What follows belongs to an exercise in optimizing a design on an open flow for small area, a short achievable clock period and few clock cycles per item; a production flow would make more cautious choices.
At most, simulation tests tie the RTL to the original design; equivalence was not proved.
Some runs may be left out. An edit can pass the tests and still lose a function that they never use.
The RTL of runs 1, 9, 10, 15 and 16 was laid out without a check of its function.

run_1/congestion_map.png
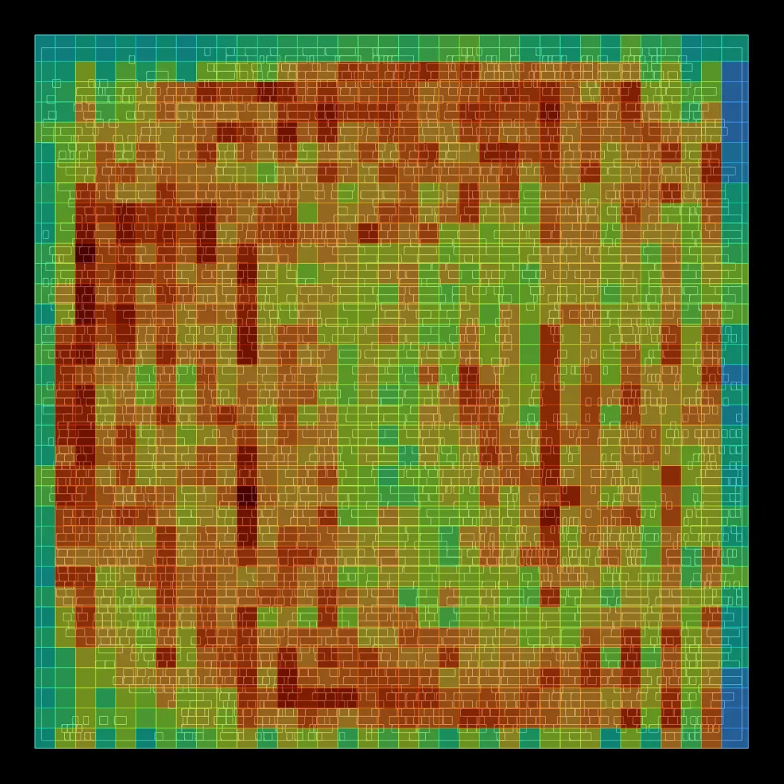
run_1/clock_wires.png
Scale: 2 px per um.
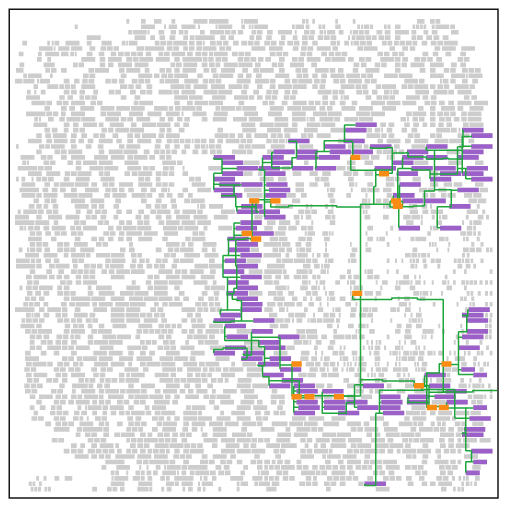
run_1/pinout.png
Scale: 2 px per um. Pins as bars across the die edge, other pins in gray.
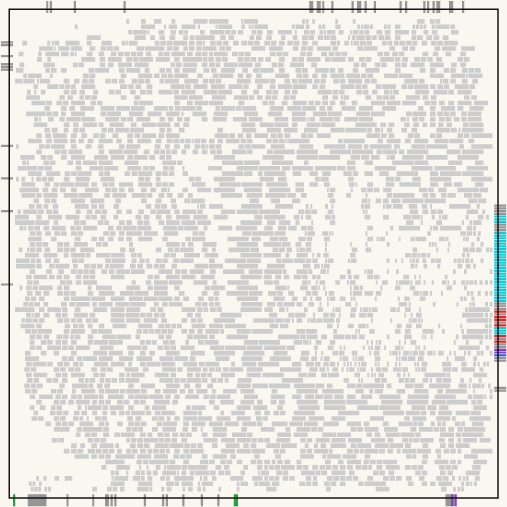
==> flow/design.v, too long to show whole: its modules and the start of the top module <==
// module mult_fa: 4 lines
// module mult_ha: 4 lines
// module mult_xnor: 3 lines
// module mult_fac: 4 lines
// module mult_ao22: 3 lines
// module mult_bsel: 5 lines
// module mult_bseln: 5 lines
// module mult_benc: 4 lines
// module mult_gpn: 4 lines
// module mult_gn: 3 lines
// module mult_gpi: 4 lines
// module mult_gi: 3 lines
// module mult_and: 3 lines
// module mult_pre: 2496 lines
// module mult_post: 996 lines
// module mult_top: 39 lines
module mult_top (
    input  logic        clock,
    input  logic        reset,
    input  logic        in_valid,
    input  logic [31:0] in_rs1,
    input  logic [31:0] in_rs2,
    input  logic [5:0]  in_dest,
    input  logic [3:0]  in_bm,
    input  logic [2:0]  in_func,
    output logic        fu_free,
    input  logic [3:0]  b_mm_resolve,
    input  logic        b_mm_mispred,
    input  logic        cdb_gnt,
    output logic        out_valid,
    output logic [31:0] out_result,
    output logic [5:0]  out_dest
);
  // ...
==> flow/flow/run.sh <==
#!/bin/bash
# The standard layout (standard.sh) with two changes to how it is made:
# the input and output ports get plain buf_2 buffers (buffer_ports would
# otherwise pick a delay cell), and clock-tree synthesis inserts no dummy
# loads.  The full make output goes to standard.log in the work folder.
set -euo pipefail
export BUFFER_PORTS_ARGS="-buffer_cell sky130_fd_sc_hd__buf_2"
export CTS_ARGS="-sink_clustering_enable -repair_clock_nets -dont_use_dummy_load -buf_list {sky130_fd_sc_hd__clkbuf_4 sky130_fd_sc_hd__clkbuf_8}"
bash standard.sh > standard.log 2>&1
==> flow/standard.sh <==
#!/bin/bash
# synth_recipe.tcl (not shown) runs the flow's synth.tcl, then flattens the netlist and writes it again
# the make line also repeats each setting of config.mk as NAME=value (left out here)
make -C /OpenROAD-flow-scripts/flow DESIGN_CONFIG=/design/flow/config.mk WORK_HOME=/design/flow/orfs CLKGATE_MAP_FILE= SYNTH_SCRIPT=/design/flow/synth_recipe.tcl "${@:-finish}"
==> flow/config.mk <==
export PLATFORM = sky130hd
export DESIGN_NAME = mult_top
export DESIGN_NICKNAME = mult_top
export VERILOG_FILES = /design/flow/design.v
export SDC_FILE = /design/flow/constraint.sdc
export NUM_CORES = 4
export LEC_CHECK = 0
export CAP_MARGIN = 20
export CORE_MARGIN = 2
export CORE_UTILIZATION = 50
export CTS_BUF_LIST = sky130_fd_sc_hd__clkbuf_4 sky130_fd_sc_hd__clkbuf_8
export PLACE_DENSITY = 0.65
export SETUP_SLACK_MARGIN = 1.5
export SLEW_MARGIN = 20
export SYNTH_HIERARCHICAL = 1
export SYNTH_MINIMUM_KEEP_SIZE = 0
export TNS_END_PERCENT = 0
==> flow/constraint.sdc <==
create_clock -name core_clock -period 6.5 [get_ports {clock}]
set_input_delay 1.3000 -clock core_clock [delete_from_list [all_inputs] [get_ports {clock}]]
set_output_delay 1.3000 -clock core_clock [all_outputs]
set_load 0.01 [all_outputs]
==> summary.md, run 1 <==
| Metric | Value |
|---|---|
| Crit path required time | `6670 ps` |
| Sink Count | `between 100 and 150` |
| Final period util | `79.3%` |
| Outcome | `timing/DRC/antenna clean` |
| # placed instances | `3487` |
| Area delta synth->final | `16.8%` |
| H-tree levels | `4` |
| Vias in the first global route | `roughly 24000` |
| Hold Vio Cnt, Final | `0` |
| RSZ-0062 raised after global routing | `yes` |
| Seq/Total Area, Yosys | `~14%` |
| Initial DRT Pass Iterations | `6` |
| Layout cells sized above 1 | `22.5%` |
| Final worst-path setup slack | `1340 ps` |
| Nets@finish | `3483` |
| Fin. max-slew vios | `0` |
| Routability cong. | `around 0.94` |
| First DRT Iteration DRCs | `between 2000 and 2500` |
| CTS buffer count | `17` |
| Startpoint types | `input pin` |
| Setup TNS | `0 ps` |
| Dpl ws | `around 540 ps` |
| Period minus WS final | `5160 ps` |
| CTS Root Cell | `clkbuf_8` |
| CTS tree | `yes` |
About congestion_map.png:
met1 Usage GRT: 46.7%
met3 usage: 7.99%

About clock_wires.png:
Orange stands for clock-net drivers, count 17. Green stands for clock wires, length 1760 um. Purple stands for flip-flops, count 136.
There are 18 routed clock nets.
Setup Skew: 24.8 ps
Clock Latency Late Sink: 450 ps

About pinout.png:
Blue stands for `reset`, pins 1, direction input, edge right. Cyan stands for `out_result`, pins 32, direction output, edge right. Green stands for `in_func`, pins 3, direction input, edge bottom. Red stands for `in_dest`, pins 6, direction input, edge right. Purple stands for `b_mm_resolve`, pins 4, direction input, edge 2 right, 2 bottom.
I/O Buffers: 124
Die H: 244 um
die width: 244 um

run 1: repair_timing:
| action | 4_1_cts | 5_1_grt |
|---|---|---|
| endpoints found under the hold margin | 0 | 0 |
| resized for setup | 61 | 84 |
| endpoints found under the setup margin | 92 | 86 |
| buffers inserted | 61 | 18 |
| pin swaps | 25 | 21 |
run 1: worst reg2reg max path, stage by stage (launching register included):
cell,delay (ps)
dfxtp_1,310
and2b_1,220
inv_6,510
buf_4,780
run 1: per-layer routing:
| metal | share of wire [%] | GRT usage (%) |
|---|---|---|
| met1 | 42 | 46.7 |
| met5 | 0.013 | 0 |
| met2 | 46 | 51.3 |
| met4 | 1.9 | 7.34 |
| met3 | 10 | 7.99 |
run 1: Yosys cell counts (all sizes together):
cell	n	area, um^2
a22oi	2	25.0
nand2b	35	219
clkbuf	6	22.5
and3	2	13.8
a22o	544	4760
mux2	2	22.5
and2b	1	7.51
o22ai	32	400
o211ai	2	15.0
nor2	69	259
o21ai	80	584
fa	476	9530
a21boi	2	15.0
nand4	3	18.8
a31oi	1	6.26
edfxtp	131	3930
xor2	596	5220
ha	92	1150
a311oi	1	15.0
nand3	1	5.00
inv	49	184
and2	40	250
xnor2	50	438
or2b	1	7.51
o221ai	1	8.76
conb	1	3.75
buf	1	7.51
nand2	117	439
or2	17	106
or3	1	6.26
or4	2	15.0
dfxtp	5	100
a21oi	112	928
run 1: cell type report:
type	instances	area, um^2
sequential	136	4030
fill	4707	23100
inverter	49	189
timing repair buffer	321	2540
multi-input combinational	2304	25600
clock buffer	17	234
tap	756	946
run 1: cell families after synthesis:
logic type               Yosys count  share of synthesized area [%]
XOR/XNOR                         646                           19.7
multiplexers                       2                         0.0784
flip-flops                       136                           14.0
adder cells (fa/ha/maj)          568                           37.2
AND/OR/NAND/NOR                  289                           4.69
AO/OA/AOI/OAI                    777                           23.5
buffers and inverters             56                          0.745
other                              1                         0.0131
--- run 2: outline of the changes from run 1 ---
flow/design.v: 3581 -> 3564 lines; modules unchanged: 15
  mult_pre: edited, 2496 -> 2479 lines
run_2/m2.png
Scale: 2 px per um. Cells faint in the background.
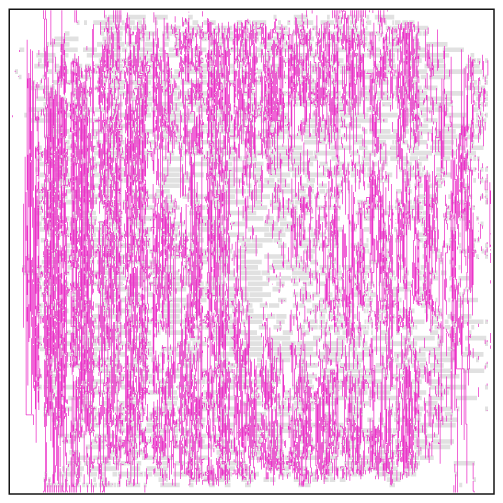
The longest straight run is 115 um. The layer holds 46% of the routed length. The layer carries 48.3 mm of wire. The wires run mostly vertical. 2953 nets have wire on it.
met2 Use GR: 56.7%
Total Wirelength: 106000 um
via count of the routed design: 23321

run_2/ff_map.png
Scale: 2 px per um. Other sequential cells in the stronger gray, the rest of the logic in the fainter gray.
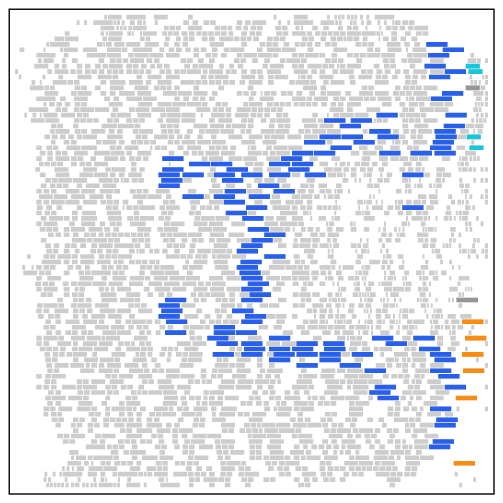
Blue stands for `t_q`, placed flops 124. Orange stands for `out_dest`, placed flops 6, where bottom right. Cyan stands for `bm_q`, placed flops 4, where top right.
Another 2 sequential cells are not colored.
register area: 0.00403 mm^2
Finished Core Util: 58.2%

==> run 2 against run 1 <==
  * Still clean on timing, DRC and antenna
  * Sequential share of layout area up 0.34 points
  * Wire length up 7.6%
  * First-iteration DRC count up 41%
  * Core utilization down 1.1 points
  * Worst hold slack better by 9.0 ps
  * Critical endpoint is now t_q[77]
==> summary.md, run 2 <==
| Metric | Value |
|---|---|
| EDFF count, synth | `between 100 and 150` |
| Setup TNS | `0 ps` |
| Most frequent cells in the layout | `xor2_1 (558), a22o_1 (544), fa_1 (436)` |
| RSZ-0062 raised after global routing | `yes` |
| Period minus WS final | `5160 ps` |
| CTS tree | `yes` |
| Total global routing overflow | `0` |
| H-tree levels | `4` |
| CTS Root Cell | `clkbuf_8` |
| Startpoint types | `input pin` |
| Hold Vio Cnt, Final | `0` |
| Nets@finish | `3360` |
| Outcome | `timing/DRC/antenna clean` |
| First DRT Iteration DRCs | `between 2000 and 3000` |
| CTS buffer count | `17` |
| Die width | `242 um` |
| Area contributors post-synth | `fa_1 (34%), xor2_1 (18%), a22o_1 (17%)` |
| Routability cong. | `0.987` |
| Post-synth ARST share | `0%` |
| Seq/Total Area, Yosys | `14.3%` |
| Most instantiated library cell after synthesis | `xor2_1` |
| Post-synth top cells | `xor2_1 (580), a22o_1 (544), fa_1 (476)` |
| Area leader, netlist | `fa_1` |
| Top_reg_cell synth | `edfxtp_1` |
| FMAX | `just under 200 MHz` |
| Fin. max-slew vios | `0` |
| Clock Path Buffers | `2` |
| Worst-path fanout max | `8` |
| # placed instances | `3394` |
| Crit path required time | `between 6000 and 7000 ps` |
| Area delta synth->final | `15.6%` |
| Layout cells sized above 1 | `22.2%` |
| Clock Latency Late Sink | `460 ps` |
| Top-area cell type share of the netlist area | `33.8%` |
| Sink Count | `136` |
| Die H | `242 um` |
| Final period util | `around 79%` |
| I/O Buffers | `124` |
| Vias in the first global route | `24957` |
| Setup Skew | `19.0 ps` |
Testbench counts for the RTL of run 2, summed over its fixed seeds: cycles 6,414, items 4,800.
run 2: changes by cell type after synthesis:
cell and change:
nand2b_1 -16, nand2_1 -16, o22ai_2 -16, xor2_1 -16
run 2: repair_timing:
| item | 4_1_cts | 5_1_grt |
|---|---|---|
| buffers inserted | 41 | 4 |
| pin swaps | 38 | 8 |
| cloned | 4 | 0 |
| gates resized for setup | 106 | 36 |
| setup endpoints to repair | 87 | 74 |
run 2: cell families (layout without fill, tap and decap cells):
group | count (synthesis) | after routing | share of synthesized area (%)
AO/OA/AOI/OAI | 761 | 763 | 23.3
XOR/XNOR | 630 | 632 | 19.6
adder cells (fa/ha/maj) | 568 | 568 | 37.8
AND/OR/NAND/NOR | 257 | 257 | 4.21
flip-flops | 136 | 136 | 14.3
buffers and inverters | 56 | 327 | 0.758
multiplexers | 2 | 2 | 0.0798
other | 1 | 20 | 0.0133
run 2: final cells by class:
cell class | count | area [um^2]
multi-input combinational | 2241 | 25200
tap | 756 | 946
fill | 4680 | 23400
sequential | 136 | 4030
antenna | 1 | 2.50
timing repair buffer | 261 | 2010
clock buffer | 17 | 234
inverter | 49 | 189
run 2: metrics by stage:
| stage | area, um^2 | hold slack (ps) | util, % | setup WS [ps] |
|---|---|---|---|---|
| after floorplan | 28800 | 459 | - | 1400 |
| after global placement | 31100 | 476 | 55.5 | 751 |
| after detailed placement | 31100 | 490 | 55.5 | 663 |
| after CTS | 32400 | 509 | 57.9 | 1460 |
| after global routing | 32600 | 514 | 58.2 | 1350 |
| final | 32600 | 500 | 58.2 | 1340 |
run 2: metal layers:
metal	wire length, um	global-route usage (%)	vias up
li1	-	-	9337
met1	40500	47.0	11868
met2	48300	56.7	1741
met3	11900	9.10	369
met4	5120	16.6	6
met5	35	0	-
run 2: worst max-delay path, stage by stage:
cell and delay, ps:
buf_2 310, nand2_1 310, o22ai_4 230, buf_12 180, a22o_1 170, xor2_1 220, fa_1 510, fa_2 390
fa_2 350, fa_2 340, fa_1 520, fa_1 500
==> run 3, diff against run 2 <==
--- a/flow/config.mk
+++ b/flow/config.mk
@@ -15,3 +15,2 @@
 export SYNTH_HIERARCHICAL = 1
 export SYNTH_MINIMUM_KEEP_SIZE = 0
-export TNS_END_PERCENT = 0
run_3/pinout.png
Scale: 2 px per um. Pins as bars across the die edge, other pins in gray.
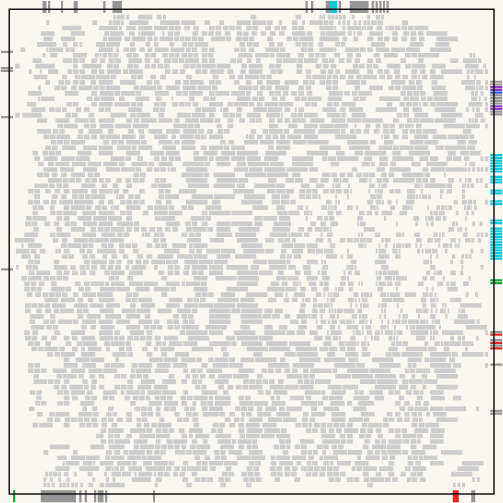
Green stands for `in_func`, pins 3, direction input, edge 2 right, 1 bottom. Purple stands for `b_mm_resolve`, pins 4, direction input, edge right. Cyan stands for `out_result`, pins 32, direction output, edge 28 right, 4 top. Red stands for `in_dest`, pins 6, direction input, edge 3 bottom, 3 right. Blue stands for `reset`, pins 1, direction input, edge right.
die width: 242 um
Die H: 242 um

run_3/congestion_map.png
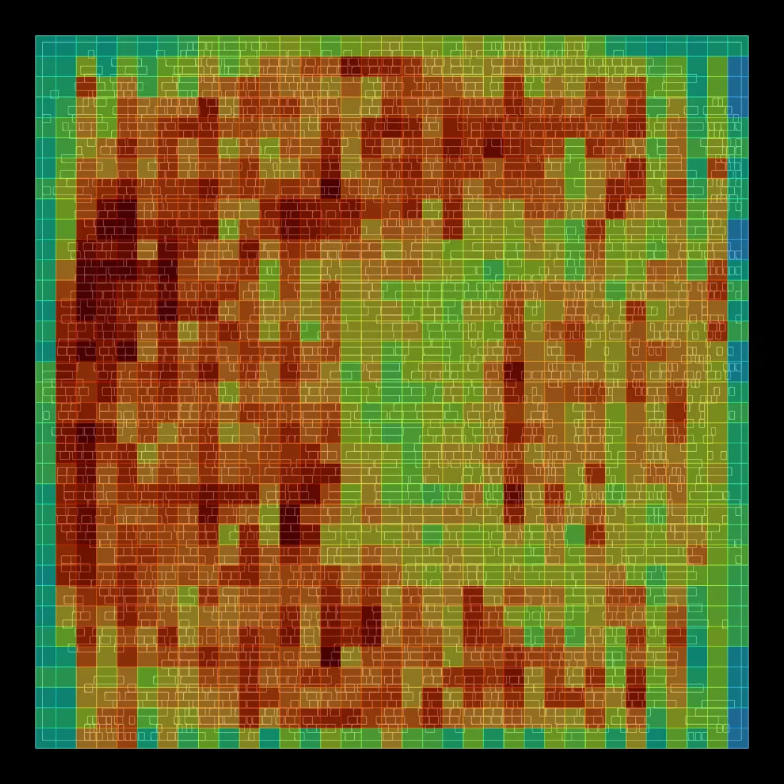
met2 Use GR: 55.6%
post-DR wirelength/cell: 30.5 um

==> run 3 against run 2 <==
  * Worst hold slack worse by 13 ps
  * Still clean on timing, DRC and antenna
  * Worst setup slack better by 73 ps
  * Highest routed layer unchanged
  * Synthesized cell count is the same
  * Count of clock-buffer cells in the layout stayed put
  * Global-route usage down 0.25 points
  * Sequential share of layout area decreased by 0.23 points
  * Final cell count rose by 0.78%
==> summary.md, run 3 <==
| Metric | Value |
|---|---|
| Hold Vio Cnt, Final | `0` |
| I/O Buffers | `124` |
| FMAX | `196 MHz` |
| Levels on crit path | `15` |
| Routed met1 length | `slightly above 40000 um` |
| Setup TNS | `0 ps` |
| CTS buffer count | `17` |
| Crit path max-delay family | `adder cells` |
| Metal2 WL | `48200 um` |
| H-tree levels | `4` |
| Vias in the first global route | `24983` |
| CTS tree | `yes` |
| Total global routing overflow | `0` |
| Top Layer Used | `met5` |
| Number of fill cells | `4618` |
| Met3 routed WL | `11500 um` |
| Sink Count | `around 140` |
| Area contributors post-synth | `fa_1 (34%), xor2_1 (18%), a22o_1 (17%)` |
| Xor and xnor fraction of the mapped netlist area | `19.6%` |
| Crit path required time | `5200 ps` |
| Register area | `0.00403 mm^2` |
| Post-synth top cells | `xor2_1 (580), a22o_1 (544), fa_1 (476)` |
| Nets@finish | `3387` |
| Multiplexer area fraction after synthesis | `0.0798%` |
| Synth Area in Compound Gates | `23.3%` |
| # placed instances | `3410` |
| Outcome | `timing/DRC/antenna clean` |
| Startpoint types | `flip-flop` |
| RSZ-0062 raised after global routing | `yes` |
| Area delta synth->final | `17.8%` |
## run 3: changes by cell type in the layout (fill, tap and decap cells not counted), moves of 7 or more
cell / previous run / this run
nand2b_1: 14 / 7
fa_2: 40 / 54
buf_12: 25 / 35
buf_2: 121 / 110
fa_1: 436 / 422
clkbuf_4: 1 / 11
nand2b_4: 4 / 12
buf_4: 107 / 118
## run 3: cell type report
cell class / count / area share [%]
diodes: 1 / 0.00753
repair buffers: 288 / 7.32
well taps: 756 / 2.84
multi-input cells: 2241 / 76.4
clock buffers: 17 / 0.704
inverters: 49 / 0.568
flip-flops and latches: 136 / 12.1
## run 3: cells by family (layout without fill, tap and decap cells)
group           Yosys count  count (layout)
compound gates          761             763
xor+xnor                630             632
fa+ha+maj               568             568
simple gates            257             257
flops                   136             136
buf+inv                  56             354
mux                       2               2
other cells               1              20
## run 3: through the flow
step,cell area (um^2),hold slack (ps),setup slack (ps),util [%]
after floorplan,28900,459,1410,-
after global placement,31400,475,779,56.0
after detailed placement,31400,476,699,56.0
after CTS,32700,490,1360,58.3
after global routing,33200,505,1250,59.3
final,33200,488,1410,59.3
## run 3: layer usage
layer | vias to the layer above | global-route usage [%]
met5 | - | 0
met4 | 2 | 18.1
met3 | 371 | 8.00
met2 | 1685 | 55.6
met1 | 11909 | 47.4
li1 | 9400 | -
## run 3: timing repair
item,in CTS,in global routing
pin swaps,49,27
gates cloned,4,3
setup buffers,33,20
endpoints found under the setup margin,76,78
resized for setup,123,65
## run 3: tightest hold or removal path, delay by kind of cell, from the launching register on
| kind | cells | cell delay (ps) |
|---|---|---|
| flip-flops | 1 | 320 |
| AO/OA/AOI/OAI | 1 | 60 |
| AND/OR/NAND/NOR | 1 | 60 |
==> run 4, diff against run 3 <==
--- a/flow/config.mk
+++ b/flow/config.mk
@@ -15,2 +15,3 @@
 export SYNTH_HIERARCHICAL = 1
 export SYNTH_MINIMUM_KEEP_SIZE = 0
+export TNS_END_PERCENT = 30
run_4/pinout.png
Scale: 2 px per um. Pins as bars across the die edge, other pins in gray.
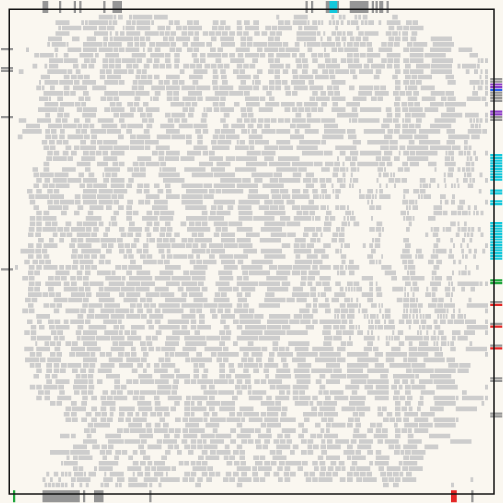
Cyan stands for `out_result`, pins 32, direction output, edge 28 right, 4 top. Red stands for `in_dest`, pins 6, direction input, edge 3 bottom, 3 right. Blue stands for `reset`, pins 1, direction input, edge right. Green stands for `in_func`, pins 3, direction input, edge 2 right, 1 bottom. Purple stands for `b_mm_resolve`, pins 4, direction input, edge right.

run_4/m2.png
Scale: 2 px per um. Cells faint in the background.
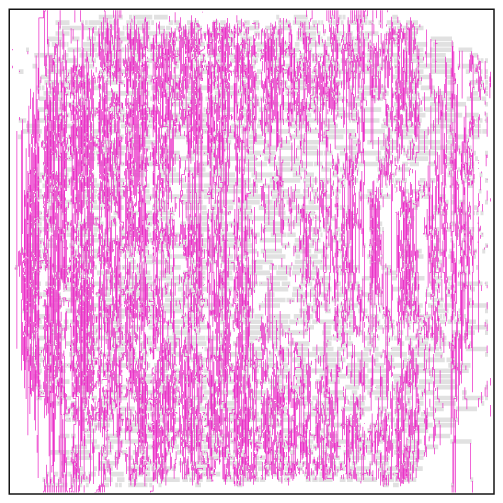
The wires run mostly vertical. The longest straight run is 109 um. 2924 nets have wire on it. The layer holds 45% of the routed length. The layer carries 49.3 mm of wire.
Total Wirelength: 109000 um
met2 Use GR: 56.9%
via count of the routed design: 23462

==> run 4 against run 3 <==
  * Final cell count grew 0.49%
  * Via count grew 0.41%
  * Maximum frequency grew 0.66%
  * Register-to-register slack gained 310 ps
  * Flip-flop and latch count is the same
  * Clock skew shrank 5.3 ps
  * Sequential share of layout area shrank 0.076 points
  * Worst hold slack gained 7.5 ps
  * Worst setup slack gained 33 ps
  * Wire length grew 2.7%
  * Highest routed layer unchanged
==> summary.md, run 4 <==
| Metric | Value |
|---|---|
| Die width | `242 um` |
| CTS buffer count | `17` |
| Setup TNS | `0 ps` |
| Post-synth ARST share | `0%` |
| Setup Skew | `19.1 ps` |
| CTS Root Cell | `clkbuf_8` |
| Levels on crit path | `14` |
| Top_reg_cell synth | `edfxtp_1` |
| Initial DRT Pass Iterations | `5` |
| Fin. max-slew vios | `0` |
| Outcome | `timing/DRC/antenna clean` |
| Hold Vio Cnt, Final | `0` |
| Worst-path fanout max | `3` |
| Period minus WS final | `5060 ps` |
| Top-area cell type share of the netlist area | `between 30% and 40%` |
| Nets@finish | `between 3000 and 4000` |
| CP max stage cell | `fa_1` |
| Number of fill cells | `~4600` |
| Total global routing overflow | `0` |
| Cells along the critical path | `ha_1 > fa_1 > ha_4 > nand2_4 > nor2_4 > nand2_1 > nor2_2 > nand2_1 > o21ai_4 > a21oi_2 > xnor2_2 > nor2_1 > a21oi_2 > buf_2` |
| Startpoint types | `flip-flop` |
| Routability cong. | `0.966` |
| Seq/Total Area, Yosys | `14.3%` |
| Post-Syn Area | `0.0282 mm^2` |
| Most frequent cells in the layout | `xor2_1 (550), a22o_1 (544), fa_1 (419)` |
| Sink Count | `136` |
| Most instantiated library cell after synthesis | `xor2_1` |
| Crit path max-delay family | `adder cells` |
| Layout cells sized above 1 | `about a quarter` |
| Clock Path Buffers | `2` |
| EDFF count, synth | `131` |
| WP buf/inv | `1` |
| Crit path required time | `roughly 5200 ps` |
| I/O Buffers | `124` |
| Area of the multi-input gates | `approximately 0.025 mm^2` |
| CTS tree | `yes` |
| Area delta synth->final | `18.6%` |
| Post-DR wirelength/cell | `about 31 um` |
| First DRT Iteration DRCs | `2799` |
| Area leader, netlist | `fa_1` |
| Die H | `242 um` |
| Final period util | `~80%` |
| Worst R2R Setup Slack | `4550 ps` |
[run 4: repair_timing]
action                     in CTS  in global routing
gates cloned                    6                  5
pin swaps                      45                 40
setup endpoints to repair      84                 72
buffers inserted               36                 27
gates resized for setup       104                 88
[run 4: layer usage]
metal	part of all wire, %	vias to the layer above	routed length, um	track usage (%)
li1	-	9417	-	-
met1	38	11900	41700	48.1
met2	45	1745	49300	56.9
met3	11	394	12200	8.40
met4	5.4	6	5890	17.3
met5	0.13	-	144	0
[run 4: cells by family after synthesis]
| family | Yosys count | share of synthesized area [%] |
|---|---|---|
| adders and majority gates | 568 | 37.8 |
| muxes | 2 | 0.0798 |
| AOI/OAI and AO/OA | 761 | 23.3 |
| other | 1 | 0.0133 |
| and+or+nand+nor | 257 | 4.21 |
| xor gates and xnor gates | 630 | 19.6 |
| DFF | 136 | 14.3 |
| buffers and inverters | 56 | 0.758 |
[run 4: worst reg2reg max path, stage by stage, from the launching register on]
cell	delay, ps
dfxtp_1	310
and2b_1	220
inv_6	260
buf_4	730
[run 4: cell type report]
class / count / share of cell area, %
diodes: 1 / 0.00748
clock buffers: 17 / 0.699
inverters: 49 / 0.565
multi-input cells: 2240 / 76.0
flip-flops and latches: 136 / 12.1
well taps: 756 / 2.83
repair buffers: 306 / 7.87
[run 4: through the flow]
step,hold slack (ps),setup slack (ps),cell area [um^2],util (%),instances
6_report,495,1440,33500,59.7,3505
5_1_grt,514,1350,33500,59.7,3504
4_1_cts,498,1430,32700,58.3,3472
3_5_place_dp,487,659,31400,56.0,3413
3_3_place_gp,477,706,31400,56.0,3413
2_1_floorplan,459,1410,28900,-,2429
==> run 5, diff against run 4 <==
--- a/flow/config.mk
+++ b/flow/config.mk
@@ -10,8 +10,8 @@
 export CORE_UTILIZATION = 50
 export CTS_BUF_LIST = sky130_fd_sc_hd__clkbuf_4 sky130_fd_sc_hd__clkbuf_8
-export PLACE_DENSITY = 0.65
+export PLACE_DENSITY = 0.75
 export SETUP_SLACK_MARGIN = 1.5
 export SLEW_MARGIN = 20
 export SYNTH_HIERARCHICAL = 1
 export SYNTH_MINIMUM_KEEP_SIZE = 0
-export TNS_END_PERCENT = 30
+export TNS_END_PERCENT = 0
run_5/pinout.png
Scale: 2 px per um. Pins as bars across the die edge, other pins in gray.
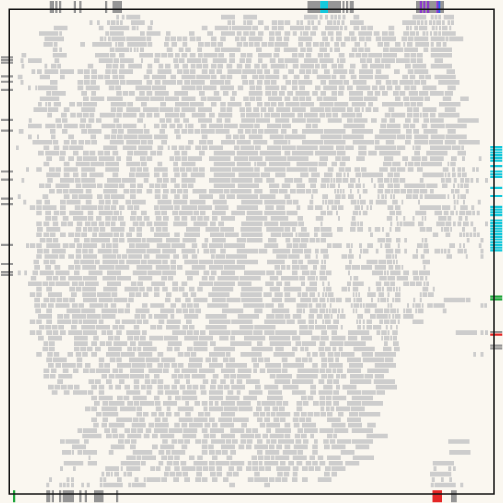
Cyan stands for `out_result`, pins 32, direction output, edge 28 right, 4 top. Purple stands for `b_mm_resolve`, pins 4, direction input, edge top. Green stands for `in_func`, pins 3, direction input, edge 2 right, 1 bottom. Red stands for `in_dest`, pins 6, direction input, edge 5 bottom, 1 right. Blue stands for `reset`, pins 1, direction input, edge top.
All pins by edge: 49 top, 34 right, 27 bottom, 16 left.

run_5/m2.png
Scale: 2 px per um. Cells faint in the background.
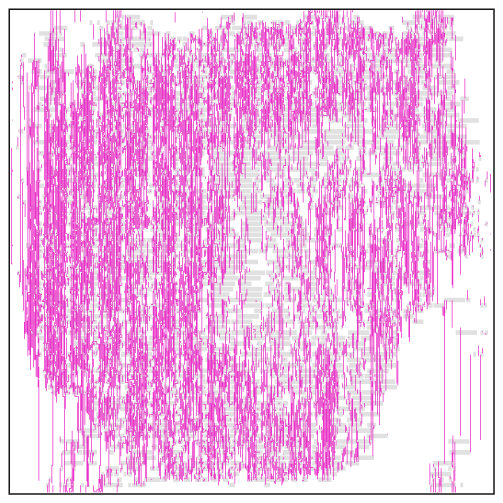
The wires run mostly vertical. The layer carries 46.5 mm of wire. 2986 nets have wire on it. The longest straight run is 109 um.
met2 Use GR: 54.2%
via count of the routed design: 23614
Total Wirelength: 103000 um

==> run 5 against run 4 <==
  * Synthesized cell count unchanged
  * Clock skew up 7.7 ps
  * Die area unchanged
  * Still clean
  * Synthesized area unchanged
  * Worst setup slack worse by 110 ps
  * Worst hold slack worse by 8.6 ps
  * Non-clock buffer count down 41
==> summary.md, run 5 <==
| Metric | Value |
|---|---|
| Top_reg_cell synth | `edfxtp_1` |
| Routability cong. | `0.985` |
| Most instantiated library cell after synthesis | `xor2_1` |
| Worst R2R Setup Slack | `about 4200 ps` |
| I/O pins | `126` |
| Setup TNS | `0 ps` |
| Final period util | `79.5%` |
| Crit path required time | `6680 ps` |
| Fin. max-slew vios | `0` |
| Hold Vio Cnt, Final | `0` |
| Initial DRT Pass Iterations | `7` |
| Met1 Usage GRT | `44.4%` |
| First-pass GRT wire length | `154000 um` |
| Worst-path fanout max | `11` |
| Startpoint types | `input pin` |
| Nets@finish | `about 3400` |
| First DRT Iteration DRCs | `2783` |
| Post-Syn Area | `0.0282 mm^2` |
| Vias in the first global route | `25078` |
| Area leader, netlist | `fa_1` |
| Outcome | `timing/DRC/antenna clean` |
| Levels on crit path | `10` |
| Dpl ws | `711 ps` |
| Layout cells sized above 1 | `22.8%` |
| CTS tree | `yes` |
| CP max stage delay | `590 ps` |
| CP dominant cell by count | `fa_1` |
| Hold Path Stages | `2` |
| EDFF count, synth | `between 100 and 150` |
| Area delta synth->final | `15.9%` |
| Cells along the critical path | `buf_4 > xor2_4 > buf_4 > a22o_1 > xor2_1 > fa_1 > fa_1 > fa_1 > fa_1 > fa_1` |
| RSZ-0062 raised after global routing | `yes` |
| Die H | `242 um` |
| Setup Skew | `26.8 ps` |
| CTS Root Cell | `clkbuf_8` |
| Total global routing overflow | `0` |
| Seq/Total Area, Yosys | `14.3%` |
| FMAX | `between 150 and 200 MHz` |
| Area contributors post-synth | `fa_1 (34%), xor2_1 (18%), a22o_1 (17%)` |
| Post-DR wirelength/cell | `29.8 um` |
| Critical Path End Type | `flip-flop` |
| WP buf/inv | `2` |
| Sink Count | `136` |
| Die width | `242 um` |
| H-tree levels | `4` |
| Post-synth top cells | `xor2_1 (580), a22o_1 (544), fa_1 (476)` |
| CTS buffer count | `17` |
| CP max stage cell | `xor2_4` |
| Final worst-path setup slack | `1330 ps` |
| Gr busiest metal | `met2` |
| Crit path max-delay family | `adder cells` |
| Period minus WS final | `5170 ps` |
| Most frequent cells in the layout | `xor2_1 (556), a22o_1 (544), fa_1 (435)` |
| Top-area cell type share of the netlist area | `33.8%` |
| Clock Path Buffers | `2` |
| Clock Latency Late Sink | `480 ps` |
[run 5: cell type report]
type	count	area, um^2
Multi-Input combinational cell	2241	25400
Sequential cell	136	4030
Fill cell	4653	23300
Timing Repair Buffer	265	1950
Antenna cell	1	2.50
Tap cell	756	946
Clock buffer	17	234
Inverter	49	189
[run 5: cell families (layout without fill, tap and decap cells)]
logic type	Yosys count	count (layout)	share of synthesized area [%]
flops	136	136	14.3
mux	2	2	0.0798
simple gates	257	257	4.21
buf+inv	56	331	0.758
other cells	1	20	0.0133
fa+ha+maj	568	568	37.8
xor+xnor	630	632	19.6
compound gates	761	763	23.3
[run 5: worst min-delay path, delay by kind of cell, from the launching register on]
family	cells	cell delay, ps
DFF	1	320
and+or+nand+nor	1	60
AOI/OAI and AO/OA	1	60
[run 5: timing repair]
item	4_1_cts	5_1_grt
endpoints found under the setup margin	81	70
gates cloned	4	0
resized for setup	117	47
buffers inserted	47	4
pin swaps	44	15
[run 5: through the flow]
stage               instance area, um^2  instances  utilization [%]  hold WS (ps)
finish                            32700       3465             58.4           487
global route                      32700       3465             58.4           523
CTS                               32500       3460             57.9           491
detailed placement                31100       3392             55.5           480
global placement                  31100       3392             55.5           473
floorplan                         28800       2429                -           459
[run 5: routing by layer]
layer  routed length [um]  up-vias
li1                     -     9344
met1                38400    11850
met4                 6350        6
met5                   35        -
met3                11800      500
met2                46500     1914
==> run 6, diff against run 5 <==
--- a/flow/config.mk
+++ b/flow/config.mk
@@ -10,6 +10,6 @@
 export CORE_UTILIZATION = 50
 export CTS_BUF_LIST = sky130_fd_sc_hd__clkbuf_4 sky130_fd_sc_hd__clkbuf_8
-export PLACE_DENSITY = 0.75
-export SETUP_SLACK_MARGIN = 1.5
+export PLACE_DENSITY = 0.65
+export SETUP_SLACK_MARGIN = 1.8
 export SLEW_MARGIN = 20
 export SYNTH_HIERARCHICAL = 1
run_6/pinout.png
Scale: 2 px per um. Pins as bars across the die edge, other pins in gray.
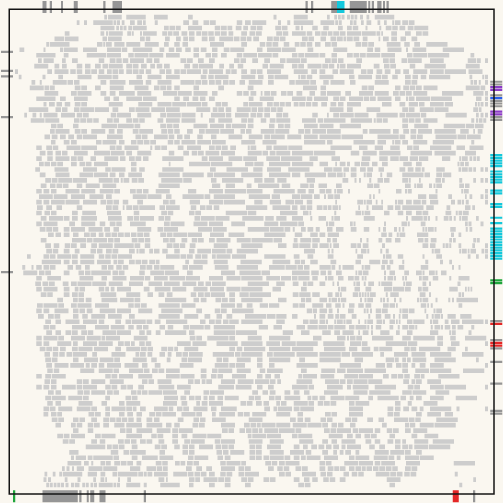
Blue stands for `reset`, pins 1, direction input, edge right. Red stands for `in_dest`, pins 6, direction input, edge 3 right, 3 bottom. Green stands for `in_func`, pins 3, direction input, edge 2 right, 1 bottom. Cyan stands for `out_result`, pins 32, direction output, edge 28 right, 4 top. Purple stands for `b_mm_resolve`, pins 4, direction input, edge right.
All pins by edge: 53 right, 36 top, 32 bottom, 5 left.

run_6/congestion_map.png
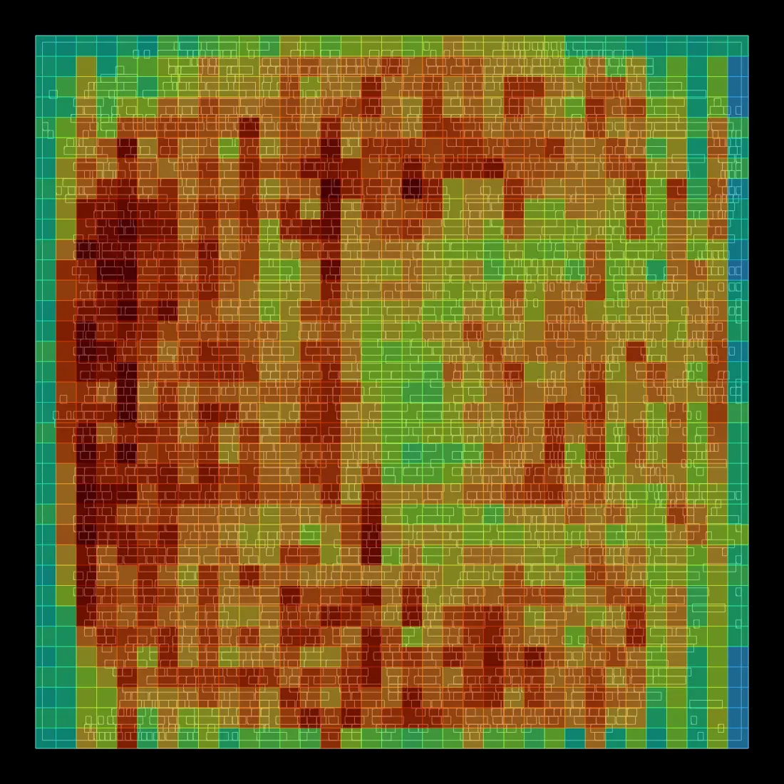
met3 usage: 9.10%
met2 Use GR: 56.7%
all-layer global routing usage: 36.1%

==> run 6 against run 5 <==
  * Die area did not move
  * Synthesized area unchanged
  * Core utilization down 0.15 points
  * Wire length up 2.6%
  * Synthesized cell count unchanged
  * Final cell count down 0.12%
  * Register-to-register slack is essentially flat
==> summary.md, run 6 <==
| Metric | Value |
|---|---|
| Routability cong. | `0.987` |
| CTS buffer count | `17` |
| Final period util | `79.5%` |
| Area delta synth->final | `15.6%` |
| Number of fill cells | `4680` |
| Post-synth ARST share | `0%` |
| Worst-path fanout max | `8` |
| Initial DRT Pass Iterations | `6` |
| FMAX | `194 MHz` |
| Period minus WS final | `around 5200 ps` |
| Die width | `242 um` |
| CTS Root Cell | `clkbuf_8` |
| Sink Count | `136` |
| Most instantiated library cell after synthesis | `xor2_1` |
| Total global routing overflow | `0` |
| Startpoint types | `input pin` |
| Post-DR wirelength/cell | `30.6 um` |
| Post-synth top cells | `xor2_1 (580), a22o_1 (544), fa_1 (476)` |
| Vias in the first global route | `24957` |
| Area contributors post-synth | `fa_1 (34%), xor2_1 (18%), a22o_1 (17%)` |
| Total Wirelength | `106000 um` |
| Clock Pin Slew Worst Setup and Hold Paths | `70 ps` |
| Cells after Synth | `2411` |
| Clock Latency Late Sink | `460 ps` |
| Setup TNS | `0 ps` |
| Fin. max-slew vios | `0` |
| Die H | `~240 um` |
| Top_reg_cell synth | `edfxtp_1` |
| Register area | `roughly 0.0040 mm^2` |
| Crit path required time | `roughly 6700 ps` |
| Layout cells sized above 1 | `22.2%` |
| Worst R2R Setup Slack | `4200 ps` |
| Seq/Total Area, Yosys | `14.3%` |
| EDFF count, synth | `131` |
| Dpl ws | `approximately 660 ps` |
| WHS | `500 ps` |
| First-pass GRT wire length | `158000 um` |
| Setup Skew | `19.0 ps` |
| Outcome | `timing/DRC/antenna clean` |
| Most frequent cells in the layout | `xor2_1 (558), a22o_1 (544), fa_1 (436)` |
| RSZ-0062 raised after global routing | `yes` |
| Area leader, netlist | `fa_1` |
| Critical Path End Type | `flip-flop` |
| Nets@finish | `3360` |
| CTS tree | `yes` |
| Post-Syn Area | `0.0282 mm^2` |
| Clock Path Buffers | `2` |
| Hold Path Stages | `2` |
| First DRT Iteration DRCs | `around 2900` |
| Area of the multi-input gates | `0.0252 mm^2` |
==> run 6: final cells by class <==
cell class | instances | area share, %
diodes | 1 | 0.00767
well taps | 756 | 2.90
clock buffers | 17 | 0.717
inverters | 49 | 0.579
repair buffers | 261 | 6.17
flip-flops and latches | 136 | 12.4
multi-input cells | 2241 | 77.3
==> run 6: critical path: stages <==
cell and delay, ps:
buf_2 310, nand2_1 310, o22ai_4 230, buf_12 180
a22o_1 170, xor2_1 220, fa_1 510, fa_2 390
fa_2 350, fa_2 340, fa_1 520, fa_1 500
==> run 6: repair_timing <==
action	4_1_cts	5_1_grt
cloned	4	0
pin swaps	38	8
buffers inserted	41	4
resized for setup	106	36
endpoints found under the setup margin	110	108
==> run 6: cell families after synthesis <==
| kind of cell | Yosys count | share of synthesized area, % |
|---|---|---|
| mux | 2 | 0.0798 |
| fa+ha+maj | 568 | 37.8 |
| simple gates | 257 | 4.21 |
| xor+xnor | 630 | 19.6 |
| flops | 136 | 14.3 |
| other cells | 1 | 0.0133 |
| buf+inv | 56 | 0.758 |
| compound gates | 761 | 23.3 |
==> run 6: metal layers <==
metal	global-route usage, %	vias to the layer above	share of wire, %
li1	-	9337	-
met1	47.0	11868	38
met2	56.7	1741	46
met3	9.10	369	11
met4	16.6	6	4.8
met5	0	-	0.033
==> run 6: through the flow <==
step                      util [%]  instance area (um^2)  instances
after CTS                     57.9                 32400       3456
after detailed placement      55.5                 31100       3394
after global placement        55.5                 31100       3394
after floorplan                  -                 28800       2429
final                         58.2                 32600       3461
after global routing          58.2                 32600       3460
==> run 7, diff against run 6 <==
--- a/flow/config.mk
+++ b/flow/config.mk
@@ -6,11 +6,11 @@
 export NUM_CORES = 4
 export LEC_CHECK = 0
-export CAP_MARGIN = 20
+export CAP_MARGIN = 0
 export CORE_MARGIN = 2
 export CORE_UTILIZATION = 50
 export CTS_BUF_LIST = sky130_fd_sc_hd__clkbuf_4 sky130_fd_sc_hd__clkbuf_8
 export PLACE_DENSITY = 0.65
-export SETUP_SLACK_MARGIN = 1.8
-export SLEW_MARGIN = 20
+export SETUP_SLACK_MARGIN = 1.5
+export SLEW_MARGIN = 0
 export SYNTH_HIERARCHICAL = 1
 export SYNTH_MINIMUM_KEEP_SIZE = 0
run_7/clock_wires.png
Scale: 2 px per um.
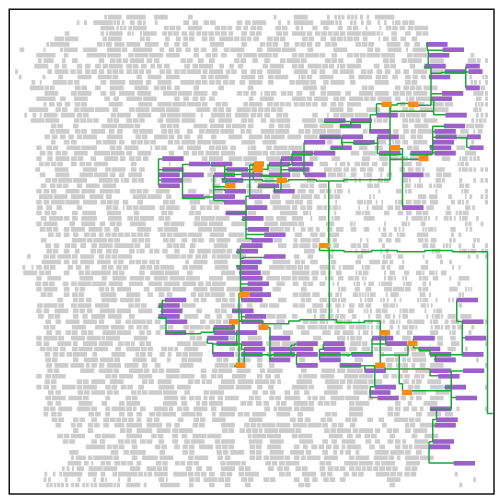
Orange stands for clock-net drivers, count 17. Purple stands for flip-flops, count 136. Green stands for clock wires, length 1810 um.
There are 18 routed clock nets.
Clock Latency Late Sink: 460 ps
Setup Skew: 19.0 ps

run_7/placed.png
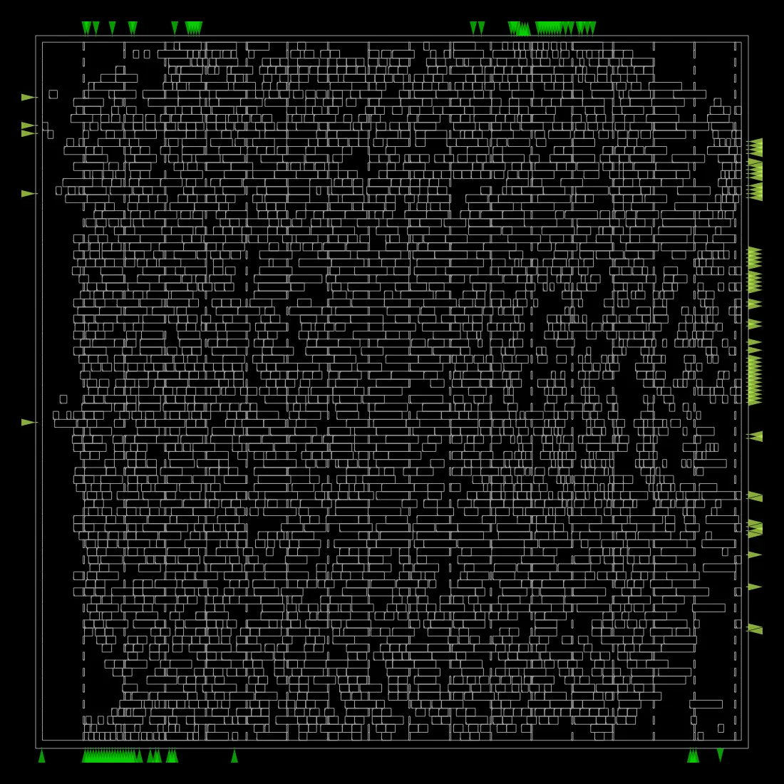
Core Region: 0.0561 mm^2
# rows: 87
FF+latch count: 136
fin cells: 3461

==> run 7 against run 6 <==
  * Largest cell class unchanged
  * Synthesized cell count is the same
  * Non-clock buffer count is the same
  * Register-to-register slack is essentially flat
  * Critical endpoint unchanged
  * Maximum frequency is the same
  * Still clean
  * Global-route usage is the same
==> summary.md, run 7 <==
| Metric | Value |
|---|---|
| Crit path max-delay family | `adder cells` |
| Area delta synth->final | `15.6%` |
| Total global routing overflow | `0` |
| CTS Root Cell | `clkbuf_8` |
| Hold Path Stages | `2` |
| Total Wirelength | `~110000 um` |
| Die H | `around 240 um` |
| Number of fill cells | `4680` |
| Outcome | `timing/DRC/antenna clean` |
| Clock Path Buffers | `2` |
| CTS tree | `yes` |
| CTS buffer count | `17` |
| Post-Syn Area | `between 0.02 and 0.03 mm^2` |
| Most instantiated library cell after synthesis | `xor2_1` |
| Hold Vio Cnt, Final | `0` |
| Critical Path End Type | `flip-flop` |
| H-tree levels | `4` |
| Setup TNS | `0 ps` |
| Layout cells sized above 1 | `22.2%` |
| Fin. max-slew vios | `0` |
| Placed Area | `around 0.031 mm^2` |
| CP max stage cell | `fa_1` |
| I/O pins | `between 100 and 150` |
| Initial DRT Pass Iterations | `6` |
| Vias in the first global route | `about 25000` |
| CP max stage delay | `520 ps` |
| Crit path required time | `6680 ps` |
| Area contributors post-synth | `fa_1 (34%), xor2_1 (18%), a22o_1 (17%)` |
| Cells after Synth | `approximately 2400` |
| Worst R2R Setup Slack | `between 4000 and 5000 ps` |
| Sink Count | `136` |
| Final period util | `79.5%` |
| Worst slew margin | `24.7%` |
| Worst-path fanout max | `8` |
| Nets@finish | `~3400` |
| I/O Buffers | `between 100 and 150` |
| Routability cong. | `approximately 0.99` |
| Top-area cell type share of the netlist area | `33.8%` |
| First-pass GRT wire length | `around 160000 um` |
| Seq/Total Area, Yosys | `14.3%` |
| Post-synth ARST share | `0%` |
| Most frequent cells in the layout | `xor2_1 (558), a22o_1 (544), fa_1 (436)` |
| Levels on crit path | `12` |
| RSZ-0062 raised after global routing | `yes` |
| # placed instances | `3394` |
| EDFF count, synth | `131` |
| Post-synth top cells | `xor2_1 (580), a22o_1 (544), fa_1 (476)` |
| WP buf/inv | `2` |
| First DRT Iteration DRCs | `2899` |
| Clock Pin Slew Worst Setup and Hold Paths | `70 ps` |
| Post-route design area | `0.0326 mm^2` |
| All-layer global routing usage | `36.1%` |
| Cells along the critical path | `buf_2 > nand2_1 > o22ai_4 > buf_12 > a22o_1 > xor2_1 > fa_1 > fa_2 > fa_2 > fa_2 > fa_1 > fa_1` |
| Period minus WS final | `just over 5000 ps` |
| Top_reg_cell synth | `edfxtp_1` |
| Die width | `about 240 um` |
-- run 7: area by class of cell --
type	instances	area, um^2	share of cell area (%)
sequential	136	4030	12.4
antenna	1	2.50	0.00767
multi-input combinational	2241	25200	77.3
clock buffer	17	234	0.717
timing repair buffer	261	2010	6.17
tap	756	946	2.90
inverter	49	189	0.579
-- run 7: worst min-delay path, cell delays in order, from the launching register on --
cell	delay, ps
dfxtp_1	320
nand2b_1	60
o21ai_0	70
-- run 7: routing by layer --
layer,global-route usage [%],vias to the layer above,part of all wire [%]
met3,9.10,369,11
met1,47.0,11868,38
met4,16.6,6,4.8
met5,0,-,0.033
met2,56.7,1741,46
li1,-,9337,-
-- run 7: kinds of logic after synthesis --
family / Yosys count / share of synthesized area (%)
xor gates and xnor gates: 630 / 19.6
other: 1 / 0.0133
muxes: 2 / 0.0798
adders and majority gates: 568 / 37.8
buffers and inverters: 56 / 0.758
AOI/OAI and AO/OA: 761 / 23.3
and+or+nand+nor: 257 / 4.21
DFF: 136 / 14.3
-- run 7: timing repair --
item                       4_1_cts  5_1_grt
setup endpoints to repair       87       74
pin swaps                       38        8
resized for setup              106       36
gates cloned                     4        0
buffers inserted                41        4
-- run 7: stage by stage --
| stage | setup WS (ps) | hold WS [ps] |
|---|---|---|
| finish | 1340 | 500 |
| global route | 1350 | 514 |
| detailed placement | 663 | 490 |
| CTS | 1460 | 509 |
| floorplan | 1400 | 459 |
| global placement | 751 | 476 |
==> run 8, diff against run 7 <==
==> flow/flow/run.sh (replaced) <==
#!/bin/bash
# The standard layout (standard.sh) with two changes to how it is made:
# the input and output ports get plain buf_4 buffers (buffer_ports would
# otherwise pick a delay cell), and clock-tree synthesis inserts no dummy
# loads.  The full make output goes to standard.log in the work folder.
set -euo pipefail
export BUFFER_PORTS_ARGS="-buffer_cell sky130_fd_sc_hd__buf_4"
export CTS_ARGS="-sink_clustering_enable -repair_clock_nets -dont_use_dummy_load -buf_list {sky130_fd_sc_hd__clkbuf_4 sky130_fd_sc_hd__clkbuf_8}"
bash standard.sh > standard.log 2>&1
--- a/flow/config.mk
+++ b/flow/config.mk
@@ -6,5 +6,5 @@
 export NUM_CORES = 4
 export LEC_CHECK = 0
-export CAP_MARGIN = 0
+export CAP_MARGIN = 20
 export CORE_MARGIN = 2
 export CORE_UTILIZATION = 50
@@ -12,6 +12,5 @@
 export PLACE_DENSITY = 0.65
 export SETUP_SLACK_MARGIN = 1.5
-export SLEW_MARGIN = 0
+export SLEW_MARGIN = 20
 export SYNTH_HIERARCHICAL = 1
 export SYNTH_MINIMUM_KEEP_SIZE = 0
-export TNS_END_PERCENT = 0
run_8/placed.png
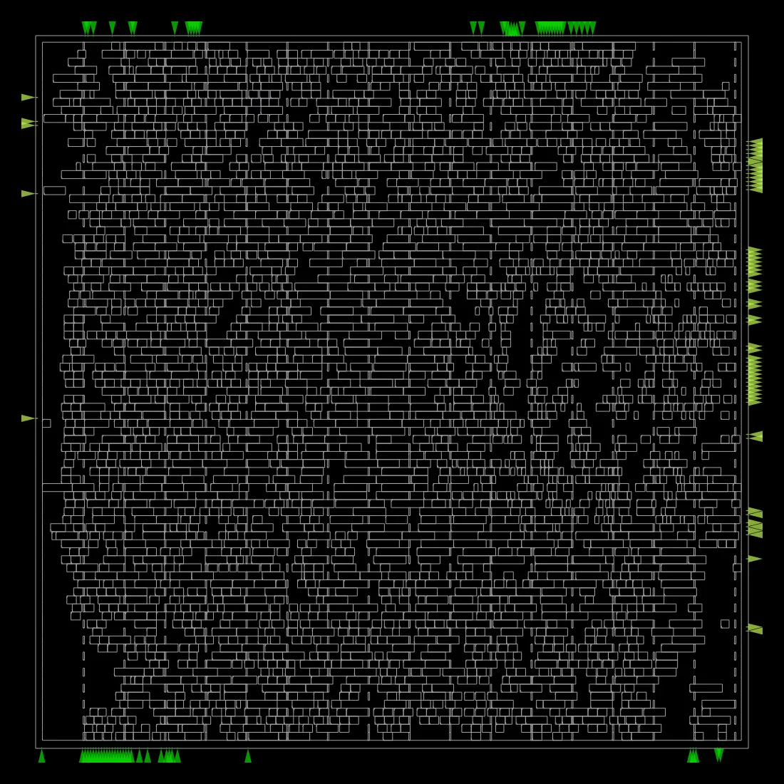
fin cells: 3475
number of fill cells: 4641
Finished Core Util: 60.0%
sequential share of cell area: 12.0%

run_8/ff_map.png
Scale: 2 px per um. Other sequential cells in the stronger gray, the rest of the logic in the fainter gray.
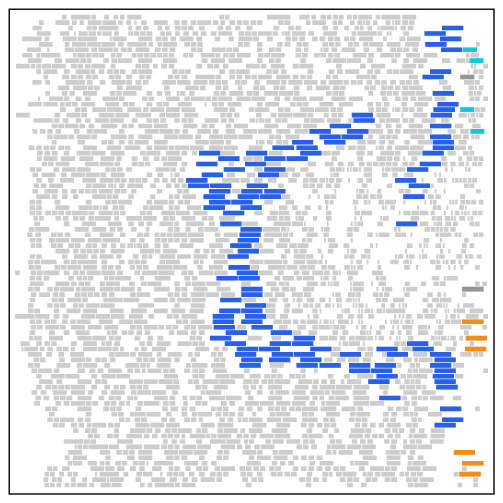
Orange stands for `out_dest`, placed flops 6, where bottom right. Cyan stands for `bm_q`, placed flops 4, where top right. Blue stands for `t_q`, placed flops 124.
Another 2 sequential cells are not colored.

==> run 8 against run 7 <==
  * Final cell count up 0.40%
  * Still clean on timing, DRC and antenna
  * Global-route usage fell by 0.16 points
  * Critical path depth is 2 higher
  * Largest cell class unchanged
  * Synthesized cell count is the same
  * Critical path type is now flip-flop to output port
  * Via count up 0.33%
  * Highest routed layer unchanged
  * Critical endpoint is now out_result[17]
  * Register-to-register slack improved by 50 ps
==> summary.md, run 8 <==
| Metric | Value |
|---|---|
| Area leader, netlist | `fa_1` |
| Vias in the first global route | `24747` |
| Startpoint types | `flip-flop` |
| Most instantiated library cell after synthesis | `xor2_1` |
| H-tree levels | `4` |
| Worst R2R Setup Slack | `4250 ps` |
| Post-synth ARST share | `0%` |
| Worst slew margin | `30.1%` |
| First DRT Iteration DRCs | `2821` |
| Post-synth top cells | `xor2_1 (580), a22o_1 (544), fa_1 (476)` |
| Hold Path Stages | `2` |
| CTS buffer count | `17` |
| Hold Vio Cnt, Final | `0` |
| Core Region | `0.0561 mm^2` |
| First-pass GRT wire length | `156000 um` |
| # placed instances | `between 3000 and 4000` |
| FMAX | `198 MHz` |
| Crit path required time | `5200 ps` |
| Post-Syn Area | `roughly 0.028 mm^2` |
| Die width | `242 um` |
| Synth Area in Compound Gates | `about a quarter` |
| Fin. max-slew vios | `0` |
| Dpl ws | `between 500 and 600 ps` |
| # rows | `87` |
| Largest family of logic cells by synthesized area | `adder cells` |
| Cells along the critical path | `ha_4 > fa_2 > ha_4 > nand2_4 > nor2_4 > nand2_2 > nor2_2 > nand2_1 > o21ai_2 > a21oi_2 > xnor2_2 > nor2_1 > a21oi_2 > buf_4` |
| All-layer global routing usage | `35.9%` |
| Placed Area | `0.0314 mm^2` |
| Sink Count | `136` |
| I/O pins | `126` |
| Post-route design area | `0.0336 mm^2` |
| Nets@finish | `3374` |
| Die H | `242 um` |
| Routability cong. | `0.973` |
| CTS tree | `yes` |
| Seq/Total Area, Yosys | `14.3%` |
| Multiplexer area fraction after synthesis | `less than 1%` |
| Top-area cell type share of the netlist area | `33.8%` |
| Clock Latency Late Sink | `480 ps` |
| CP max stage delay | `460 ps` |
| Area delta synth->final | `19.2%` |
| Final worst-path setup slack | `1460 ps` |
| WHS | `489 ps` |
| Outcome | `timing/DRC/antenna clean` |
| Post-Synth Simple-Gate Area | `about 4.2%` |
| Area contributors post-synth | `fa_1 (34%), xor2_1 (18%), a22o_1 (17%)` |
| Setup Skew | `25.8 ps` |
| Cells after Synth | `2411` |
| Via count of the routed design | `between 20000 and 25000` |
| Layout cells sized above 1 | `24.1%` |
| Critical Path End Type | `output port` |
| Initial DRT Pass Iterations | `6` |
| Top_reg_cell synth | `edfxtp_1` |
| Xor and xnor fraction of the mapped netlist area | `between 10% and 20%` |
| Adder-cell area share of the yosys netlist | `37.8%` |
| Clock Path Buffers | `2` |
==> run 8: kinds of logic (layout without fill, tap and decap cells) <==
kind of cell | count (synthesis) | count (layout)
DFF | 136 | 136
other | 1 | 20
xor gates and xnor gates | 630 | 632
adders and majority gates | 568 | 568
and+or+nand+nor | 257 | 257
buffers and inverters | 56 | 340
AOI/OAI and AO/OA | 761 | 764
muxes | 2 | 2
==> run 8: worst max-delay path: cells and delay by family (launching register included) <==
kind / cells / cell delay [ps]
fa+ha+maj: 3 / 1070
simple gates: 6 / 810
compound gates: 3 / 510
flops: 1 / 430
xor+xnor: 1 / 270
buf+inv: 1 / 170
==> run 8: area by class of cell <==
class	count	area, um^2
Antenna cell	1	2.50
Clock buffer	17	234
Fill cell	4641	22400
Inverter	49	189
Multi-Input combinational cell	2242	25600
Sequential cell	136	4030
Tap cell	756	946
Timing Repair Buffer	274	2670
==> run 8: routing by layer <==
metal  global-route usage, %  up-vias  wire length [um]  share of wire [%]
met4                    19.4        2              6260                5.9
met2                    55.1     1704             48400                 45
li1                        -     9369                 -                  -
met5                       0        -                13              0.012
met1                    46.3    11905             40600                 38
met3                    9.76      418             11700                 11
==> run 8: what timing repair did <==
| item | 4_1_cts | 5_1_grt |
|---|---|---|
| setup endpoints to repair | 95 | 66 |
| resized for setup | 108 | 109 |
| cloned | 7 | 2 |
| pin swaps | 41 | 47 |
| setup buffers | 47 | 26 |
==> run 9, diff against run 8 <==
--- a/flow/design.v
+++ b/flow/design.v
@@ -49,4 +49,7 @@
     assign y = a & b;
 endmodule
+module mult_sgn (input logic [1:0] f, input logic s, output logic y);
+    assign y = ~(f[1] & f[0]) & s;
+endmodule
 module mult_pre (
     input  logic [31:0] rs1,
@@ -56,8 +59,9 @@
 );
     logic [34:0] ax, bx;
-    logic sa, sb;
-    assign sa = ~(func[1] & func[0]) & rs1[31];
+    logic sa0, sa1, sb;
+    mult_sgn g_sa0 (.f(func), .s(rs1[31]), .y(sa0));
+    mult_sgn g_sa1 (.f(func), .s(rs1[31]), .y(sa1));
     assign sb = ~func[1] & rs2[31];
-    assign ax = {sa, sa, rs1, 1'b0};
+    assign ax = {sa1, sa0, rs1, 1'b0};
     assign bx = {sb, sb, rs2, 1'b0};
     logic u;         
==> flow/flow/run.sh (replaced) <==
#!/bin/bash
# The standard layout (standard.sh) with two changes to how it is made:
# the input and output ports get plain buf_2 buffers (buffer_ports would
# otherwise pick a delay cell), and clock-tree synthesis inserts no dummy
# loads.  The full make output goes to standard.log in the work folder.
set -euo pipefail
export BUFFER_PORTS_ARGS="-buffer_cell sky130_fd_sc_hd__buf_2"
export CTS_ARGS="-sink_clustering_enable -repair_clock_nets -dont_use_dummy_load -buf_list {sky130_fd_sc_hd__clkbuf_4 sky130_fd_sc_hd__clkbuf_8}"
bash standard.sh > standard.log 2>&1
--- a/flow/config.mk
+++ b/flow/config.mk
@@ -15,2 +15,3 @@
 export SYNTH_HIERARCHICAL = 1
 export SYNTH_MINIMUM_KEEP_SIZE = 0
+export TNS_END_PERCENT = 0
run_9/clock_wires.png
Scale: 2 px per um.
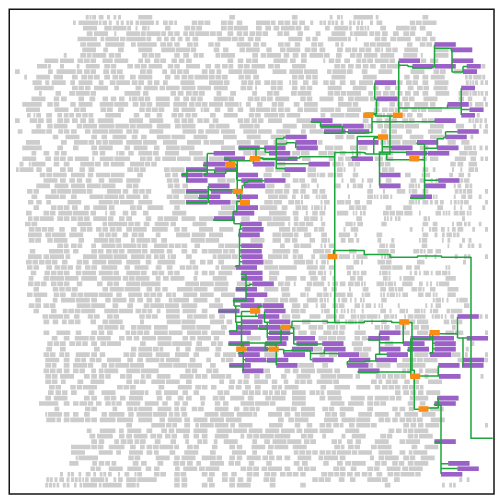
Orange stands for clock-net drivers, count 17. Green stands for clock wires, length 1830 um. Purple stands for flip-flops, count 136.
There are 18 routed clock nets.
Setup Skew: 37.5 ps

run_9/congestion_map.png
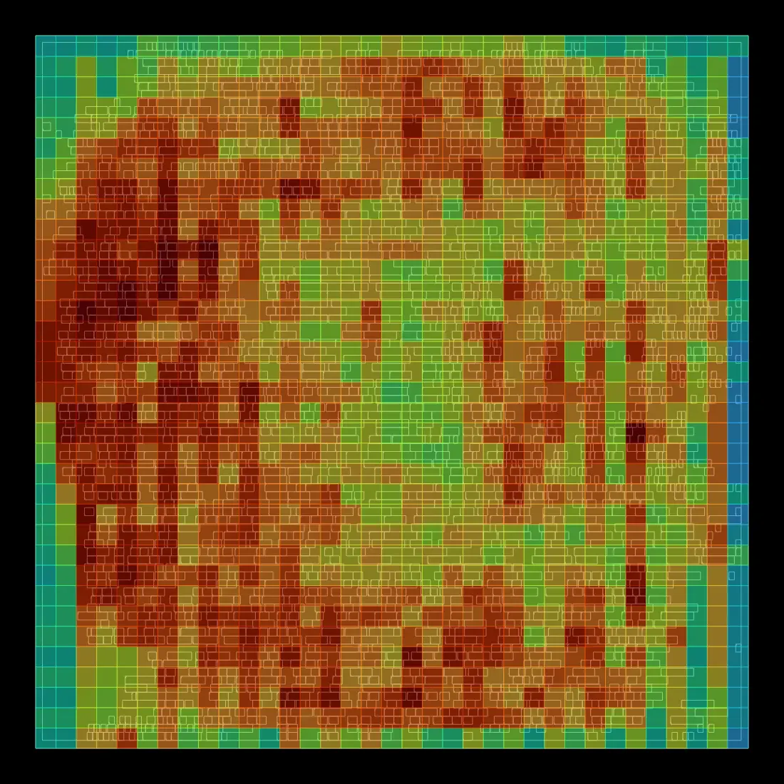
gr busiest metal: met2
met3 usage: 8.73%
Finished Core Util: 58.8%

==> run 9 against run 8 <==
  * Still clean on timing, DRC and antenna
  * Via count is 0.47% higher
  * Critical path type is now input pin to flip-flop
  * Core utilization fell by 1.2 points
  * Critical endpoint is now t_q[97]
  * Worst setup slack got worse by 180 ps
==> summary.md, run 9 <==
| Metric | Value |
|---|---|
| All-layer global routing usage | `35.9%` |
| Worst R2R Setup Slack | `4250 ps` |
| Vias in the first global route | `24473` |
| Adder-cell area share of the yosys netlist | `37.8%` |
| Multiplexer area fraction after synthesis | `less than 1%` |
| Die width | `242 um` |
| Total Wirelength | `around 110000 um` |
| Area of the multi-input gates | `0.0253 mm^2` |
| Startpoint types | `input pin` |
| First DRT Iteration DRCs | `2866` |
| Sink Count | `between 100 and 150` |
| CTS buffer count | `17` |
| Synth Area in Compound Gates | `23.3%` |
| FMAX | `192 MHz` |
| Outcome | `timing/DRC/antenna clean` |
| Crit path required time | `6680 ps` |
| Post-DR wirelength/cell | `30.5 um` |
| Core Region | `roughly 0.056 mm^2` |
| Met2 Use GR | `54.7%` |
| Nets@finish | `approximately 3400` |
| First-pass GRT wire length | `157000 um` |
| Fin. max-slew vios | `0` |
| Fin cells | `between 3000 and 4000` |
| Area delta synth->final | `16.8%` |
| Register area | `0.00403 mm^2` |
| Worst slew margin | `a little under 30%` |
| RSZ-0062 raised after global routing | `yes` |
| Post-Synth Simple-Gate Area | `4.21%` |
| Most frequent cells in the layout | `xor2_1 (556), a22o_1 (544), fa_1 (440)` |
| Area leader, netlist | `fa_1` |
| Final period util | `80.3%` |
| Top_reg_cell synth | `edfxtp_1` |
-- run 9: cell types whose count changed in the layout (fill, tap and decap cells not counted), moves of 7 or more --
| cell | previous run | this run |
|---|---|---|
| buf_2 | 0 | 119 |
| buf_6 | 14 | 3 |
| nand2b_4 | 13 | 5 |
| fa_2 | 57 | 36 |
| buf_12 | 34 | 22 |
| a21oi_2 | 90 | 99 |
| fa_1 | 419 | 440 |
| buf_4 | 215 | 140 |
| a21oi_4 | 14 | 7 |
-- run 9: logic make-up (layout without fill, tap and decap cells) --
| logic type | Yosys count | after routing |
|---|---|---|
| DFF | 136 | 136 |
| and+or+nand+nor | 257 | 257 |
| xor gates and xnor gates | 630 | 634 |
| AOI/OAI and AO/OA | 762 | 766 |
| buffers and inverters | 56 | 357 |
| muxes | 2 | 2 |
| adders and majority gates | 568 | 568 |
| other | 1 | 19 |
-- run 9: layout make-up --
| type | instances | area share [%] |
|---|---|---|
| timing repair buffer | 291 | 6.79 |
| sequential | 136 | 12.2 |
| clock buffer | 17 | 0.710 |
| multi-input combinational | 2246 | 76.8 |
| inverter | 49 | 0.573 |
| tap | 756 | 2.87 |
-- run 9: stage by stage --
step | util, % | setup WS [ps] | hold WS (ps) | area [um^2]
finish | 58.8 | 1280 | 490 | 33000
global placement | 55.8 | 705 | 477 | 31300
CTS | 57.5 | 1330 | 489 | 32300
global route | 58.8 | 1280 | 517 | 33000
floorplan | - | 1400 | 459 | 28800
detailed placement | 55.8 | 678 | 474 | 31300
-- run 9: critical path, cell delays in order --
cell    delay [ps]
buf_2          300
xor2_4         630
a22o_1         270
xor2_1         250
fa_1           460
fa_1           410
fa_1           440
fa_1           490
fa_2           360
fa_1           490
-- run 9: repair_timing --
action	in CTS	in global routing
hold buffers	0	0
endpoints found under the hold margin	0	0
cloned	8	2
buffers inserted	26	26
gates resized for setup	69	69
pin swaps	25	32
setup endpoints to repair	78	91
-- run 9: routing by layer --
metal | up-vias | part of all wire [%]
met1 | 11932 | 39
met3 | 415 | 11
met4 | 10 | 5.4
li1 | 9423 | -
met2 | 1729 | 45
met5 | - | 0.083
## Run 10: large edit since run 9, in outline
flow/design.v: 3568 -> 3572 lines; modules unchanged: 14
  mult_pre: edited, 2480 -> 2496 lines
  mult_post: edited, 996 -> 984 lines
  mult_top: edited, 39 -> 39 lines
==> module mult_top as of run 10 <==
module mult_top (
    input  logic        clock,
    input  logic        reset,
    input  logic        in_valid,
    input  logic [31:0] in_rs1,
    input  logic [31:0] in_rs2,
    input  logic [5:0]  in_dest,
    input  logic [3:0]  in_bm,
    input  logic [2:0]  in_func,
    output logic        fu_free,
    input  logic [3:0]  b_mm_resolve,
    input  logic        b_mm_mispred,
    input  logic        cdb_gnt,
    output logic        out_valid,
    output logic [31:0] out_result,
    output logic [5:0]  out_dest
);
    logic [120-1:0] t_in, t_q;
    logic                v_q, hi_q, kill;
    logic [3:0]          bm_q;
    mult_pre  u_pre  (.rs1(in_rs1), .rs2(in_rs2), .func(in_func[1:0]), .t(t_in));
    mult_post u_post (.r(t_q), .hi(hi_q), .res(out_result));
    assign kill      = b_mm_mispred & |(b_mm_resolve & bm_q);
    assign fu_free   = ~v_q | cdb_gnt;
    assign out_valid = v_q & ~kill;
    always_ff @(posedge clock) begin
        if (reset)        v_q <= 1'b0;
        else if (fu_free) v_q <= in_valid;
        else if (kill)    v_q <= 1'b0;
        if (fu_free) begin
            bm_q     <= in_bm;
            out_dest <= in_dest;
            hi_q     <= |in_func[1:0];
            t_q      <= t_in;
        end else begin
            bm_q     <= bm_q & ~b_mm_resolve;
        end
    end
endmodule
run_10/clock_wires.png
Scale: 2 px per um.
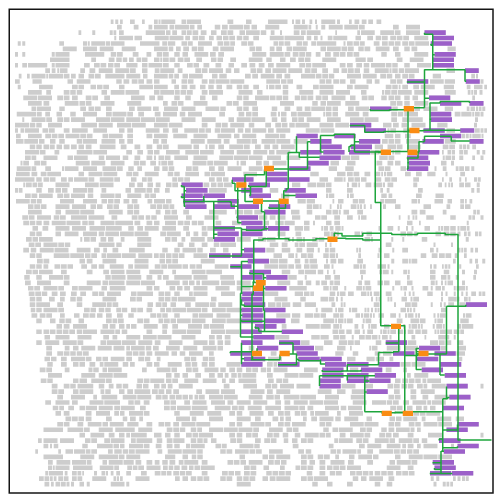
Green stands for clock wires, length 1800 um. Orange stands for clock-net drivers, count 17. Purple stands for flip-flops, count 132.
There are 18 routed clock nets.
Setup Skew: 21.1 ps

run_10/m2.png
Scale: 2 px per um. Cells faint in the background.
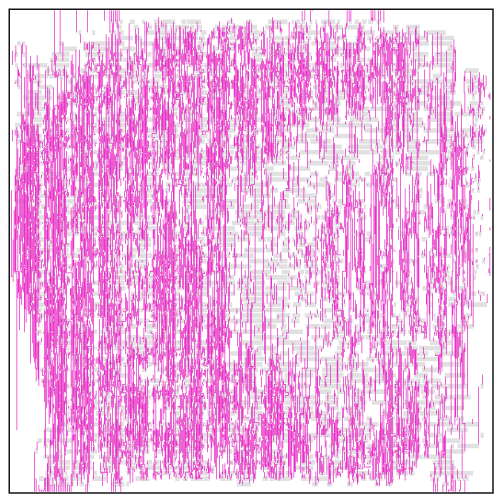
The layer holds 46% of the routed length. 2999 nets have wire on it.
met2 Use GR: 56.3%
Total Wirelength: 106000 um
via count of the routed design: 23482

==> run 10 against run 9 <==
  * Via count decreased by 0.11%
  * Wire length fell by 0.85%
  * Worst setup slack gained 130 ps
  * Maximum frequency grew 2.6%
  * Non-clock buffer count up 33
  * Global-route usage is 0.16 points lower
  * Critical path depth fell by 1
  * Core utilization is 0.96 points higher
  * Flip-flop and latch count down 4
  * Synthesized area fell by 0.43%
  * Critical path type unchanged
  * Critical endpoint is now t_q[85]
  * Largest cell class unchanged
  * Highest routed layer unchanged
==> summary.md, run 10 <==
| Metric | Value |
|---|---|
| Adder-cell area share of the yosys netlist | `a little under two fifths` |
| CTS tree | `yes` |
| Period minus WS final | `5090 ps` |
| Post-synth ARST share | `0%` |
| # rows | `86` |
| Sink Count | `132` |
| Outcome | `timing/DRC/antenna clean` |
| Area delta synth->final | `17.6%` |
| Worst-path fanout max | `26` |
| Most instantiated library cell after synthesis | `xor2_1` |
| Synth Area in Compound Gates | `about a quarter` |
| Critical Path End Type | `flip-flop` |
| I/O pins | `126` |
| Clock Pin Slew Worst Setup and Hold Paths | `about 70 ps` |
| Hold Path Stages | `2` |
| EDFF count, synth | `roughly 130` |
| CTS buffer count | `17` |
| Fin. max-slew vios | `0` |
| Top_reg_cell synth | `edfxtp_1` |
| Die H | `241 um` |
| Register area | `0.00391 mm^2` |
| Total global routing overflow | `0` |
| Clock Latency Late Sink | `460 ps` |
| Core Region | `0.0553 mm^2` |
| Area contributors post-synth | `fa_1 (34%), xor2_1 (18%), a22o_1 (17%)` |
| Most frequent cells in the layout | `xor2_1 (553), a22o_1 (544), fa_1 (447)` |
| Post-synth top cells | `xor2_1 (580), a22o_1 (544), fa_1 (476)` |
| Final period util | `78.2%` |
| I/O Buffers | `124` |
| Largest family of logic cells by synthesized area | `adder cells` |
| Post-DR wirelength/cell | `~30 um` |
| CTS Root Cell | `clkbuf_8` |
| Area leader, netlist | `fa_1` |
| Nets@finish | `approximately 3400` |
| H-tree levels | `4` |
| Startpoint types | `input pin` |
| Setup TNS | `0 ps` |
| Post-Synth Simple-Gate Area | `4.22%` |
| Vias in the first global route | `approximately 25000` |
| Initial DRT Pass Iterations | `5` |
| Post-Syn Area | `0.0281 mm^2` |
| First DRT Iteration DRCs | `2704` |
| Worst R2R Setup Slack | `4250 ps` |
| Worst slew margin | `27.1%` |
| Seq/Total Area, Yosys | `approximately 14%` |
| Number of fill cells | `4633` |
| Clock Path Buffers | `2` |
| Xor and xnor fraction of the mapped netlist area | `19.6%` |
| Hold Vio Cnt, Final | `0` |
| All-layer global routing usage | `35.7%` |
| Die width | `241 um` |
| FMAX | `197 MHz` |
[run 10: layout make-up]
| class | instances | area share, % |
|---|---|---|
| timing repair buffer | 324 | 8.78 |
| sequential | 132 | 11.8 |
| inverter | 49 | 0.572 |
| multi-input combinational | 2238 | 75.3 |
| antenna | 1 | 0.00757 |
| tap | 748 | 2.83 |
| clock buffer | 17 | 0.708 |
[run 10: stage by stage]
step / instance area [um^2] / utilization, % / setup WS (ps) / cells
finish: 33100 / 59.8 / 1410 / 3509
global route: 33100 / 59.8 / 1390 / 3508
CTS: 32100 / 58.1 / 1410 / 3475
detailed placement: 31200 / 56.4 / 628 / 3407
global placement: 31200 / 56.4 / 634 / 3407
floorplan: 28700 / - / 1260 / 2426
[run 10: logic make-up (layout without fill, tap and decap cells)]
group                      after synthesis  count (layout)
xor gates and xnor gates               630             630
other                                    1              20
DFF                                    132             132
adders and majority gates              568             568
buffers and inverters                   56             390
muxes                                    2               2
and+or+nand+nor                        257             257
AOI/OAI and AO/OA                      762             762
[run 10: repair_timing]
| item | in CTS | in global routing |
|---|---|---|
| buffers inserted | 51 | 26 |
| gates resized for setup | 32 | 115 |
| pin swaps | 18 | 19 |
| setup endpoints to repair | 70 | 69 |
| gates cloned | 0 | 7 |
| hold buffers | 0 | 0 |
[run 10: per-layer routing]
metal / part of all wire (%) / vias up / GRT usage, %
met5: 0.047 / - / 0
met4: 4.7 / 8 / 15.1
met3: 11 / 382 / 8.27
met2: 46 / 1714 / 56.3
met1: 39 / 11941 / 47.4
li1: - / 9437 / -
[run 10: worst max-delay path, stage by stage]
cell and delay (ps):
buf_2 640, a22o_1 260, xor2_1 210, fa_1 490
fa_2 420, fa_1 460, fa_2 370, fa_1 580
fa_1 460
--- run 11: outline of the changes from run 10 ---
flow/design.v: 3572 -> 4018 lines; modules unchanged: 12
  mult_pre: edited, 2496 -> 2453 lines
  mult_post: edited, 984 -> 1479 lines
  mult_top: edited, 39 -> 39 lines
  removed: mult_and, mult_sgn
==> module mult_top as of run 11 <==
module mult_top (
    input  logic        clock,
    input  logic        reset,
    input  logic        in_valid,
    input  logic [31:0] in_rs1,
    input  logic [31:0] in_rs2,
    input  logic [5:0]  in_dest,
    input  logic [3:0]  in_bm,
    input  logic [2:0]  in_func,
    output logic        fu_free,
    input  logic [3:0]  b_mm_resolve,
    input  logic        b_mm_mispred,
    input  logic        cdb_gnt,
    output logic        out_valid,
    output logic [31:0] out_result,
    output logic [5:0]  out_dest
);
    logic [139-1:0] t_in, t_q;
    logic                v_q, hi_q, kill;
    logic [3:0]          bm_q;
    mult_pre  u_pre  (.rs1(in_rs1), .rs2(in_rs2), .func(in_func[1:0]), .t(t_in));
    mult_post u_post (.r(t_q), .hi(hi_q), .res(out_result));
    assign kill      = b_mm_mispred & |(b_mm_resolve & bm_q);
    assign fu_free   = ~v_q | cdb_gnt;
    assign out_valid = v_q & ~kill;
    always_ff @(posedge clock) begin
        if (reset)        v_q <= 1'b0;
        else if (fu_free) v_q <= in_valid;
        else if (kill)    v_q <= 1'b0;
        if (fu_free) begin
            bm_q     <= in_bm;
            out_dest <= in_dest;
            hi_q     <= |in_func[1:0];
            t_q      <= t_in;
        end else begin
            bm_q     <= bm_q & ~b_mm_resolve;
        end
    end
endmodule
==> flow/run.sh (new file) <==
#!/bin/bash
# synth_recipe.tcl (not shown) runs the flow's synth.tcl, then flattens the netlist and writes it again
# the make line also repeats each setting of config.mk as NAME=value (left out here)
make -C /OpenROAD-flow-scripts/flow DESIGN_CONFIG=/design/flow/config.mk WORK_HOME=/design/flow/orfs CLKGATE_MAP_FILE= SYNTH_SCRIPT=/design/flow/synth_recipe.tcl finish
--- a/flow/config.mk
+++ b/flow/config.mk
@@ -15,3 +15,2 @@
 export SYNTH_HIERARCHICAL = 1
 export SYNTH_MINIMUM_KEEP_SIZE = 0
-export TNS_END_PERCENT = 0
removed: flow/flow/run.sh
removed: flow/standard.sh
run_11/congestion_map.png
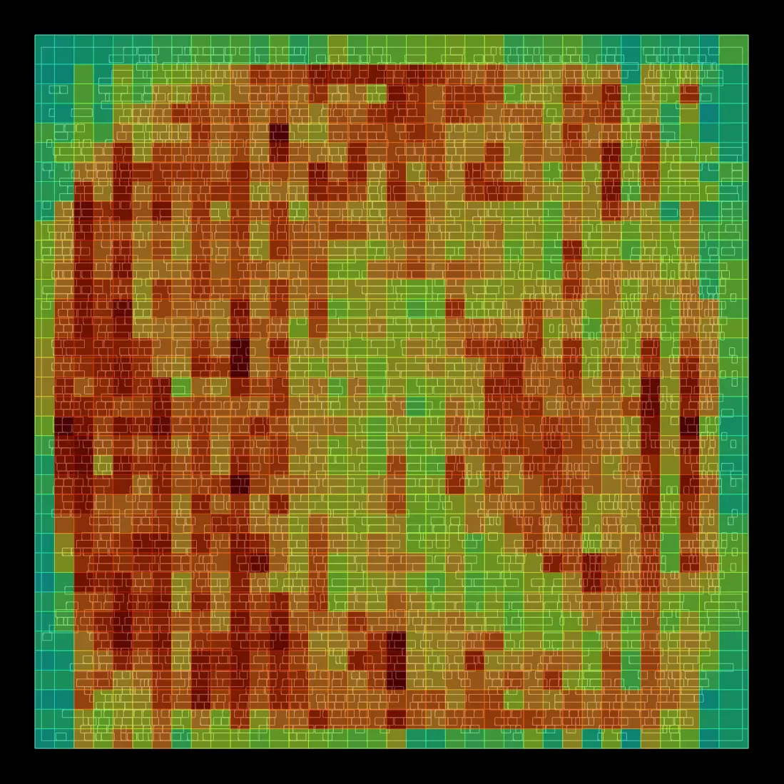
Finished Core Util: 61.6%
post-DR wirelength/cell: 28.8 um
all-layer global routing usage: 35.6%

run_11/placed.png
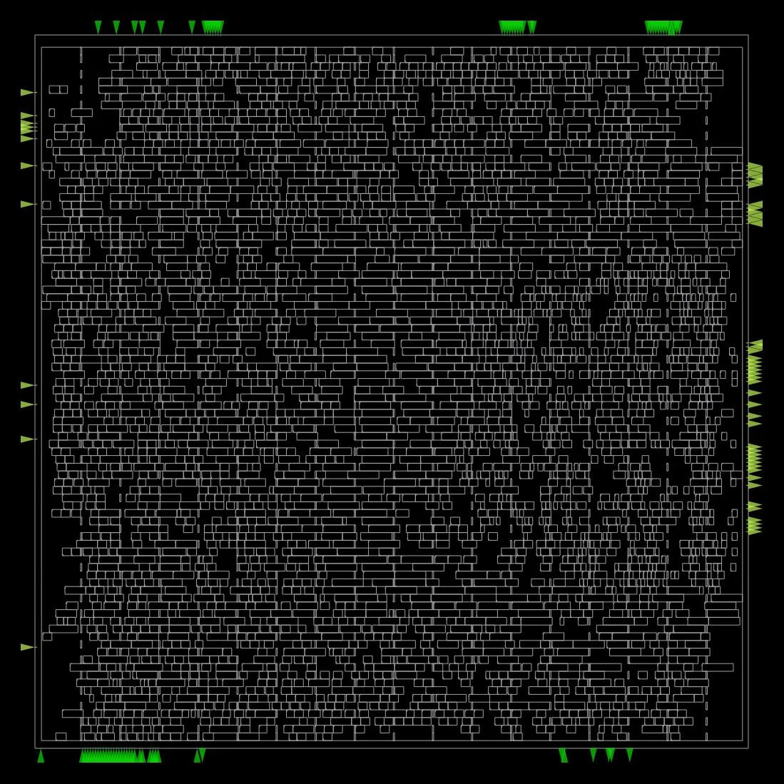
fin cells: 3952
tap cells: 782
# rows: 90
number of fill cells: 5043

==> run 11 against run 10 <==
  * Register-to-register slack worse by 380 ps
  * Clock skew down 7.9 ps
  * Global-route usage down 0.059 points
  * Worst hold slack better by 0.68 ps
  * Via count up 11%
  * Worst setup slack worse by 34 ps
  * Non-clock buffer count up 58
  * First-iteration DRC count up 0.26%
==> summary.md, run 11 <==
| Metric | Value |
|---|---|
| Clock Path Buffers | `2` |
| Die width | `252 um` |
| Most instantiated library cell after synthesis | `xor2_1` |
| Initial DRT Pass Iterations | `5` |
| Sink Count | `151` |
| First-pass GRT wire length | `170000 um` |
| Setup TNS | `0 ps` |
| Period minus WS final | `between 5000 and 6000 ps` |
| Top_reg_cell synth | `edfxtp_1` |
| Hold Vio Cnt, Final | `0` |
| # placed instances | `3813` |
| Top-area cell type share of the netlist area | `30.9%` |
| Outcome | `timing/DRC/antenna clean` |
| Clock Latency Late Sink | `480 ps` |
| H-tree levels | `4` |
| Worst-path fanout max | `4` |
| Routability cong. | `slightly above 1` |
| Via count of the routed design | `26076` |
| Area delta synth->final | `21.5%` |
| Crit path required time | `5200 ps` |
| Core Region | `0.0606 mm^2` |
| Total global routing overflow | `0` |
| CTS tree | `yes` |
| RSZ-0062 raised after global routing | `yes` |
| Total Wirelength | `114000 um` |
| EDFF count, synth | `between 100 and 150` |
| Fin. max-slew vios | `0` |
| Final period util | `between 70% and 80%` |
| Die H | `252 um` |
| Setup Skew | `13.2 ps` |
| Dpl ws | `499 ps` |
| Layout cells sized above 1 | `roughly a quarter` |
| Final worst-path setup slack | `~1400 ps` |
| First DRT Iteration DRCs | `2711` |
| Post-synth top cells | `xor2_1 (617), a22o_1 (576), fa_1 (474)` |
| Post-Syn Area | `0.0307 mm^2` |
| I/O Buffers | `between 100 and 150` |
| Critical Path End Type | `output port` |
| Register area | `0.00448 mm^2` |
| Post-route design area | `0.0373 mm^2` |
Testbench counts for the RTL of run 11, summed over its fixed seeds: cycles 6,414, items 4,800.
-- run 11: cell count changes after synthesis, moves of 32 or more --
cell	previous run	this run
a22o_1	544	576
nand2_1	101	170
o21ai_2	49	100
a21oi_2	98	155
nor2_1	69	127
xor2_1	580	617
-- run 11: kinds of logic (layout without fill, tap and decap cells) --
family / count (synthesis) / count (layout) / share of synthesized area, %
flops: 151 / 151 / 14.6
compound gates: 922 / 924 / 25.7
mux: 1 / 1 / 0.0367
simple gates: 363 / 363 / 4.99
fa+ha+maj: 566 / 566 / 34.6
buf+inv: 72 / 476 / 0.921
xor+xnor: 668 / 668 / 19.0
other cells: 1 / 21 / 0.0122
-- run 11: area by class of cell --
cell class,instances,area share [%]
multi-input cells,2542,74.2
flip-flops and latches,151,12.0
repair buffers,382,9.62
well taps,782,2.62
clock buffers,19,0.667
inverters,62,0.637
clock inverters,13,0.265
diodes,1,0.00670
-- run 11: timing repair --
action / in CTS / in global routing
pin swaps: 67 / 56
hold endpoints to repair: 0 / 0
gates resized for setup: 292 / 146
endpoints found under the setup margin: 100 / 74
setup buffers: 89 / 11
hold buffers: 0 / 0
gates cloned: 4 / 2
-- run 11: critical path, stage by stage (launching register included) --
cell and delay, ps:
edfxtp_1 410, fa_2 610, fa_2 460, ha_4 380
nand2_8 80, nor2_4 200, nand2_4 110, nor2_4 180
nand2_1 80, o21ai_2 130, xor2_1 210, nor2_1 80
a31oi_2 240, buf_2 180
-- run 11: metal layers --
metal | wire, um | track usage (%)
met1 | 45700 | 48.5
met2 | 52100 | 56.1
met3 | 11600 | 7.38
met4 | 4480 | 13.8
met5 | 0 | 0
==> run 12, diff against run 11 <==
--- a/flow/config.mk
+++ b/flow/config.mk
@@ -8,8 +8,7 @@
 export CAP_MARGIN = 20
 export CORE_MARGIN = 2
-export CORE_UTILIZATION = 50
-export CTS_BUF_LIST = sky130_fd_sc_hd__clkbuf_4 sky130_fd_sc_hd__clkbuf_8
-export PLACE_DENSITY = 0.65
-export SETUP_SLACK_MARGIN = 1.5
+export CORE_UTILIZATION = 65
+export PLACE_DENSITY = 0.75
+export SETUP_SLACK_MARGIN = 2.0
 export SLEW_MARGIN = 20
 export SYNTH_HIERARCHICAL = 1
==> run 12 against run 11 <==
  * The run now fails in global routing (5_1_grt)
  * Synthesized cell count did not move
  * Synthesized area did not move
==> summary.md, run 12 <==
| Metric | Value |
|---|---|
| Detail Placement HPWL | `83500 um` |
| CTS Root Cell | `clkbuf_16` |
| Die H | `221 um` |
| Top-area cell type share of the netlist area | `30.9%` |
| I/O Buffers | `124` |
| Library cells used by synthesis | `41` |
| Sink Count | `151` |
| Outcome | `aborted with a tool error` |
| Post-synth ARST share | `0%` |
| CTS buffer count | `17` |
| Dpl ws | `559 ps` |
| Post-synth top cells | `xor2_1 (617), a22o_1 (576), fa_1 (474)` |
| Cells after Synth | `2744` |
| Post-Syn Area | `0.0307 mm^2` |
| Seq/Total Area, Yosys | `14.6%` |
| Top_reg_cell synth | `edfxtp_1` |
| Largest net degree at the start of global routing | `80` |
| EDFF count, synth | `146` |
| Die width | `221 um` |
| Area leader, netlist | `fa_1` |
| Most instantiated library cell after synthesis | `xor2_1` |
| Last stage reached | `global routing (5_1_grt)` |
| Error msg | `[ERROR GRT-0232] Routing congestion too high. Check the congestion heatmap in the GUI.` |
| Starting density of the core | `66.0%` |
| Routability cong. | `1.06` |
| Synthesized area per cell | `roughly 11 um^2` |
| Area contributors post-synth | `fa_1 (31%), xor2_1 (18%), a22o_1 (16%)` |
| I/O pins | `126` |
| Clock Path Buffers | `2` |
| Seq cells post-synth | `151` |
| Synth warnings | `7` |
| H-tree levels | `4` |
| # rows | `just under 80` |
## run 12: cell counts after synthesis
No cell type changed its count.
## run 12: cells by family after synthesis
| logic type | after synthesis | synth area share [%] |
|---|---|---|
| other cells | 1 | 0.0122 |
| fa+ha+maj | 566 | 34.6 |
| xor+xnor | 668 | 19.0 |
| simple gates | 363 | 4.99 |
| compound gates | 922 | 25.7 |
| flops | 151 | 14.6 |
| buf+inv | 72 | 0.921 |
| mux | 1 | 0.0367 |
## run 12: through the flow
step | cell area, um^2 | instances
floorplan | 31700 | 2763
global placement | 34700 | 3629
detailed placement | 34700 | 3629
CTS | 39800 | 3880
## run 12: what timing repair did
item,CTS
hold buffers,0
cloned,28
setup endpoints to repair,157
resized for setup,805
setup buffers,191
pin swaps,203
==> run 13, diff against run 12 <==
==> flow/flow/run.sh (new file) <==
#!/bin/bash
# The standard layout (standard.sh) with two changes to how it is made:
# the input and output ports get plain buf_2 buffers (buffer_ports would
# otherwise pick a delay cell), and clock-tree synthesis inserts no dummy
# loads.  The full make output goes to standard.log in the work folder.
set -euo pipefail
export BUFFER_PORTS_ARGS="-buffer_cell sky130_fd_sc_hd__buf_2"
export CTS_ARGS="-sink_clustering_enable -repair_clock_nets -dont_use_dummy_load -buf_list {sky130_fd_sc_hd__clkbuf_4 sky130_fd_sc_hd__clkbuf_8}"
bash standard.sh > standard.log 2>&1
==> flow/standard.sh (new file) <==
#!/bin/bash
# synth_recipe.tcl (not shown) runs the flow's synth.tcl, then flattens the netlist and writes it again
# the make line also repeats each setting of config.mk as NAME=value (left out here)
make -C /OpenROAD-flow-scripts/flow DESIGN_CONFIG=/design/flow/config.mk WORK_HOME=/design/flow/orfs CLKGATE_MAP_FILE= SYNTH_SCRIPT=/design/flow/synth_recipe.tcl "${@:-finish}"
--- a/flow/config.mk
+++ b/flow/config.mk
@@ -8,7 +8,8 @@
 export CAP_MARGIN = 20
 export CORE_MARGIN = 2
-export CORE_UTILIZATION = 65
-export PLACE_DENSITY = 0.75
-export SETUP_SLACK_MARGIN = 2.0
+export CORE_UTILIZATION = 50
+export CTS_BUF_LIST = sky130_fd_sc_hd__clkbuf_4 sky130_fd_sc_hd__clkbuf_8
+export PLACE_DENSITY = 0.65
+export SETUP_SLACK_MARGIN = 1.5
 export SLEW_MARGIN = 20
 export SYNTH_HIERARCHICAL = 1
removed: flow/run.sh
run_13/clock_wires.png
Scale: 2 px per um.
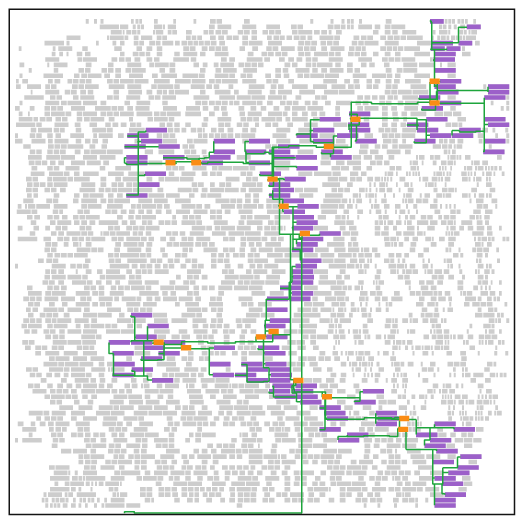
Orange stands for clock-net drivers, count 17. Green stands for clock wires, length 1950 um. Purple stands for flip-flops, count 151.
There are 18 routed clock nets. Position of the flops: widely spread.
Setup Skew: 37.0 ps
Clock Latency Late Sink: 490 ps

run_13/m2.png
Scale: 2 px per um. Cells faint in the background.
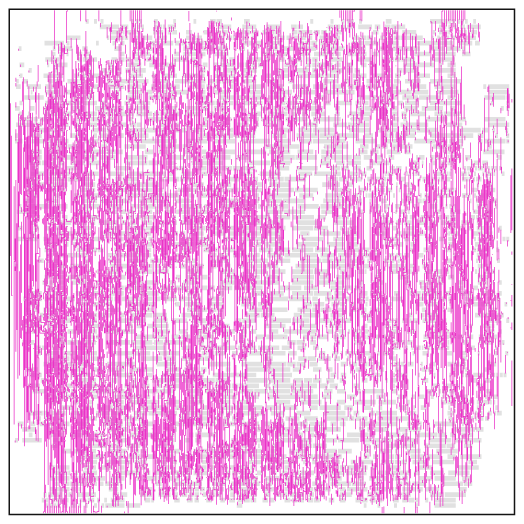
The longest straight run is 118 um. The layer carries 54.8 mm of wire. The wires run mostly vertical.
via count of the routed design: 26466
Total Wirelength: 121000 um
met2 Use GR: 58.9%

==> run 13 against run 12 <==
  * Now clean on timing, DRC and antenna
  * Synthesized cell count unchanged
  * Synthesized area unchanged
==> summary.md, run 13 <==
| Metric | Value |
|---|---|
| CTS tree | `yes` |
| Largest family of logic cells by synthesized area | `adder cells` |
| Fin. max-slew vios | `0` |
| Crit path max-delay family | `adder cells` |
| Cells after Synth | `between 2000 and 3000` |
| Hold Vio Cnt, Final | `0` |
| Most instantiated library cell after synthesis | `xor2_1` |
| Final worst-path setup slack | `1440 ps` |
| CTS buffer count | `17` |
| Most frequent cells in the layout | `xor2_1 (597), a22o_1 (576), fa_1 (403)` |
| Synth Area in Compound Gates | `between 20 and 30%` |
| Post-DR wirelength/cell | `31.3 um` |
| Area leader, netlist | `fa_1` |
| Levels on crit path | `14` |
| WP buf/inv | `2` |
| WHS | `between 400 and 500 ps` |
| I/O pins | `126` |
| Outcome | `timing/DRC/antenna clean` |
| Library cells used by synthesis | `41` |
| I/O Buffers | `124` |
| Setup TNS | `0 ps` |
| Critical Path End Type | `output port` |
| First-pass GRT wire length | `175000 um` |
| Seq cells post-synth | `151` |
| Layout cells sized above 1 | `26.6%` |
| Dpl ws | `between 700 and 800 ps` |
==> run 13: cell counts after synthesis <==
Identical to the previous run, type by type.
==> run 13: cells by family (layout without fill, tap and decap cells) <==
kind of cell               count (synthesis)  in the layout
xor gates and xnor gates                 668            676
DFF                                      151            151
buffers and inverters                     72            380
and+or+nand+nor                          363            363
adders and majority gates                566            566
other                                      1             22
muxes                                      1              1
AOI/OAI and AO/OA                        922            927
==> run 13: cell type report <==
| type | instances | area [um^2] |
|---|---|---|
| Antenna cell | 2 | 5.00 |
| Clock buffer | 17 | 234 |
| Fill cell | 5128 | 24700 |
| Inverter | 62 | 238 |
| Multi-Input combinational cell | 2553 | 27700 |
| Sequential cell | 151 | 4480 |
| Tap cell | 782 | 978 |
| Timing Repair Buffer | 301 | 2230 |
==> run 13: worst reg2reg max path: cells and delay by family (launching register included) <==
family / cells / cell delay (ps)
buffers and inverters: 2 / 1130
flip-flops: 1 / 320
AND/OR/NAND/NOR: 1 / 220
==> run 13: what timing repair did <==
action | in CTS | in global routing
endpoints found under the setup margin | 72 | 68
cloned | 9 | 4
gates resized for setup | 119 | 111
hold buffers | 0 | 0
pin swaps | 36 | 47
hold endpoints to repair | 0 | 0
setup buffers | 38 | 34
==> run 13: per-layer routing <==
metal | vias to the layer above | track usage [%] | share of wire, %
met5 | - | 0 | 0.015
met2 | 1927 | 58.9 | 45
met1 | 13348 | 48.1 | 38
met4 | 2 | 19.9 | 6.2
met3 | 508 | 9.01 | 11
li1 | 10681 | - | -
==> run 13: through the flow <==
step	instance area (um^2)	std cells	utilization [%]
global route	35900	3867	59.2
CTS	35000	3828	57.7
global placement	33700	3764	55.6
detailed placement	33700	3764	55.6
floorplan	31300	2763	-
finish	35900	3868	59.2
==> run 14, diff against run 13 <==
--- a/flow/config.mk
+++ b/flow/config.mk
@@ -11,5 +11,5 @@
 export CTS_BUF_LIST = sky130_fd_sc_hd__clkbuf_4 sky130_fd_sc_hd__clkbuf_8
 export PLACE_DENSITY = 0.65
-export SETUP_SLACK_MARGIN = 1.5
+export SETUP_SLACK_MARGIN = 2.0
 export SLEW_MARGIN = 20
 export SYNTH_HIERARCHICAL = 1
run_14/placed.png
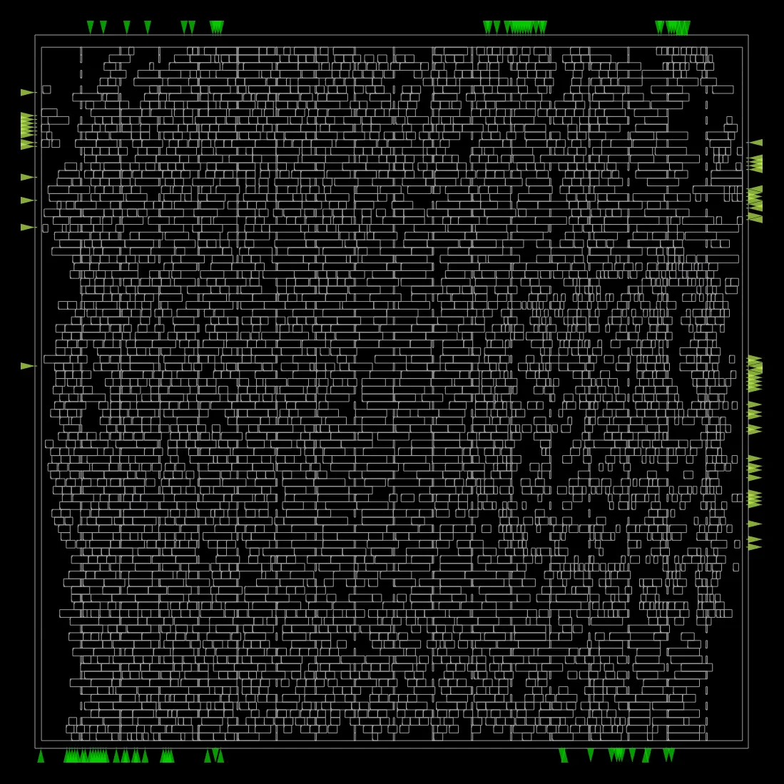
sequential share of cell area: 11.4%
fin cells: 4009
Core Region: 0.0606 mm^2
FF+latch count: 151

run_14/ff_map.png
Scale: 2 px per um. Other sequential cells in the stronger gray, the rest of the logic in the fainter gray.
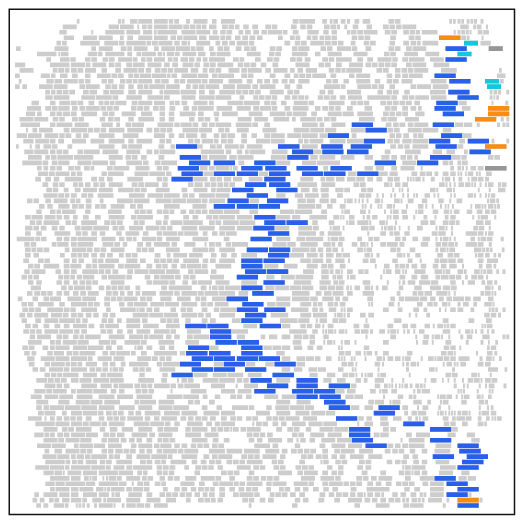
Cyan stands for `bm_q`, placed flops 4, where top right. Blue stands for `t_q`, placed flops 139. Orange stands for `out_dest`, placed flops 6.
Another 2 sequential cells are not colored.
register area: 0.00448 mm^2
Finished Core Util: 64.7%

==> run 14 against run 13 <==
  * Clock skew barely moved
  * Non-clock buffer count rose by 150
  * Worst hold slack improved by 5.0 ps
  * Die area did not move
  * Critical endpoint is now out_result[29]
  * Maximum frequency rose by 0.18%
  * Flip-flop and latch count did not move
==> summary.md, run 14 <==
| Metric | Value |
|---|---|
| Outcome | `timing/DRC/antenna clean` |
| CTS buffer count | `17` |
| FMAX | `198 MHz` |
| Nets@finish | `3880` |
| Worst slew margin | `52.2%` |
| Die H | `252 um` |
| Worst R2R Setup Slack | `~4400 ps` |
| Fin. max-slew vios | `0` |
| Via count of the routed design | `26665` |
| H-tree levels | `4` |
| Post-DR wirelength/cell | `slightly below 30 um` |
| CTS Root Cell | `clkbuf_8` |
| Post-CTS Hold Buffers | `0` |
| Total global routing overflow | `0` |
| CTS tree | `yes` |
| Setup TNS | `0 ps` |
| Total Wirelength | `119000 um` |
| I/O Buffers | `124` |
| All-layer global routing usage | `36.6%` |
| Initial DRT Pass Iterations | `7` |
| # rows | `90` |
| Library cells used by synthesis | `41` |
| Hold Path Stages | `2` |
| Area delta synth->final | `27.7%` |
| Vias in the first global route | `27398` |
| Seq/Total Area, Yosys | `14.6%` |
| Setup Skew | `36.6 ps` |
| Hold Vio Cnt, Final | `0` |
| Final worst-path setup slack | `~1400 ps` |
| # placed instances | `3778` |
| Largest net degree at the start of global routing | `68` |
| Starting density of the core | `50.7%` |
| Clock Latency Late Sink | `480 ps` |
| Final period util | `between 70 and 80%` |
| Crit path max-delay family | `adder cells` |
| Startpoint types | `flip-flop` |
| Placed Area | `0.0341 mm^2` |
| Synth warnings | `7` |
| Crit path required time | `5200 ps` |
| Most instantiated library cell after synthesis | `xor2_1` |
| Cells along the critical path | `fa_1 > fa_1 > ha_4 > buf_6 > nand2_8 > nor2_4 > buf_4 > a21oi_4 > o21ai_2 > inv_1 > o21ai_2 > a21oi_2 > xnor2_1 > nor2_1 > a21oi_1 > buf_2` |
| Routability cong. | `between 1 and 1.5` |
| Post-synth ARST share | `0%` |
| Top_reg_cell synth | `edfxtp_1` |
| First-pass GRT wire length | `~170000 um` |
| Dpl ws | `828 ps` |
| Clock Path Buffers | `2` |
| Detail Placement HPWL | `83600 um` |
| I/O pins | `126` |
| Sink Count | `151` |
| WHS | `about 500 ps` |
| Area leader, netlist | `fa_1` |
| Post-Syn Area | `0.0307 mm^2` |
| Synthesized area per cell | `11.2 um^2` |
| Area contributors post-synth | `fa_1 (31%), xor2_1 (18%), a22o_1 (16%)` |
| Worst-path fanout max | `4` |
## run 14: cell counts after synthesis
No cell type changed its count.
## run 14: what timing repair did
action / in CTS / in global routing
pin swaps: 102 / 107
setup endpoints to repair: 134 / 69
setup buffers: 162 / 33
resized for setup: 307 / 239
gates cloned: 14 / 4
## run 14: area by class of cell
type | instances | area [um^2]
antenna | 1 | 2.50
clock buffer | 17 | 234
fill | 4719 | 21400
inverter | 62 | 238
multi-input combinational | 2545 | 28600
sequential | 151 | 4480
tap | 782 | 978
timing repair buffer | 451 | 4630
## run 14: logic make-up (layout without fill, tap and decap cells)
group	after synthesis	count (layout)	share of synthesized area (%)
AND/OR/NAND/NOR	363	363	4.99
flip-flops	151	151	14.6
adder cells (fa/ha/maj)	566	566	34.6
multiplexers	1	1	0.0367
buffers and inverters	72	530	0.921
other	1	21	0.0122
XOR/XNOR	668	670	19.0
AO/OA/AOI/OAI	922	925	25.7
## run 14: metal layers
metal	vias up	GRT usage (%)	wire length (um)
met2	1861	57.2	54100
met4	2	16.7	6330
met5	-	0	13
met3	363	7.81	12200
met1	13538	49.0	46500
li1	10901	-	-
## run 14: worst register-to-register path: cells and delay by family, from the launching register on
family,cells,cell delay [ps]
buf+inv,2,1120
flops,1,330
simple gates,1,220
==> run 15: too many edits to list; what changed since run 14 <==
flow/design.v: 4018 -> 4020 lines; modules unchanged: 12
  mult_pre: edited, 2453 -> 2461 lines
  mult_post: edited, 1479 -> 1473 lines
  mult_top: edited, 39 -> 39 lines
==> module mult_top as of run 15 <==
module mult_top (
    input  logic        clock,
    input  logic        reset,
    input  logic        in_valid,
    input  logic [31:0] in_rs1,
    input  logic [31:0] in_rs2,
    input  logic [5:0]  in_dest,
    input  logic [3:0]  in_bm,
    input  logic [2:0]  in_func,
    output logic        fu_free,
    input  logic [3:0]  b_mm_resolve,
    input  logic        b_mm_mispred,
    input  logic        cdb_gnt,
    output logic        out_valid,
    output logic [31:0] out_result,
    output logic [5:0]  out_dest
);
    logic [137-1:0] t_in, t_q;
    logic                v_q, hi_q, kill;
    logic [3:0]          bm_q;
    mult_pre  u_pre  (.rs1(in_rs1), .rs2(in_rs2), .func(in_func[1:0]), .t(t_in));
    mult_post u_post (.r(t_q), .hi(hi_q), .res(out_result));
    assign kill      = b_mm_mispred & |(b_mm_resolve & bm_q);
    assign fu_free   = ~v_q | cdb_gnt;
    assign out_valid = v_q & ~kill;
    always_ff @(posedge clock) begin
        if (reset)        v_q <= 1'b0;
        else if (fu_free) v_q <= in_valid;
        else if (kill)    v_q <= 1'b0;
        if (fu_free) begin
            bm_q     <= in_bm;
            out_dest <= in_dest;
            hi_q     <= |in_func[1:0];
            t_q      <= t_in;
        end else begin
            bm_q     <= bm_q & ~b_mm_resolve;
        end
    end
endmodule
--- a/flow/config.mk
+++ b/flow/config.mk
@@ -11,5 +11,5 @@
 export CTS_BUF_LIST = sky130_fd_sc_hd__clkbuf_4 sky130_fd_sc_hd__clkbuf_8
 export PLACE_DENSITY = 0.65
-export SETUP_SLACK_MARGIN = 2.0
+export SETUP_SLACK_MARGIN = 1.5
 export SLEW_MARGIN = 20
 export SYNTH_HIERARCHICAL = 1
run_15/congestion_map.png
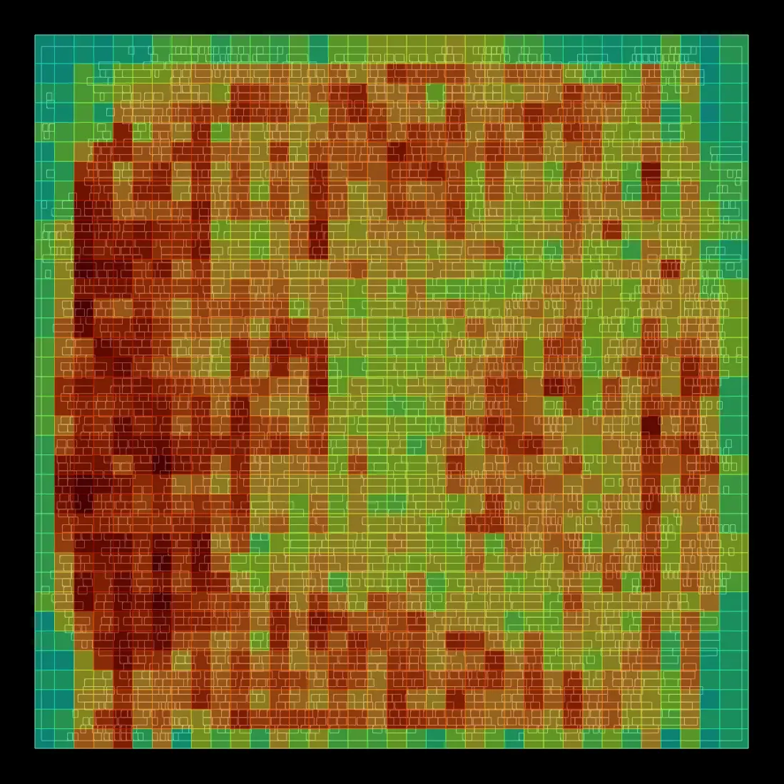
Finished Core Util: 58.7%
met1 Usage GRT: 48.1%

run_15/ff_map.png
Scale: 2 px per um. Other sequential cells in the stronger gray, the rest of the logic in the fainter gray.
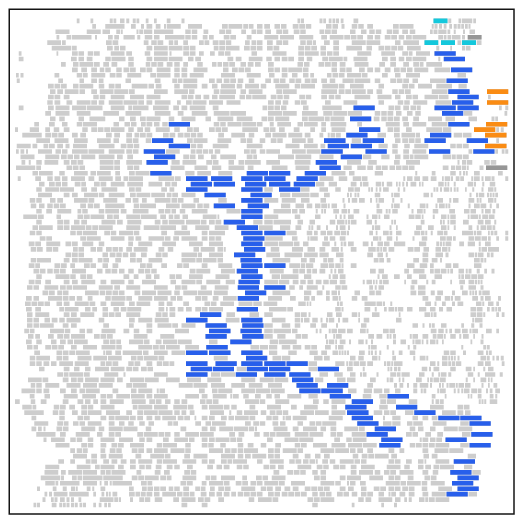
Orange stands for `out_dest`, placed flops 6, where top right. Blue stands for `t_q`, placed flops 137. Cyan stands for `bm_q`, placed flops 4, where top right.
sequential share of cell area: 12.5%
register area: 0.00442 mm^2

==> run 15 against run 14 <==
  * Still clean
  * Flip-flop and latch count is 2 lower
  * Critical path depth is 3 lower
  * Count of clock-buffer cells in the layout is the same
  * Synthesized cell count about the same
  * Final cell count decreased by 3.9%
  * Worst setup slack got worse by 0.69 ps
  * Die area down 0.19%
  * Design area is 9.4% lower
  * Wire length fell by 4.9%
  * Critical endpoint is now out_result[8]
==> summary.md, run 15 <==
| Metric | Value |
|---|---|
| Area leader, netlist | `fa_1` |
| WHS | `485 ps` |
| Post-CTS Hold Buffers | `0` |
| Outcome | `timing/DRC/antenna clean` |
| I/O Buffers | `about 120` |
| Total global routing overflow | `0` |
| Initial DRT Pass Iterations | `6` |
| Levels on crit path | `13` |
| First-pass GRT wire length | `between 150000 and 200000 um` |
| Fin. max-slew vios | `0` |
| Post-synth ARST share | `0%` |
| Post-DR wirelength/cell | `roughly 29 um` |
| CTS Root Cell | `clkbuf_8` |
| Period minus WS final | `5050 ps` |
| Final period util | `77.7%` |
| Crit path max-delay family | `adder cells` |
| Seq cells post-synth | `about 150` |
| Die width | `252 um` |
| Vias in the first global route | `27201` |
| Clock Latency Late Sink | `480 ps` |
| Top-area cell type share of the netlist area | `31.0%` |
| Hold Path Stages | `2` |
| Worst-path fanout max | `4` |
| Nets@finish | `3724` |
| First DRT Iteration DRCs | `2914` |
| Via count of the routed design | `25821` |
| # rows | `90` |
| FMAX | `198 MHz` |
| Routability cong. | `0.996` |
| Most frequent cells in the layout | `xor2_1 (598), a22o_1 (576), fa_1 (407)` |
| Clock Pin Slew Worst Setup and Hold Paths | `70 ps` |
| Area delta synth->final | `15.8%` |
| Setup TNS | `0 ps` |
| CTS buffer count | `17` |
| Sink Count | `149` |
[run 15: cell count changes in the layout (fill, tap and decap cells not counted), moves of 12 or more]
| cell | delta |
|---|---|
| buf_12 | -41 |
| buf_2 | +40 |
| buf_4 | -75 |
| buf_6 | -47 |
| buf_8 | -17 |
| fa_1 | +145 |
| fa_2 | -145 |
| nand2b_4 | -12 |
| xor2_1 | +61 |
| xor2_2 | -59 |
[run 15: cell families (layout without fill, tap and decap cells)]
| kind of cell | count (synthesis) | in the layout | share of synthesized area, % |
|---|---|---|---|
| adder cells (fa/ha/maj) | 566 | 566 | 34.7 |
| AND/OR/NAND/NOR | 363 | 363 | 5.00 |
| AO/OA/AOI/OAI | 922 | 925 | 25.8 |
| XOR/XNOR | 668 | 672 | 19.1 |
| multiplexers | 1 | 1 | 0.0367 |
| other | 1 | 21 | 0.0122 |
| flip-flops | 149 | 149 | 14.4 |
| buffers and inverters | 72 | 374 | 0.922 |
[run 15: routing by layer]
| layer | vias up | track usage (%) | routed length, um |
|---|---|---|---|
| li1 | 10623 | - | - |
| met1 | 13154 | 48.1 | 45200 |
| met2 | 1691 | 55.8 | 51400 |
| met3 | 353 | 7.96 | 11400 |
| met4 | 0 | 16.1 | 5340 |
| met5 | - | 0 | 0 |
[run 15: area by class of cell]
type / count / area, um^2
Antenna cell: 1 / 2.50
Clock buffer: 17 / 234
Fill cell: 5219 / 25000
Inverter: 62 / 238
Multi-Input combinational cell: 2547 / 27400
Sequential cell: 149 / 4420
Tap cell: 782 / 978
Timing Repair Buffer: 295 / 2250
[run 15: per-stage QoR]
stage | instances | worst slack, ps | cell area (um^2)
final | 3853 | 1450 | 35500
after global routing | 3853 | 1310 | 35500
after CTS | 3814 | 1370 | 34700
after detailed placement | 3760 | 594 | 33700
after global placement | 3760 | 662 | 33700
after floorplan | 2761 | 814 | 31300
[run 15: timing repair]
item | 4_1_cts | 5_1_grt
setup buffers | 30 | 38
pin swaps | 28 | 35
setup endpoints to repair | 65 | 67
hold endpoints to repair | 0 | 0
cloned | 7 | 0
gates resized for setup | 90 | 88
==> run 16: too many edits to list; what changed since run 15 <==
flow/design.v: 4020 -> 3877 lines; modules unchanged: 12
  mult_pre: edited, 2461 -> 2169 lines
  mult_post: edited, 1473 -> 1622 lines
  mult_top: edited, 39 -> 39 lines
==> module mult_top as of run 16 <==
module mult_top (
    input  logic        clock,
    input  logic        reset,
    input  logic        in_valid,
    input  logic [31:0] in_rs1,
    input  logic [31:0] in_rs2,
    input  logic [5:0]  in_dest,
    input  logic [3:0]  in_bm,
    input  logic [2:0]  in_func,
    output logic        fu_free,
    input  logic [3:0]  b_mm_resolve,
    input  logic        b_mm_mispred,
    input  logic        cdb_gnt,
    output logic        out_valid,
    output logic [31:0] out_result,
    output logic [5:0]  out_dest
);
    logic [242-1:0] t_in, t_q;
    logic                v_q, hi_q, kill;
    logic [3:0]          bm_q;
    mult_pre  u_pre  (.rs1(in_rs1), .rs2(in_rs2), .func(in_func[1:0]), .t(t_in));
    mult_post u_post (.r(t_q), .hi(hi_q), .res(out_result));
    assign kill      = b_mm_mispred & |(b_mm_resolve & bm_q);
    assign fu_free   = ~v_q | cdb_gnt;
    assign out_valid = v_q & ~kill;
    always_ff @(posedge clock) begin
        if (reset)        v_q <= 1'b0;
        else if (fu_free) v_q <= in_valid;
        else if (kill)    v_q <= 1'b0;
        if (fu_free) begin
            bm_q     <= in_bm;
            out_dest <= in_dest;
            hi_q     <= |in_func[1:0];
            t_q      <= t_in;
        end else begin
            bm_q     <= bm_q & ~b_mm_resolve;
        end
    end
endmodule
==> flow/run.sh (new file) <==
#!/bin/bash
# synth_recipe.tcl (not shown) runs the flow's synth.tcl, then flattens the netlist and writes it again
# the make line also repeats each setting of config.mk as NAME=value (left out here)
make -C /OpenROAD-flow-scripts/flow DESIGN_CONFIG=/design/flow/config.mk WORK_HOME=/design/flow/orfs CLKGATE_MAP_FILE= SYNTH_SCRIPT=/design/flow/synth_recipe.tcl finish
--- a/flow/config.mk
+++ b/flow/config.mk
@@ -8,8 +8,7 @@
 export CAP_MARGIN = 20
 export CORE_MARGIN = 2
-export CORE_UTILIZATION = 50
-export CTS_BUF_LIST = sky130_fd_sc_hd__clkbuf_4 sky130_fd_sc_hd__clkbuf_8
-export PLACE_DENSITY = 0.65
-export SETUP_SLACK_MARGIN = 1.5
+export CORE_UTILIZATION = 65
+export PLACE_DENSITY = 0.75
+export SETUP_SLACK_MARGIN = 2.0
 export SLEW_MARGIN = 20
 export SYNTH_HIERARCHICAL = 1
removed: flow/flow/run.sh
removed: flow/standard.sh
run_16/pinout.png
Scale: 2 px per um. Pins as bars across the die edge, other pins in gray.
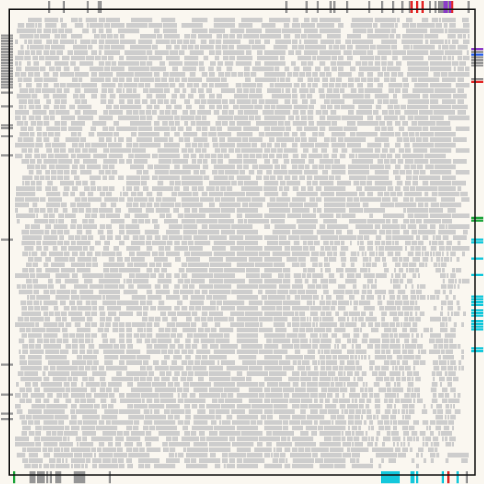
Cyan stands for `out_result`, pins 32, direction output, edge 17 right, 15 bottom. Blue stands for `reset`, pins 1, direction input, edge right. Red stands for `in_dest`, pins 6, direction input, edge 4 top, 1 right, 1 bottom. Green stands for `in_func`, pins 3, direction input, edge 2 right, 1 bottom. Purple stands for `b_mm_resolve`, pins 4, direction input, edge 3 top, 1 right.
All pins by edge: 37 bottom, 31 left, 30 top, 28 right.
Die H: 232 um
die width: 232 um

run_16/clock_wires.png
Scale: 2 px per um.
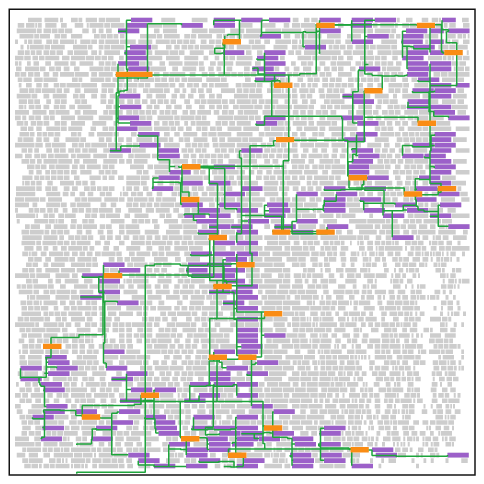
Purple stands for flip-flops, count 254. Orange stands for clock-net drivers, count 31. Green stands for clock wires, length 3840 um.
There are 32 routed clock nets.
Clock Latency Late Sink: 630 ps
Setup Skew: 24.6 ps

==> run 16 against run 15 <==
  * Still clean on timing, DRC and antenna
  * Flip-flop and latch count rose by 105
  * Worst setup slack got worse by 400 ps
  * Non-clock buffer count increased by 69
  * First-iteration DRC count increased by 53%
  * Global-route usage is 14 points higher
  * Sequential share of layout area increased by 5.6 points
  * Core utilization rose by 23 points
  * Critical path depth stayed put
  * Register-to-register slack got worse by 790 ps
==> summary.md, run 16 <==
| Metric | Value |
|---|---|
| Outcome | `timing/DRC/antenna clean` |
| Post-synth ARST share | `0%` |
| EDFF count, synth | `approximately 250` |
| Synth warnings | `7` |
| Seq cells post-synth | `between 200 and 300` |
| Worst R2R Setup Slack | `3780 ps` |
| Hold Path Stages | `2` |
| Area leader, netlist | `fa_1` |
| Clock Pin Slew Worst Setup and Hold Paths | `60 ps` |
| Vias in the first global route | `31164` |
| Nets@finish | `roughly 3900` |
| Post-Syn Area | `0.0338 mm^2` |
| Cells after Synth | `2828` |
| Period minus WS final | `5450 ps` |
| Synthesized area per cell | `12.0 um^2` |
| Setup TNS | `0 ps` |
| Starting density of the core | `between 60 and 70%` |
| Total Wirelength | `roughly 140000 um` |
| Total global routing overflow | `0` |
| Routability cong. | `1.03` |
| I/O Buffers | `124` |
| Sink Count | `254` |
| Final period util | `83.8%` |
| CTS Root Cell | `clkbuf_16` |
| Post-synth top cells | `xor2_1 (590), a22o_1 (576), fa_1 (465)` |
| First-pass GRT wire length | `195000 um` |
| Post-DR wirelength/cell | `between 30 and 40 um` |
| Area contributors post-synth | `fa_1 (28%), edfxtp_1 (22%), xor2_1 (15%)` |
| Worst-path fanout max | `4` |
| Initial DRT Pass Iterations | `8` |
| Cells along the critical path | `fa_1 > fa_1 > ha_4 > nand2_2 > nor2_4 > nand2_4 > nor2_4 > nand2_1 > o21ai_1 > xor2_1 > nand2_1 > o21ai_2 > buf_2` |
| Most instantiated library cell after synthesis | `xor2_1` |
| Fin. max-slew vios | `0` |
| WHS | `roughly 500 ps` |
| Finished Core Util | `81.6%` |
| Library cells used by synthesis | `32` |
| First DRT Iteration DRCs | `4465` |
| Hold Vio Cnt, Final | `0` |
| FMAX | `about 180 MHz` |
| Clock Path Buffers | `3` |
| Number of fill cells | `roughly 3000` |
| Seq/Total Area, Yosys | `22.4%` |
| CTS tree | `yes` |
| Top_reg_cell synth | `edfxtp_1` |
| Critical Path End Type | `output port` |
| CP max stage delay | `620 ps` |
| Area delta synth->final | `24.1%` |
| Layout cells sized above 1 | `a little over 30%` |
| I/O pins | `~130` |
| Core Region | `0.0514 mm^2` |
| Top-area cell type share of the netlist area | `roughly 28%` |
| # rows | `83` |
| CP max stage cell | `fa_1` |
| Crit path required time | `between 5000 and 6000 ps` |
| Largest net degree at the start of global routing | `86` |
| CTS buffer count | `31` |
-- run 16: routing by layer --
metal | vias to the layer above | global-route usage [%] | routed length, um
met4 | 4 | 32.0 | 11100
met1 | 14465 | 59.5 | 44500
met3 | 879 | 19.1 | 20900
met2 | 2944 | 74.2 | 58700
li1 | 11263 | - | -
met5 | - | 0 | 21
-- run 16: logic make-up after synthesis --
| kind of cell | share of synthesized area [%] |
|---|---|
| AOI/OAI and AO/OA | 23.9 |
| xor gates and xnor gates | 17.4 |
| adders and majority gates | 31.6 |
| buffers and inverters | 0.485 |
| DFF | 22.4 |
| muxes | 0.0333 |
| other | 0.0111 |
| and+or+nand+nor | 4.17 |
-- run 16: worst max-delay path: cells and delay by family, from the launching register on --
family	cells	cell delay [ps]
compound gates	2	320
xor+xnor	1	270
buf+inv	1	180
flops	1	490
simple gates	6	810
fa+ha+maj	3	1460
-- run 16: cell type report --
| cell class | instances | area (um^2) | area share, % |
|---|---|---|---|
| timing repair buffer | 364 | 3190 | 7.61 |
| clock buffer | 34 | 787 | 1.88 |
| multi-input combinational | 2566 | 29200 | 69.7 |
| tap | 680 | 851 | 2.03 |
| sequential | 254 | 7580 | 18.1 |
| timing repair inverter | 1 | 8.76 | 0.0209 |
| clock inverter | 23 | 214 | 0.510 |
| antenna | 1 | 2.50 | 0.00596 |
| inverter | 19 | 97.6 | 0.233 |
-- run 16: metrics by stage --
| stage | setup WS [ps] | instances | instance area, um^2 |
|---|---|---|---|
| 2_1_floorplan | 1540 | 2847 | 34400 |
| 3_3_place_gp | 941 | 3760 | 37200 |
| 3_5_place_dp | 918 | 3760 | 37200 |
| 4_1_cts | 1260 | 3931 | 41400 |
| 5_1_grt | 1040 | 3942 | 42000 |
| 6_report | 1050 | 3942 | 42000 |
-- run 16: repair_timing --
action | in CTS | in global routing
hold buffers | 0 | 0
setup endpoints to repair | 138 | 94
setup buffers | 110 | 8
gates resized for setup | 636 | 120
gates cloned | 4 | 1
hold endpoints to repair | 0 | 0
pin swaps | 230 | 70

==> layout pictures side by side <==
Met2 routing.
Scale: 2 px per um. Cells faint in the background.
picture 1
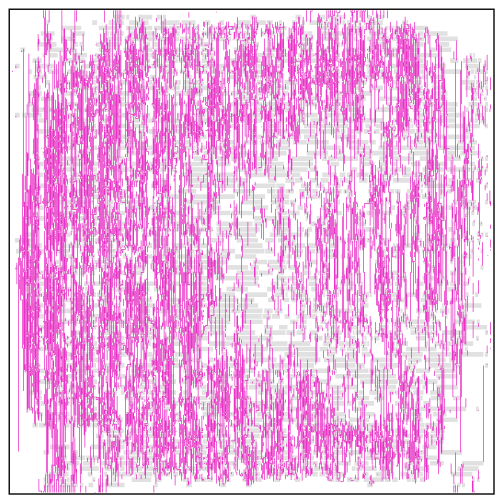
picture 2
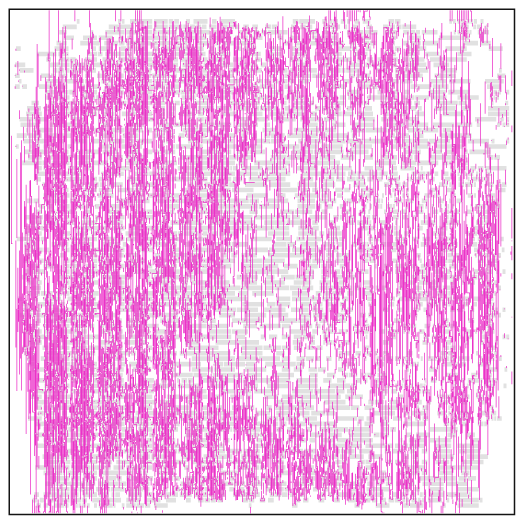
picture 3
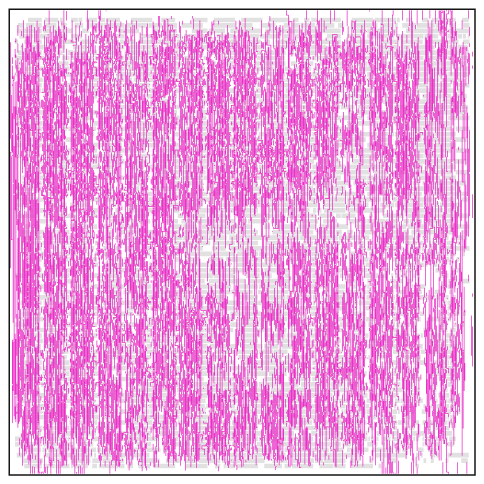
run 14: picture 2
run 3: picture 1
run 16: picture 3


## Gallery

Pin placement.
Scale: 2 px per um. Pins as bars across the die edge, other pins in gray.
panel A
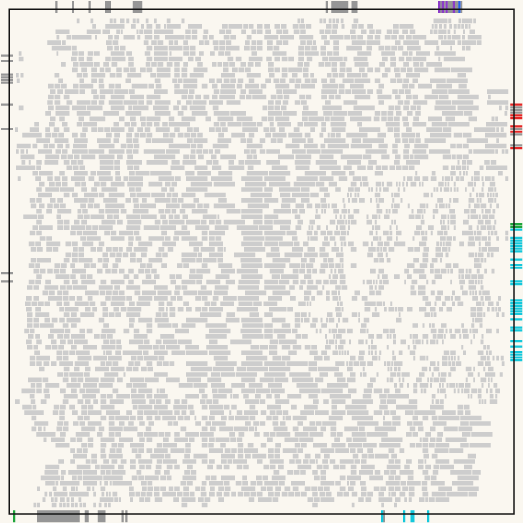
panel B
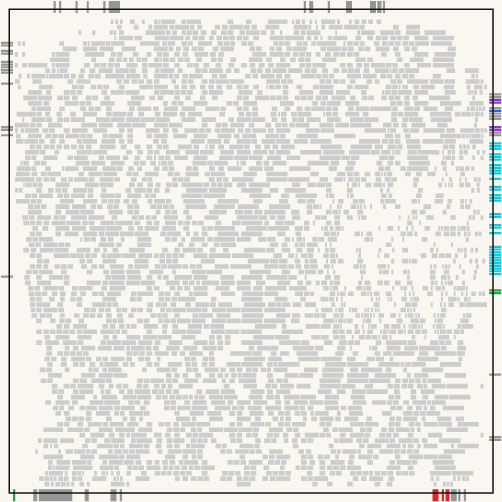
run 10 -> panel B
run 15 -> panel A

==> port drivers added, routing unchanged <==
No port has a modelled driver above. Below, the same layouts with a new extraction and two added sets of constraints. Step 1 assumes that a clkbuf_16 drives the clock port and a buf_2 every other input. Step 2 also shifts input and output timing later by t, the mid clock arrival at the registers, as if the neighbouring blocks saw the same clock. a / b / c = ideal ports / drivers / drivers and shift; a / b = the first two.
run	t, ns	setup slack, ns	hold WS [ns]	clock arrival spread, ns	cell pins on the clock port's net
run 1	0.473	1.343 / 1.354 / 0.881	0.491 / 0.491 / 0.491	0.036 / 0.036	1
run 2	0.505	1.335 / 1.250 / 0.745	0.500 / 0.500 / 0.500	0.029 / 0.030	1
run 3	0.516	1.408 / 1.361 / 0.890	0.488 / 0.488 / 0.488	0.024 / 0.025	1
run 4	0.508	1.442 / 1.393 / 0.906	0.495 / 0.495 / 0.495	0.031 / 0.031	1
run 5	0.514	1.334 / 1.358 / 0.844	0.487 / 0.487 / 0.487	0.030 / 0.030	1
run 6	0.505	1.335 / 1.250 / 0.745	0.500 / 0.500 / 0.500	0.029 / 0.030	1
run 7	0.505	1.335 / 1.250 / 0.745	0.500 / 0.500 / 0.500	0.029 / 0.030	1
run 8	0.520	1.458 / 1.409 / 0.944	0.489 / 0.489 / 0.489	0.026 / 0.027	1
run 9	0.512	1.281 / 1.231 / 0.718	0.490 / 0.490 / 0.490	0.039 / 0.039	1
run 10	0.511	1.415 / 1.416 / 0.905	0.496 / 0.496 / 0.496	0.034 / 0.034	1
run 11	0.531	1.381 / 1.324 / 0.960	0.497 / 0.497 / 0.497	0.020 / 0.020	1
run 13	0.526	1.439 / 1.385 / 0.945	0.496 / 0.496 / 0.496	0.039 / 0.039	1
run 14	0.516	1.448 / 1.391 / 1.306	0.501 / 0.501 / 0.501	0.036 / 0.037	1
run 15	0.532	1.447 / 1.391 / 0.941	0.485 / 0.485 / 0.485	0.026 / 0.026	1
run 16	0.675	1.051 / 0.996 / 1.299	0.498 / 0.498 / 0.498	0.029 / 0.030	1
After both steps setup and hold are still met in every run listed.
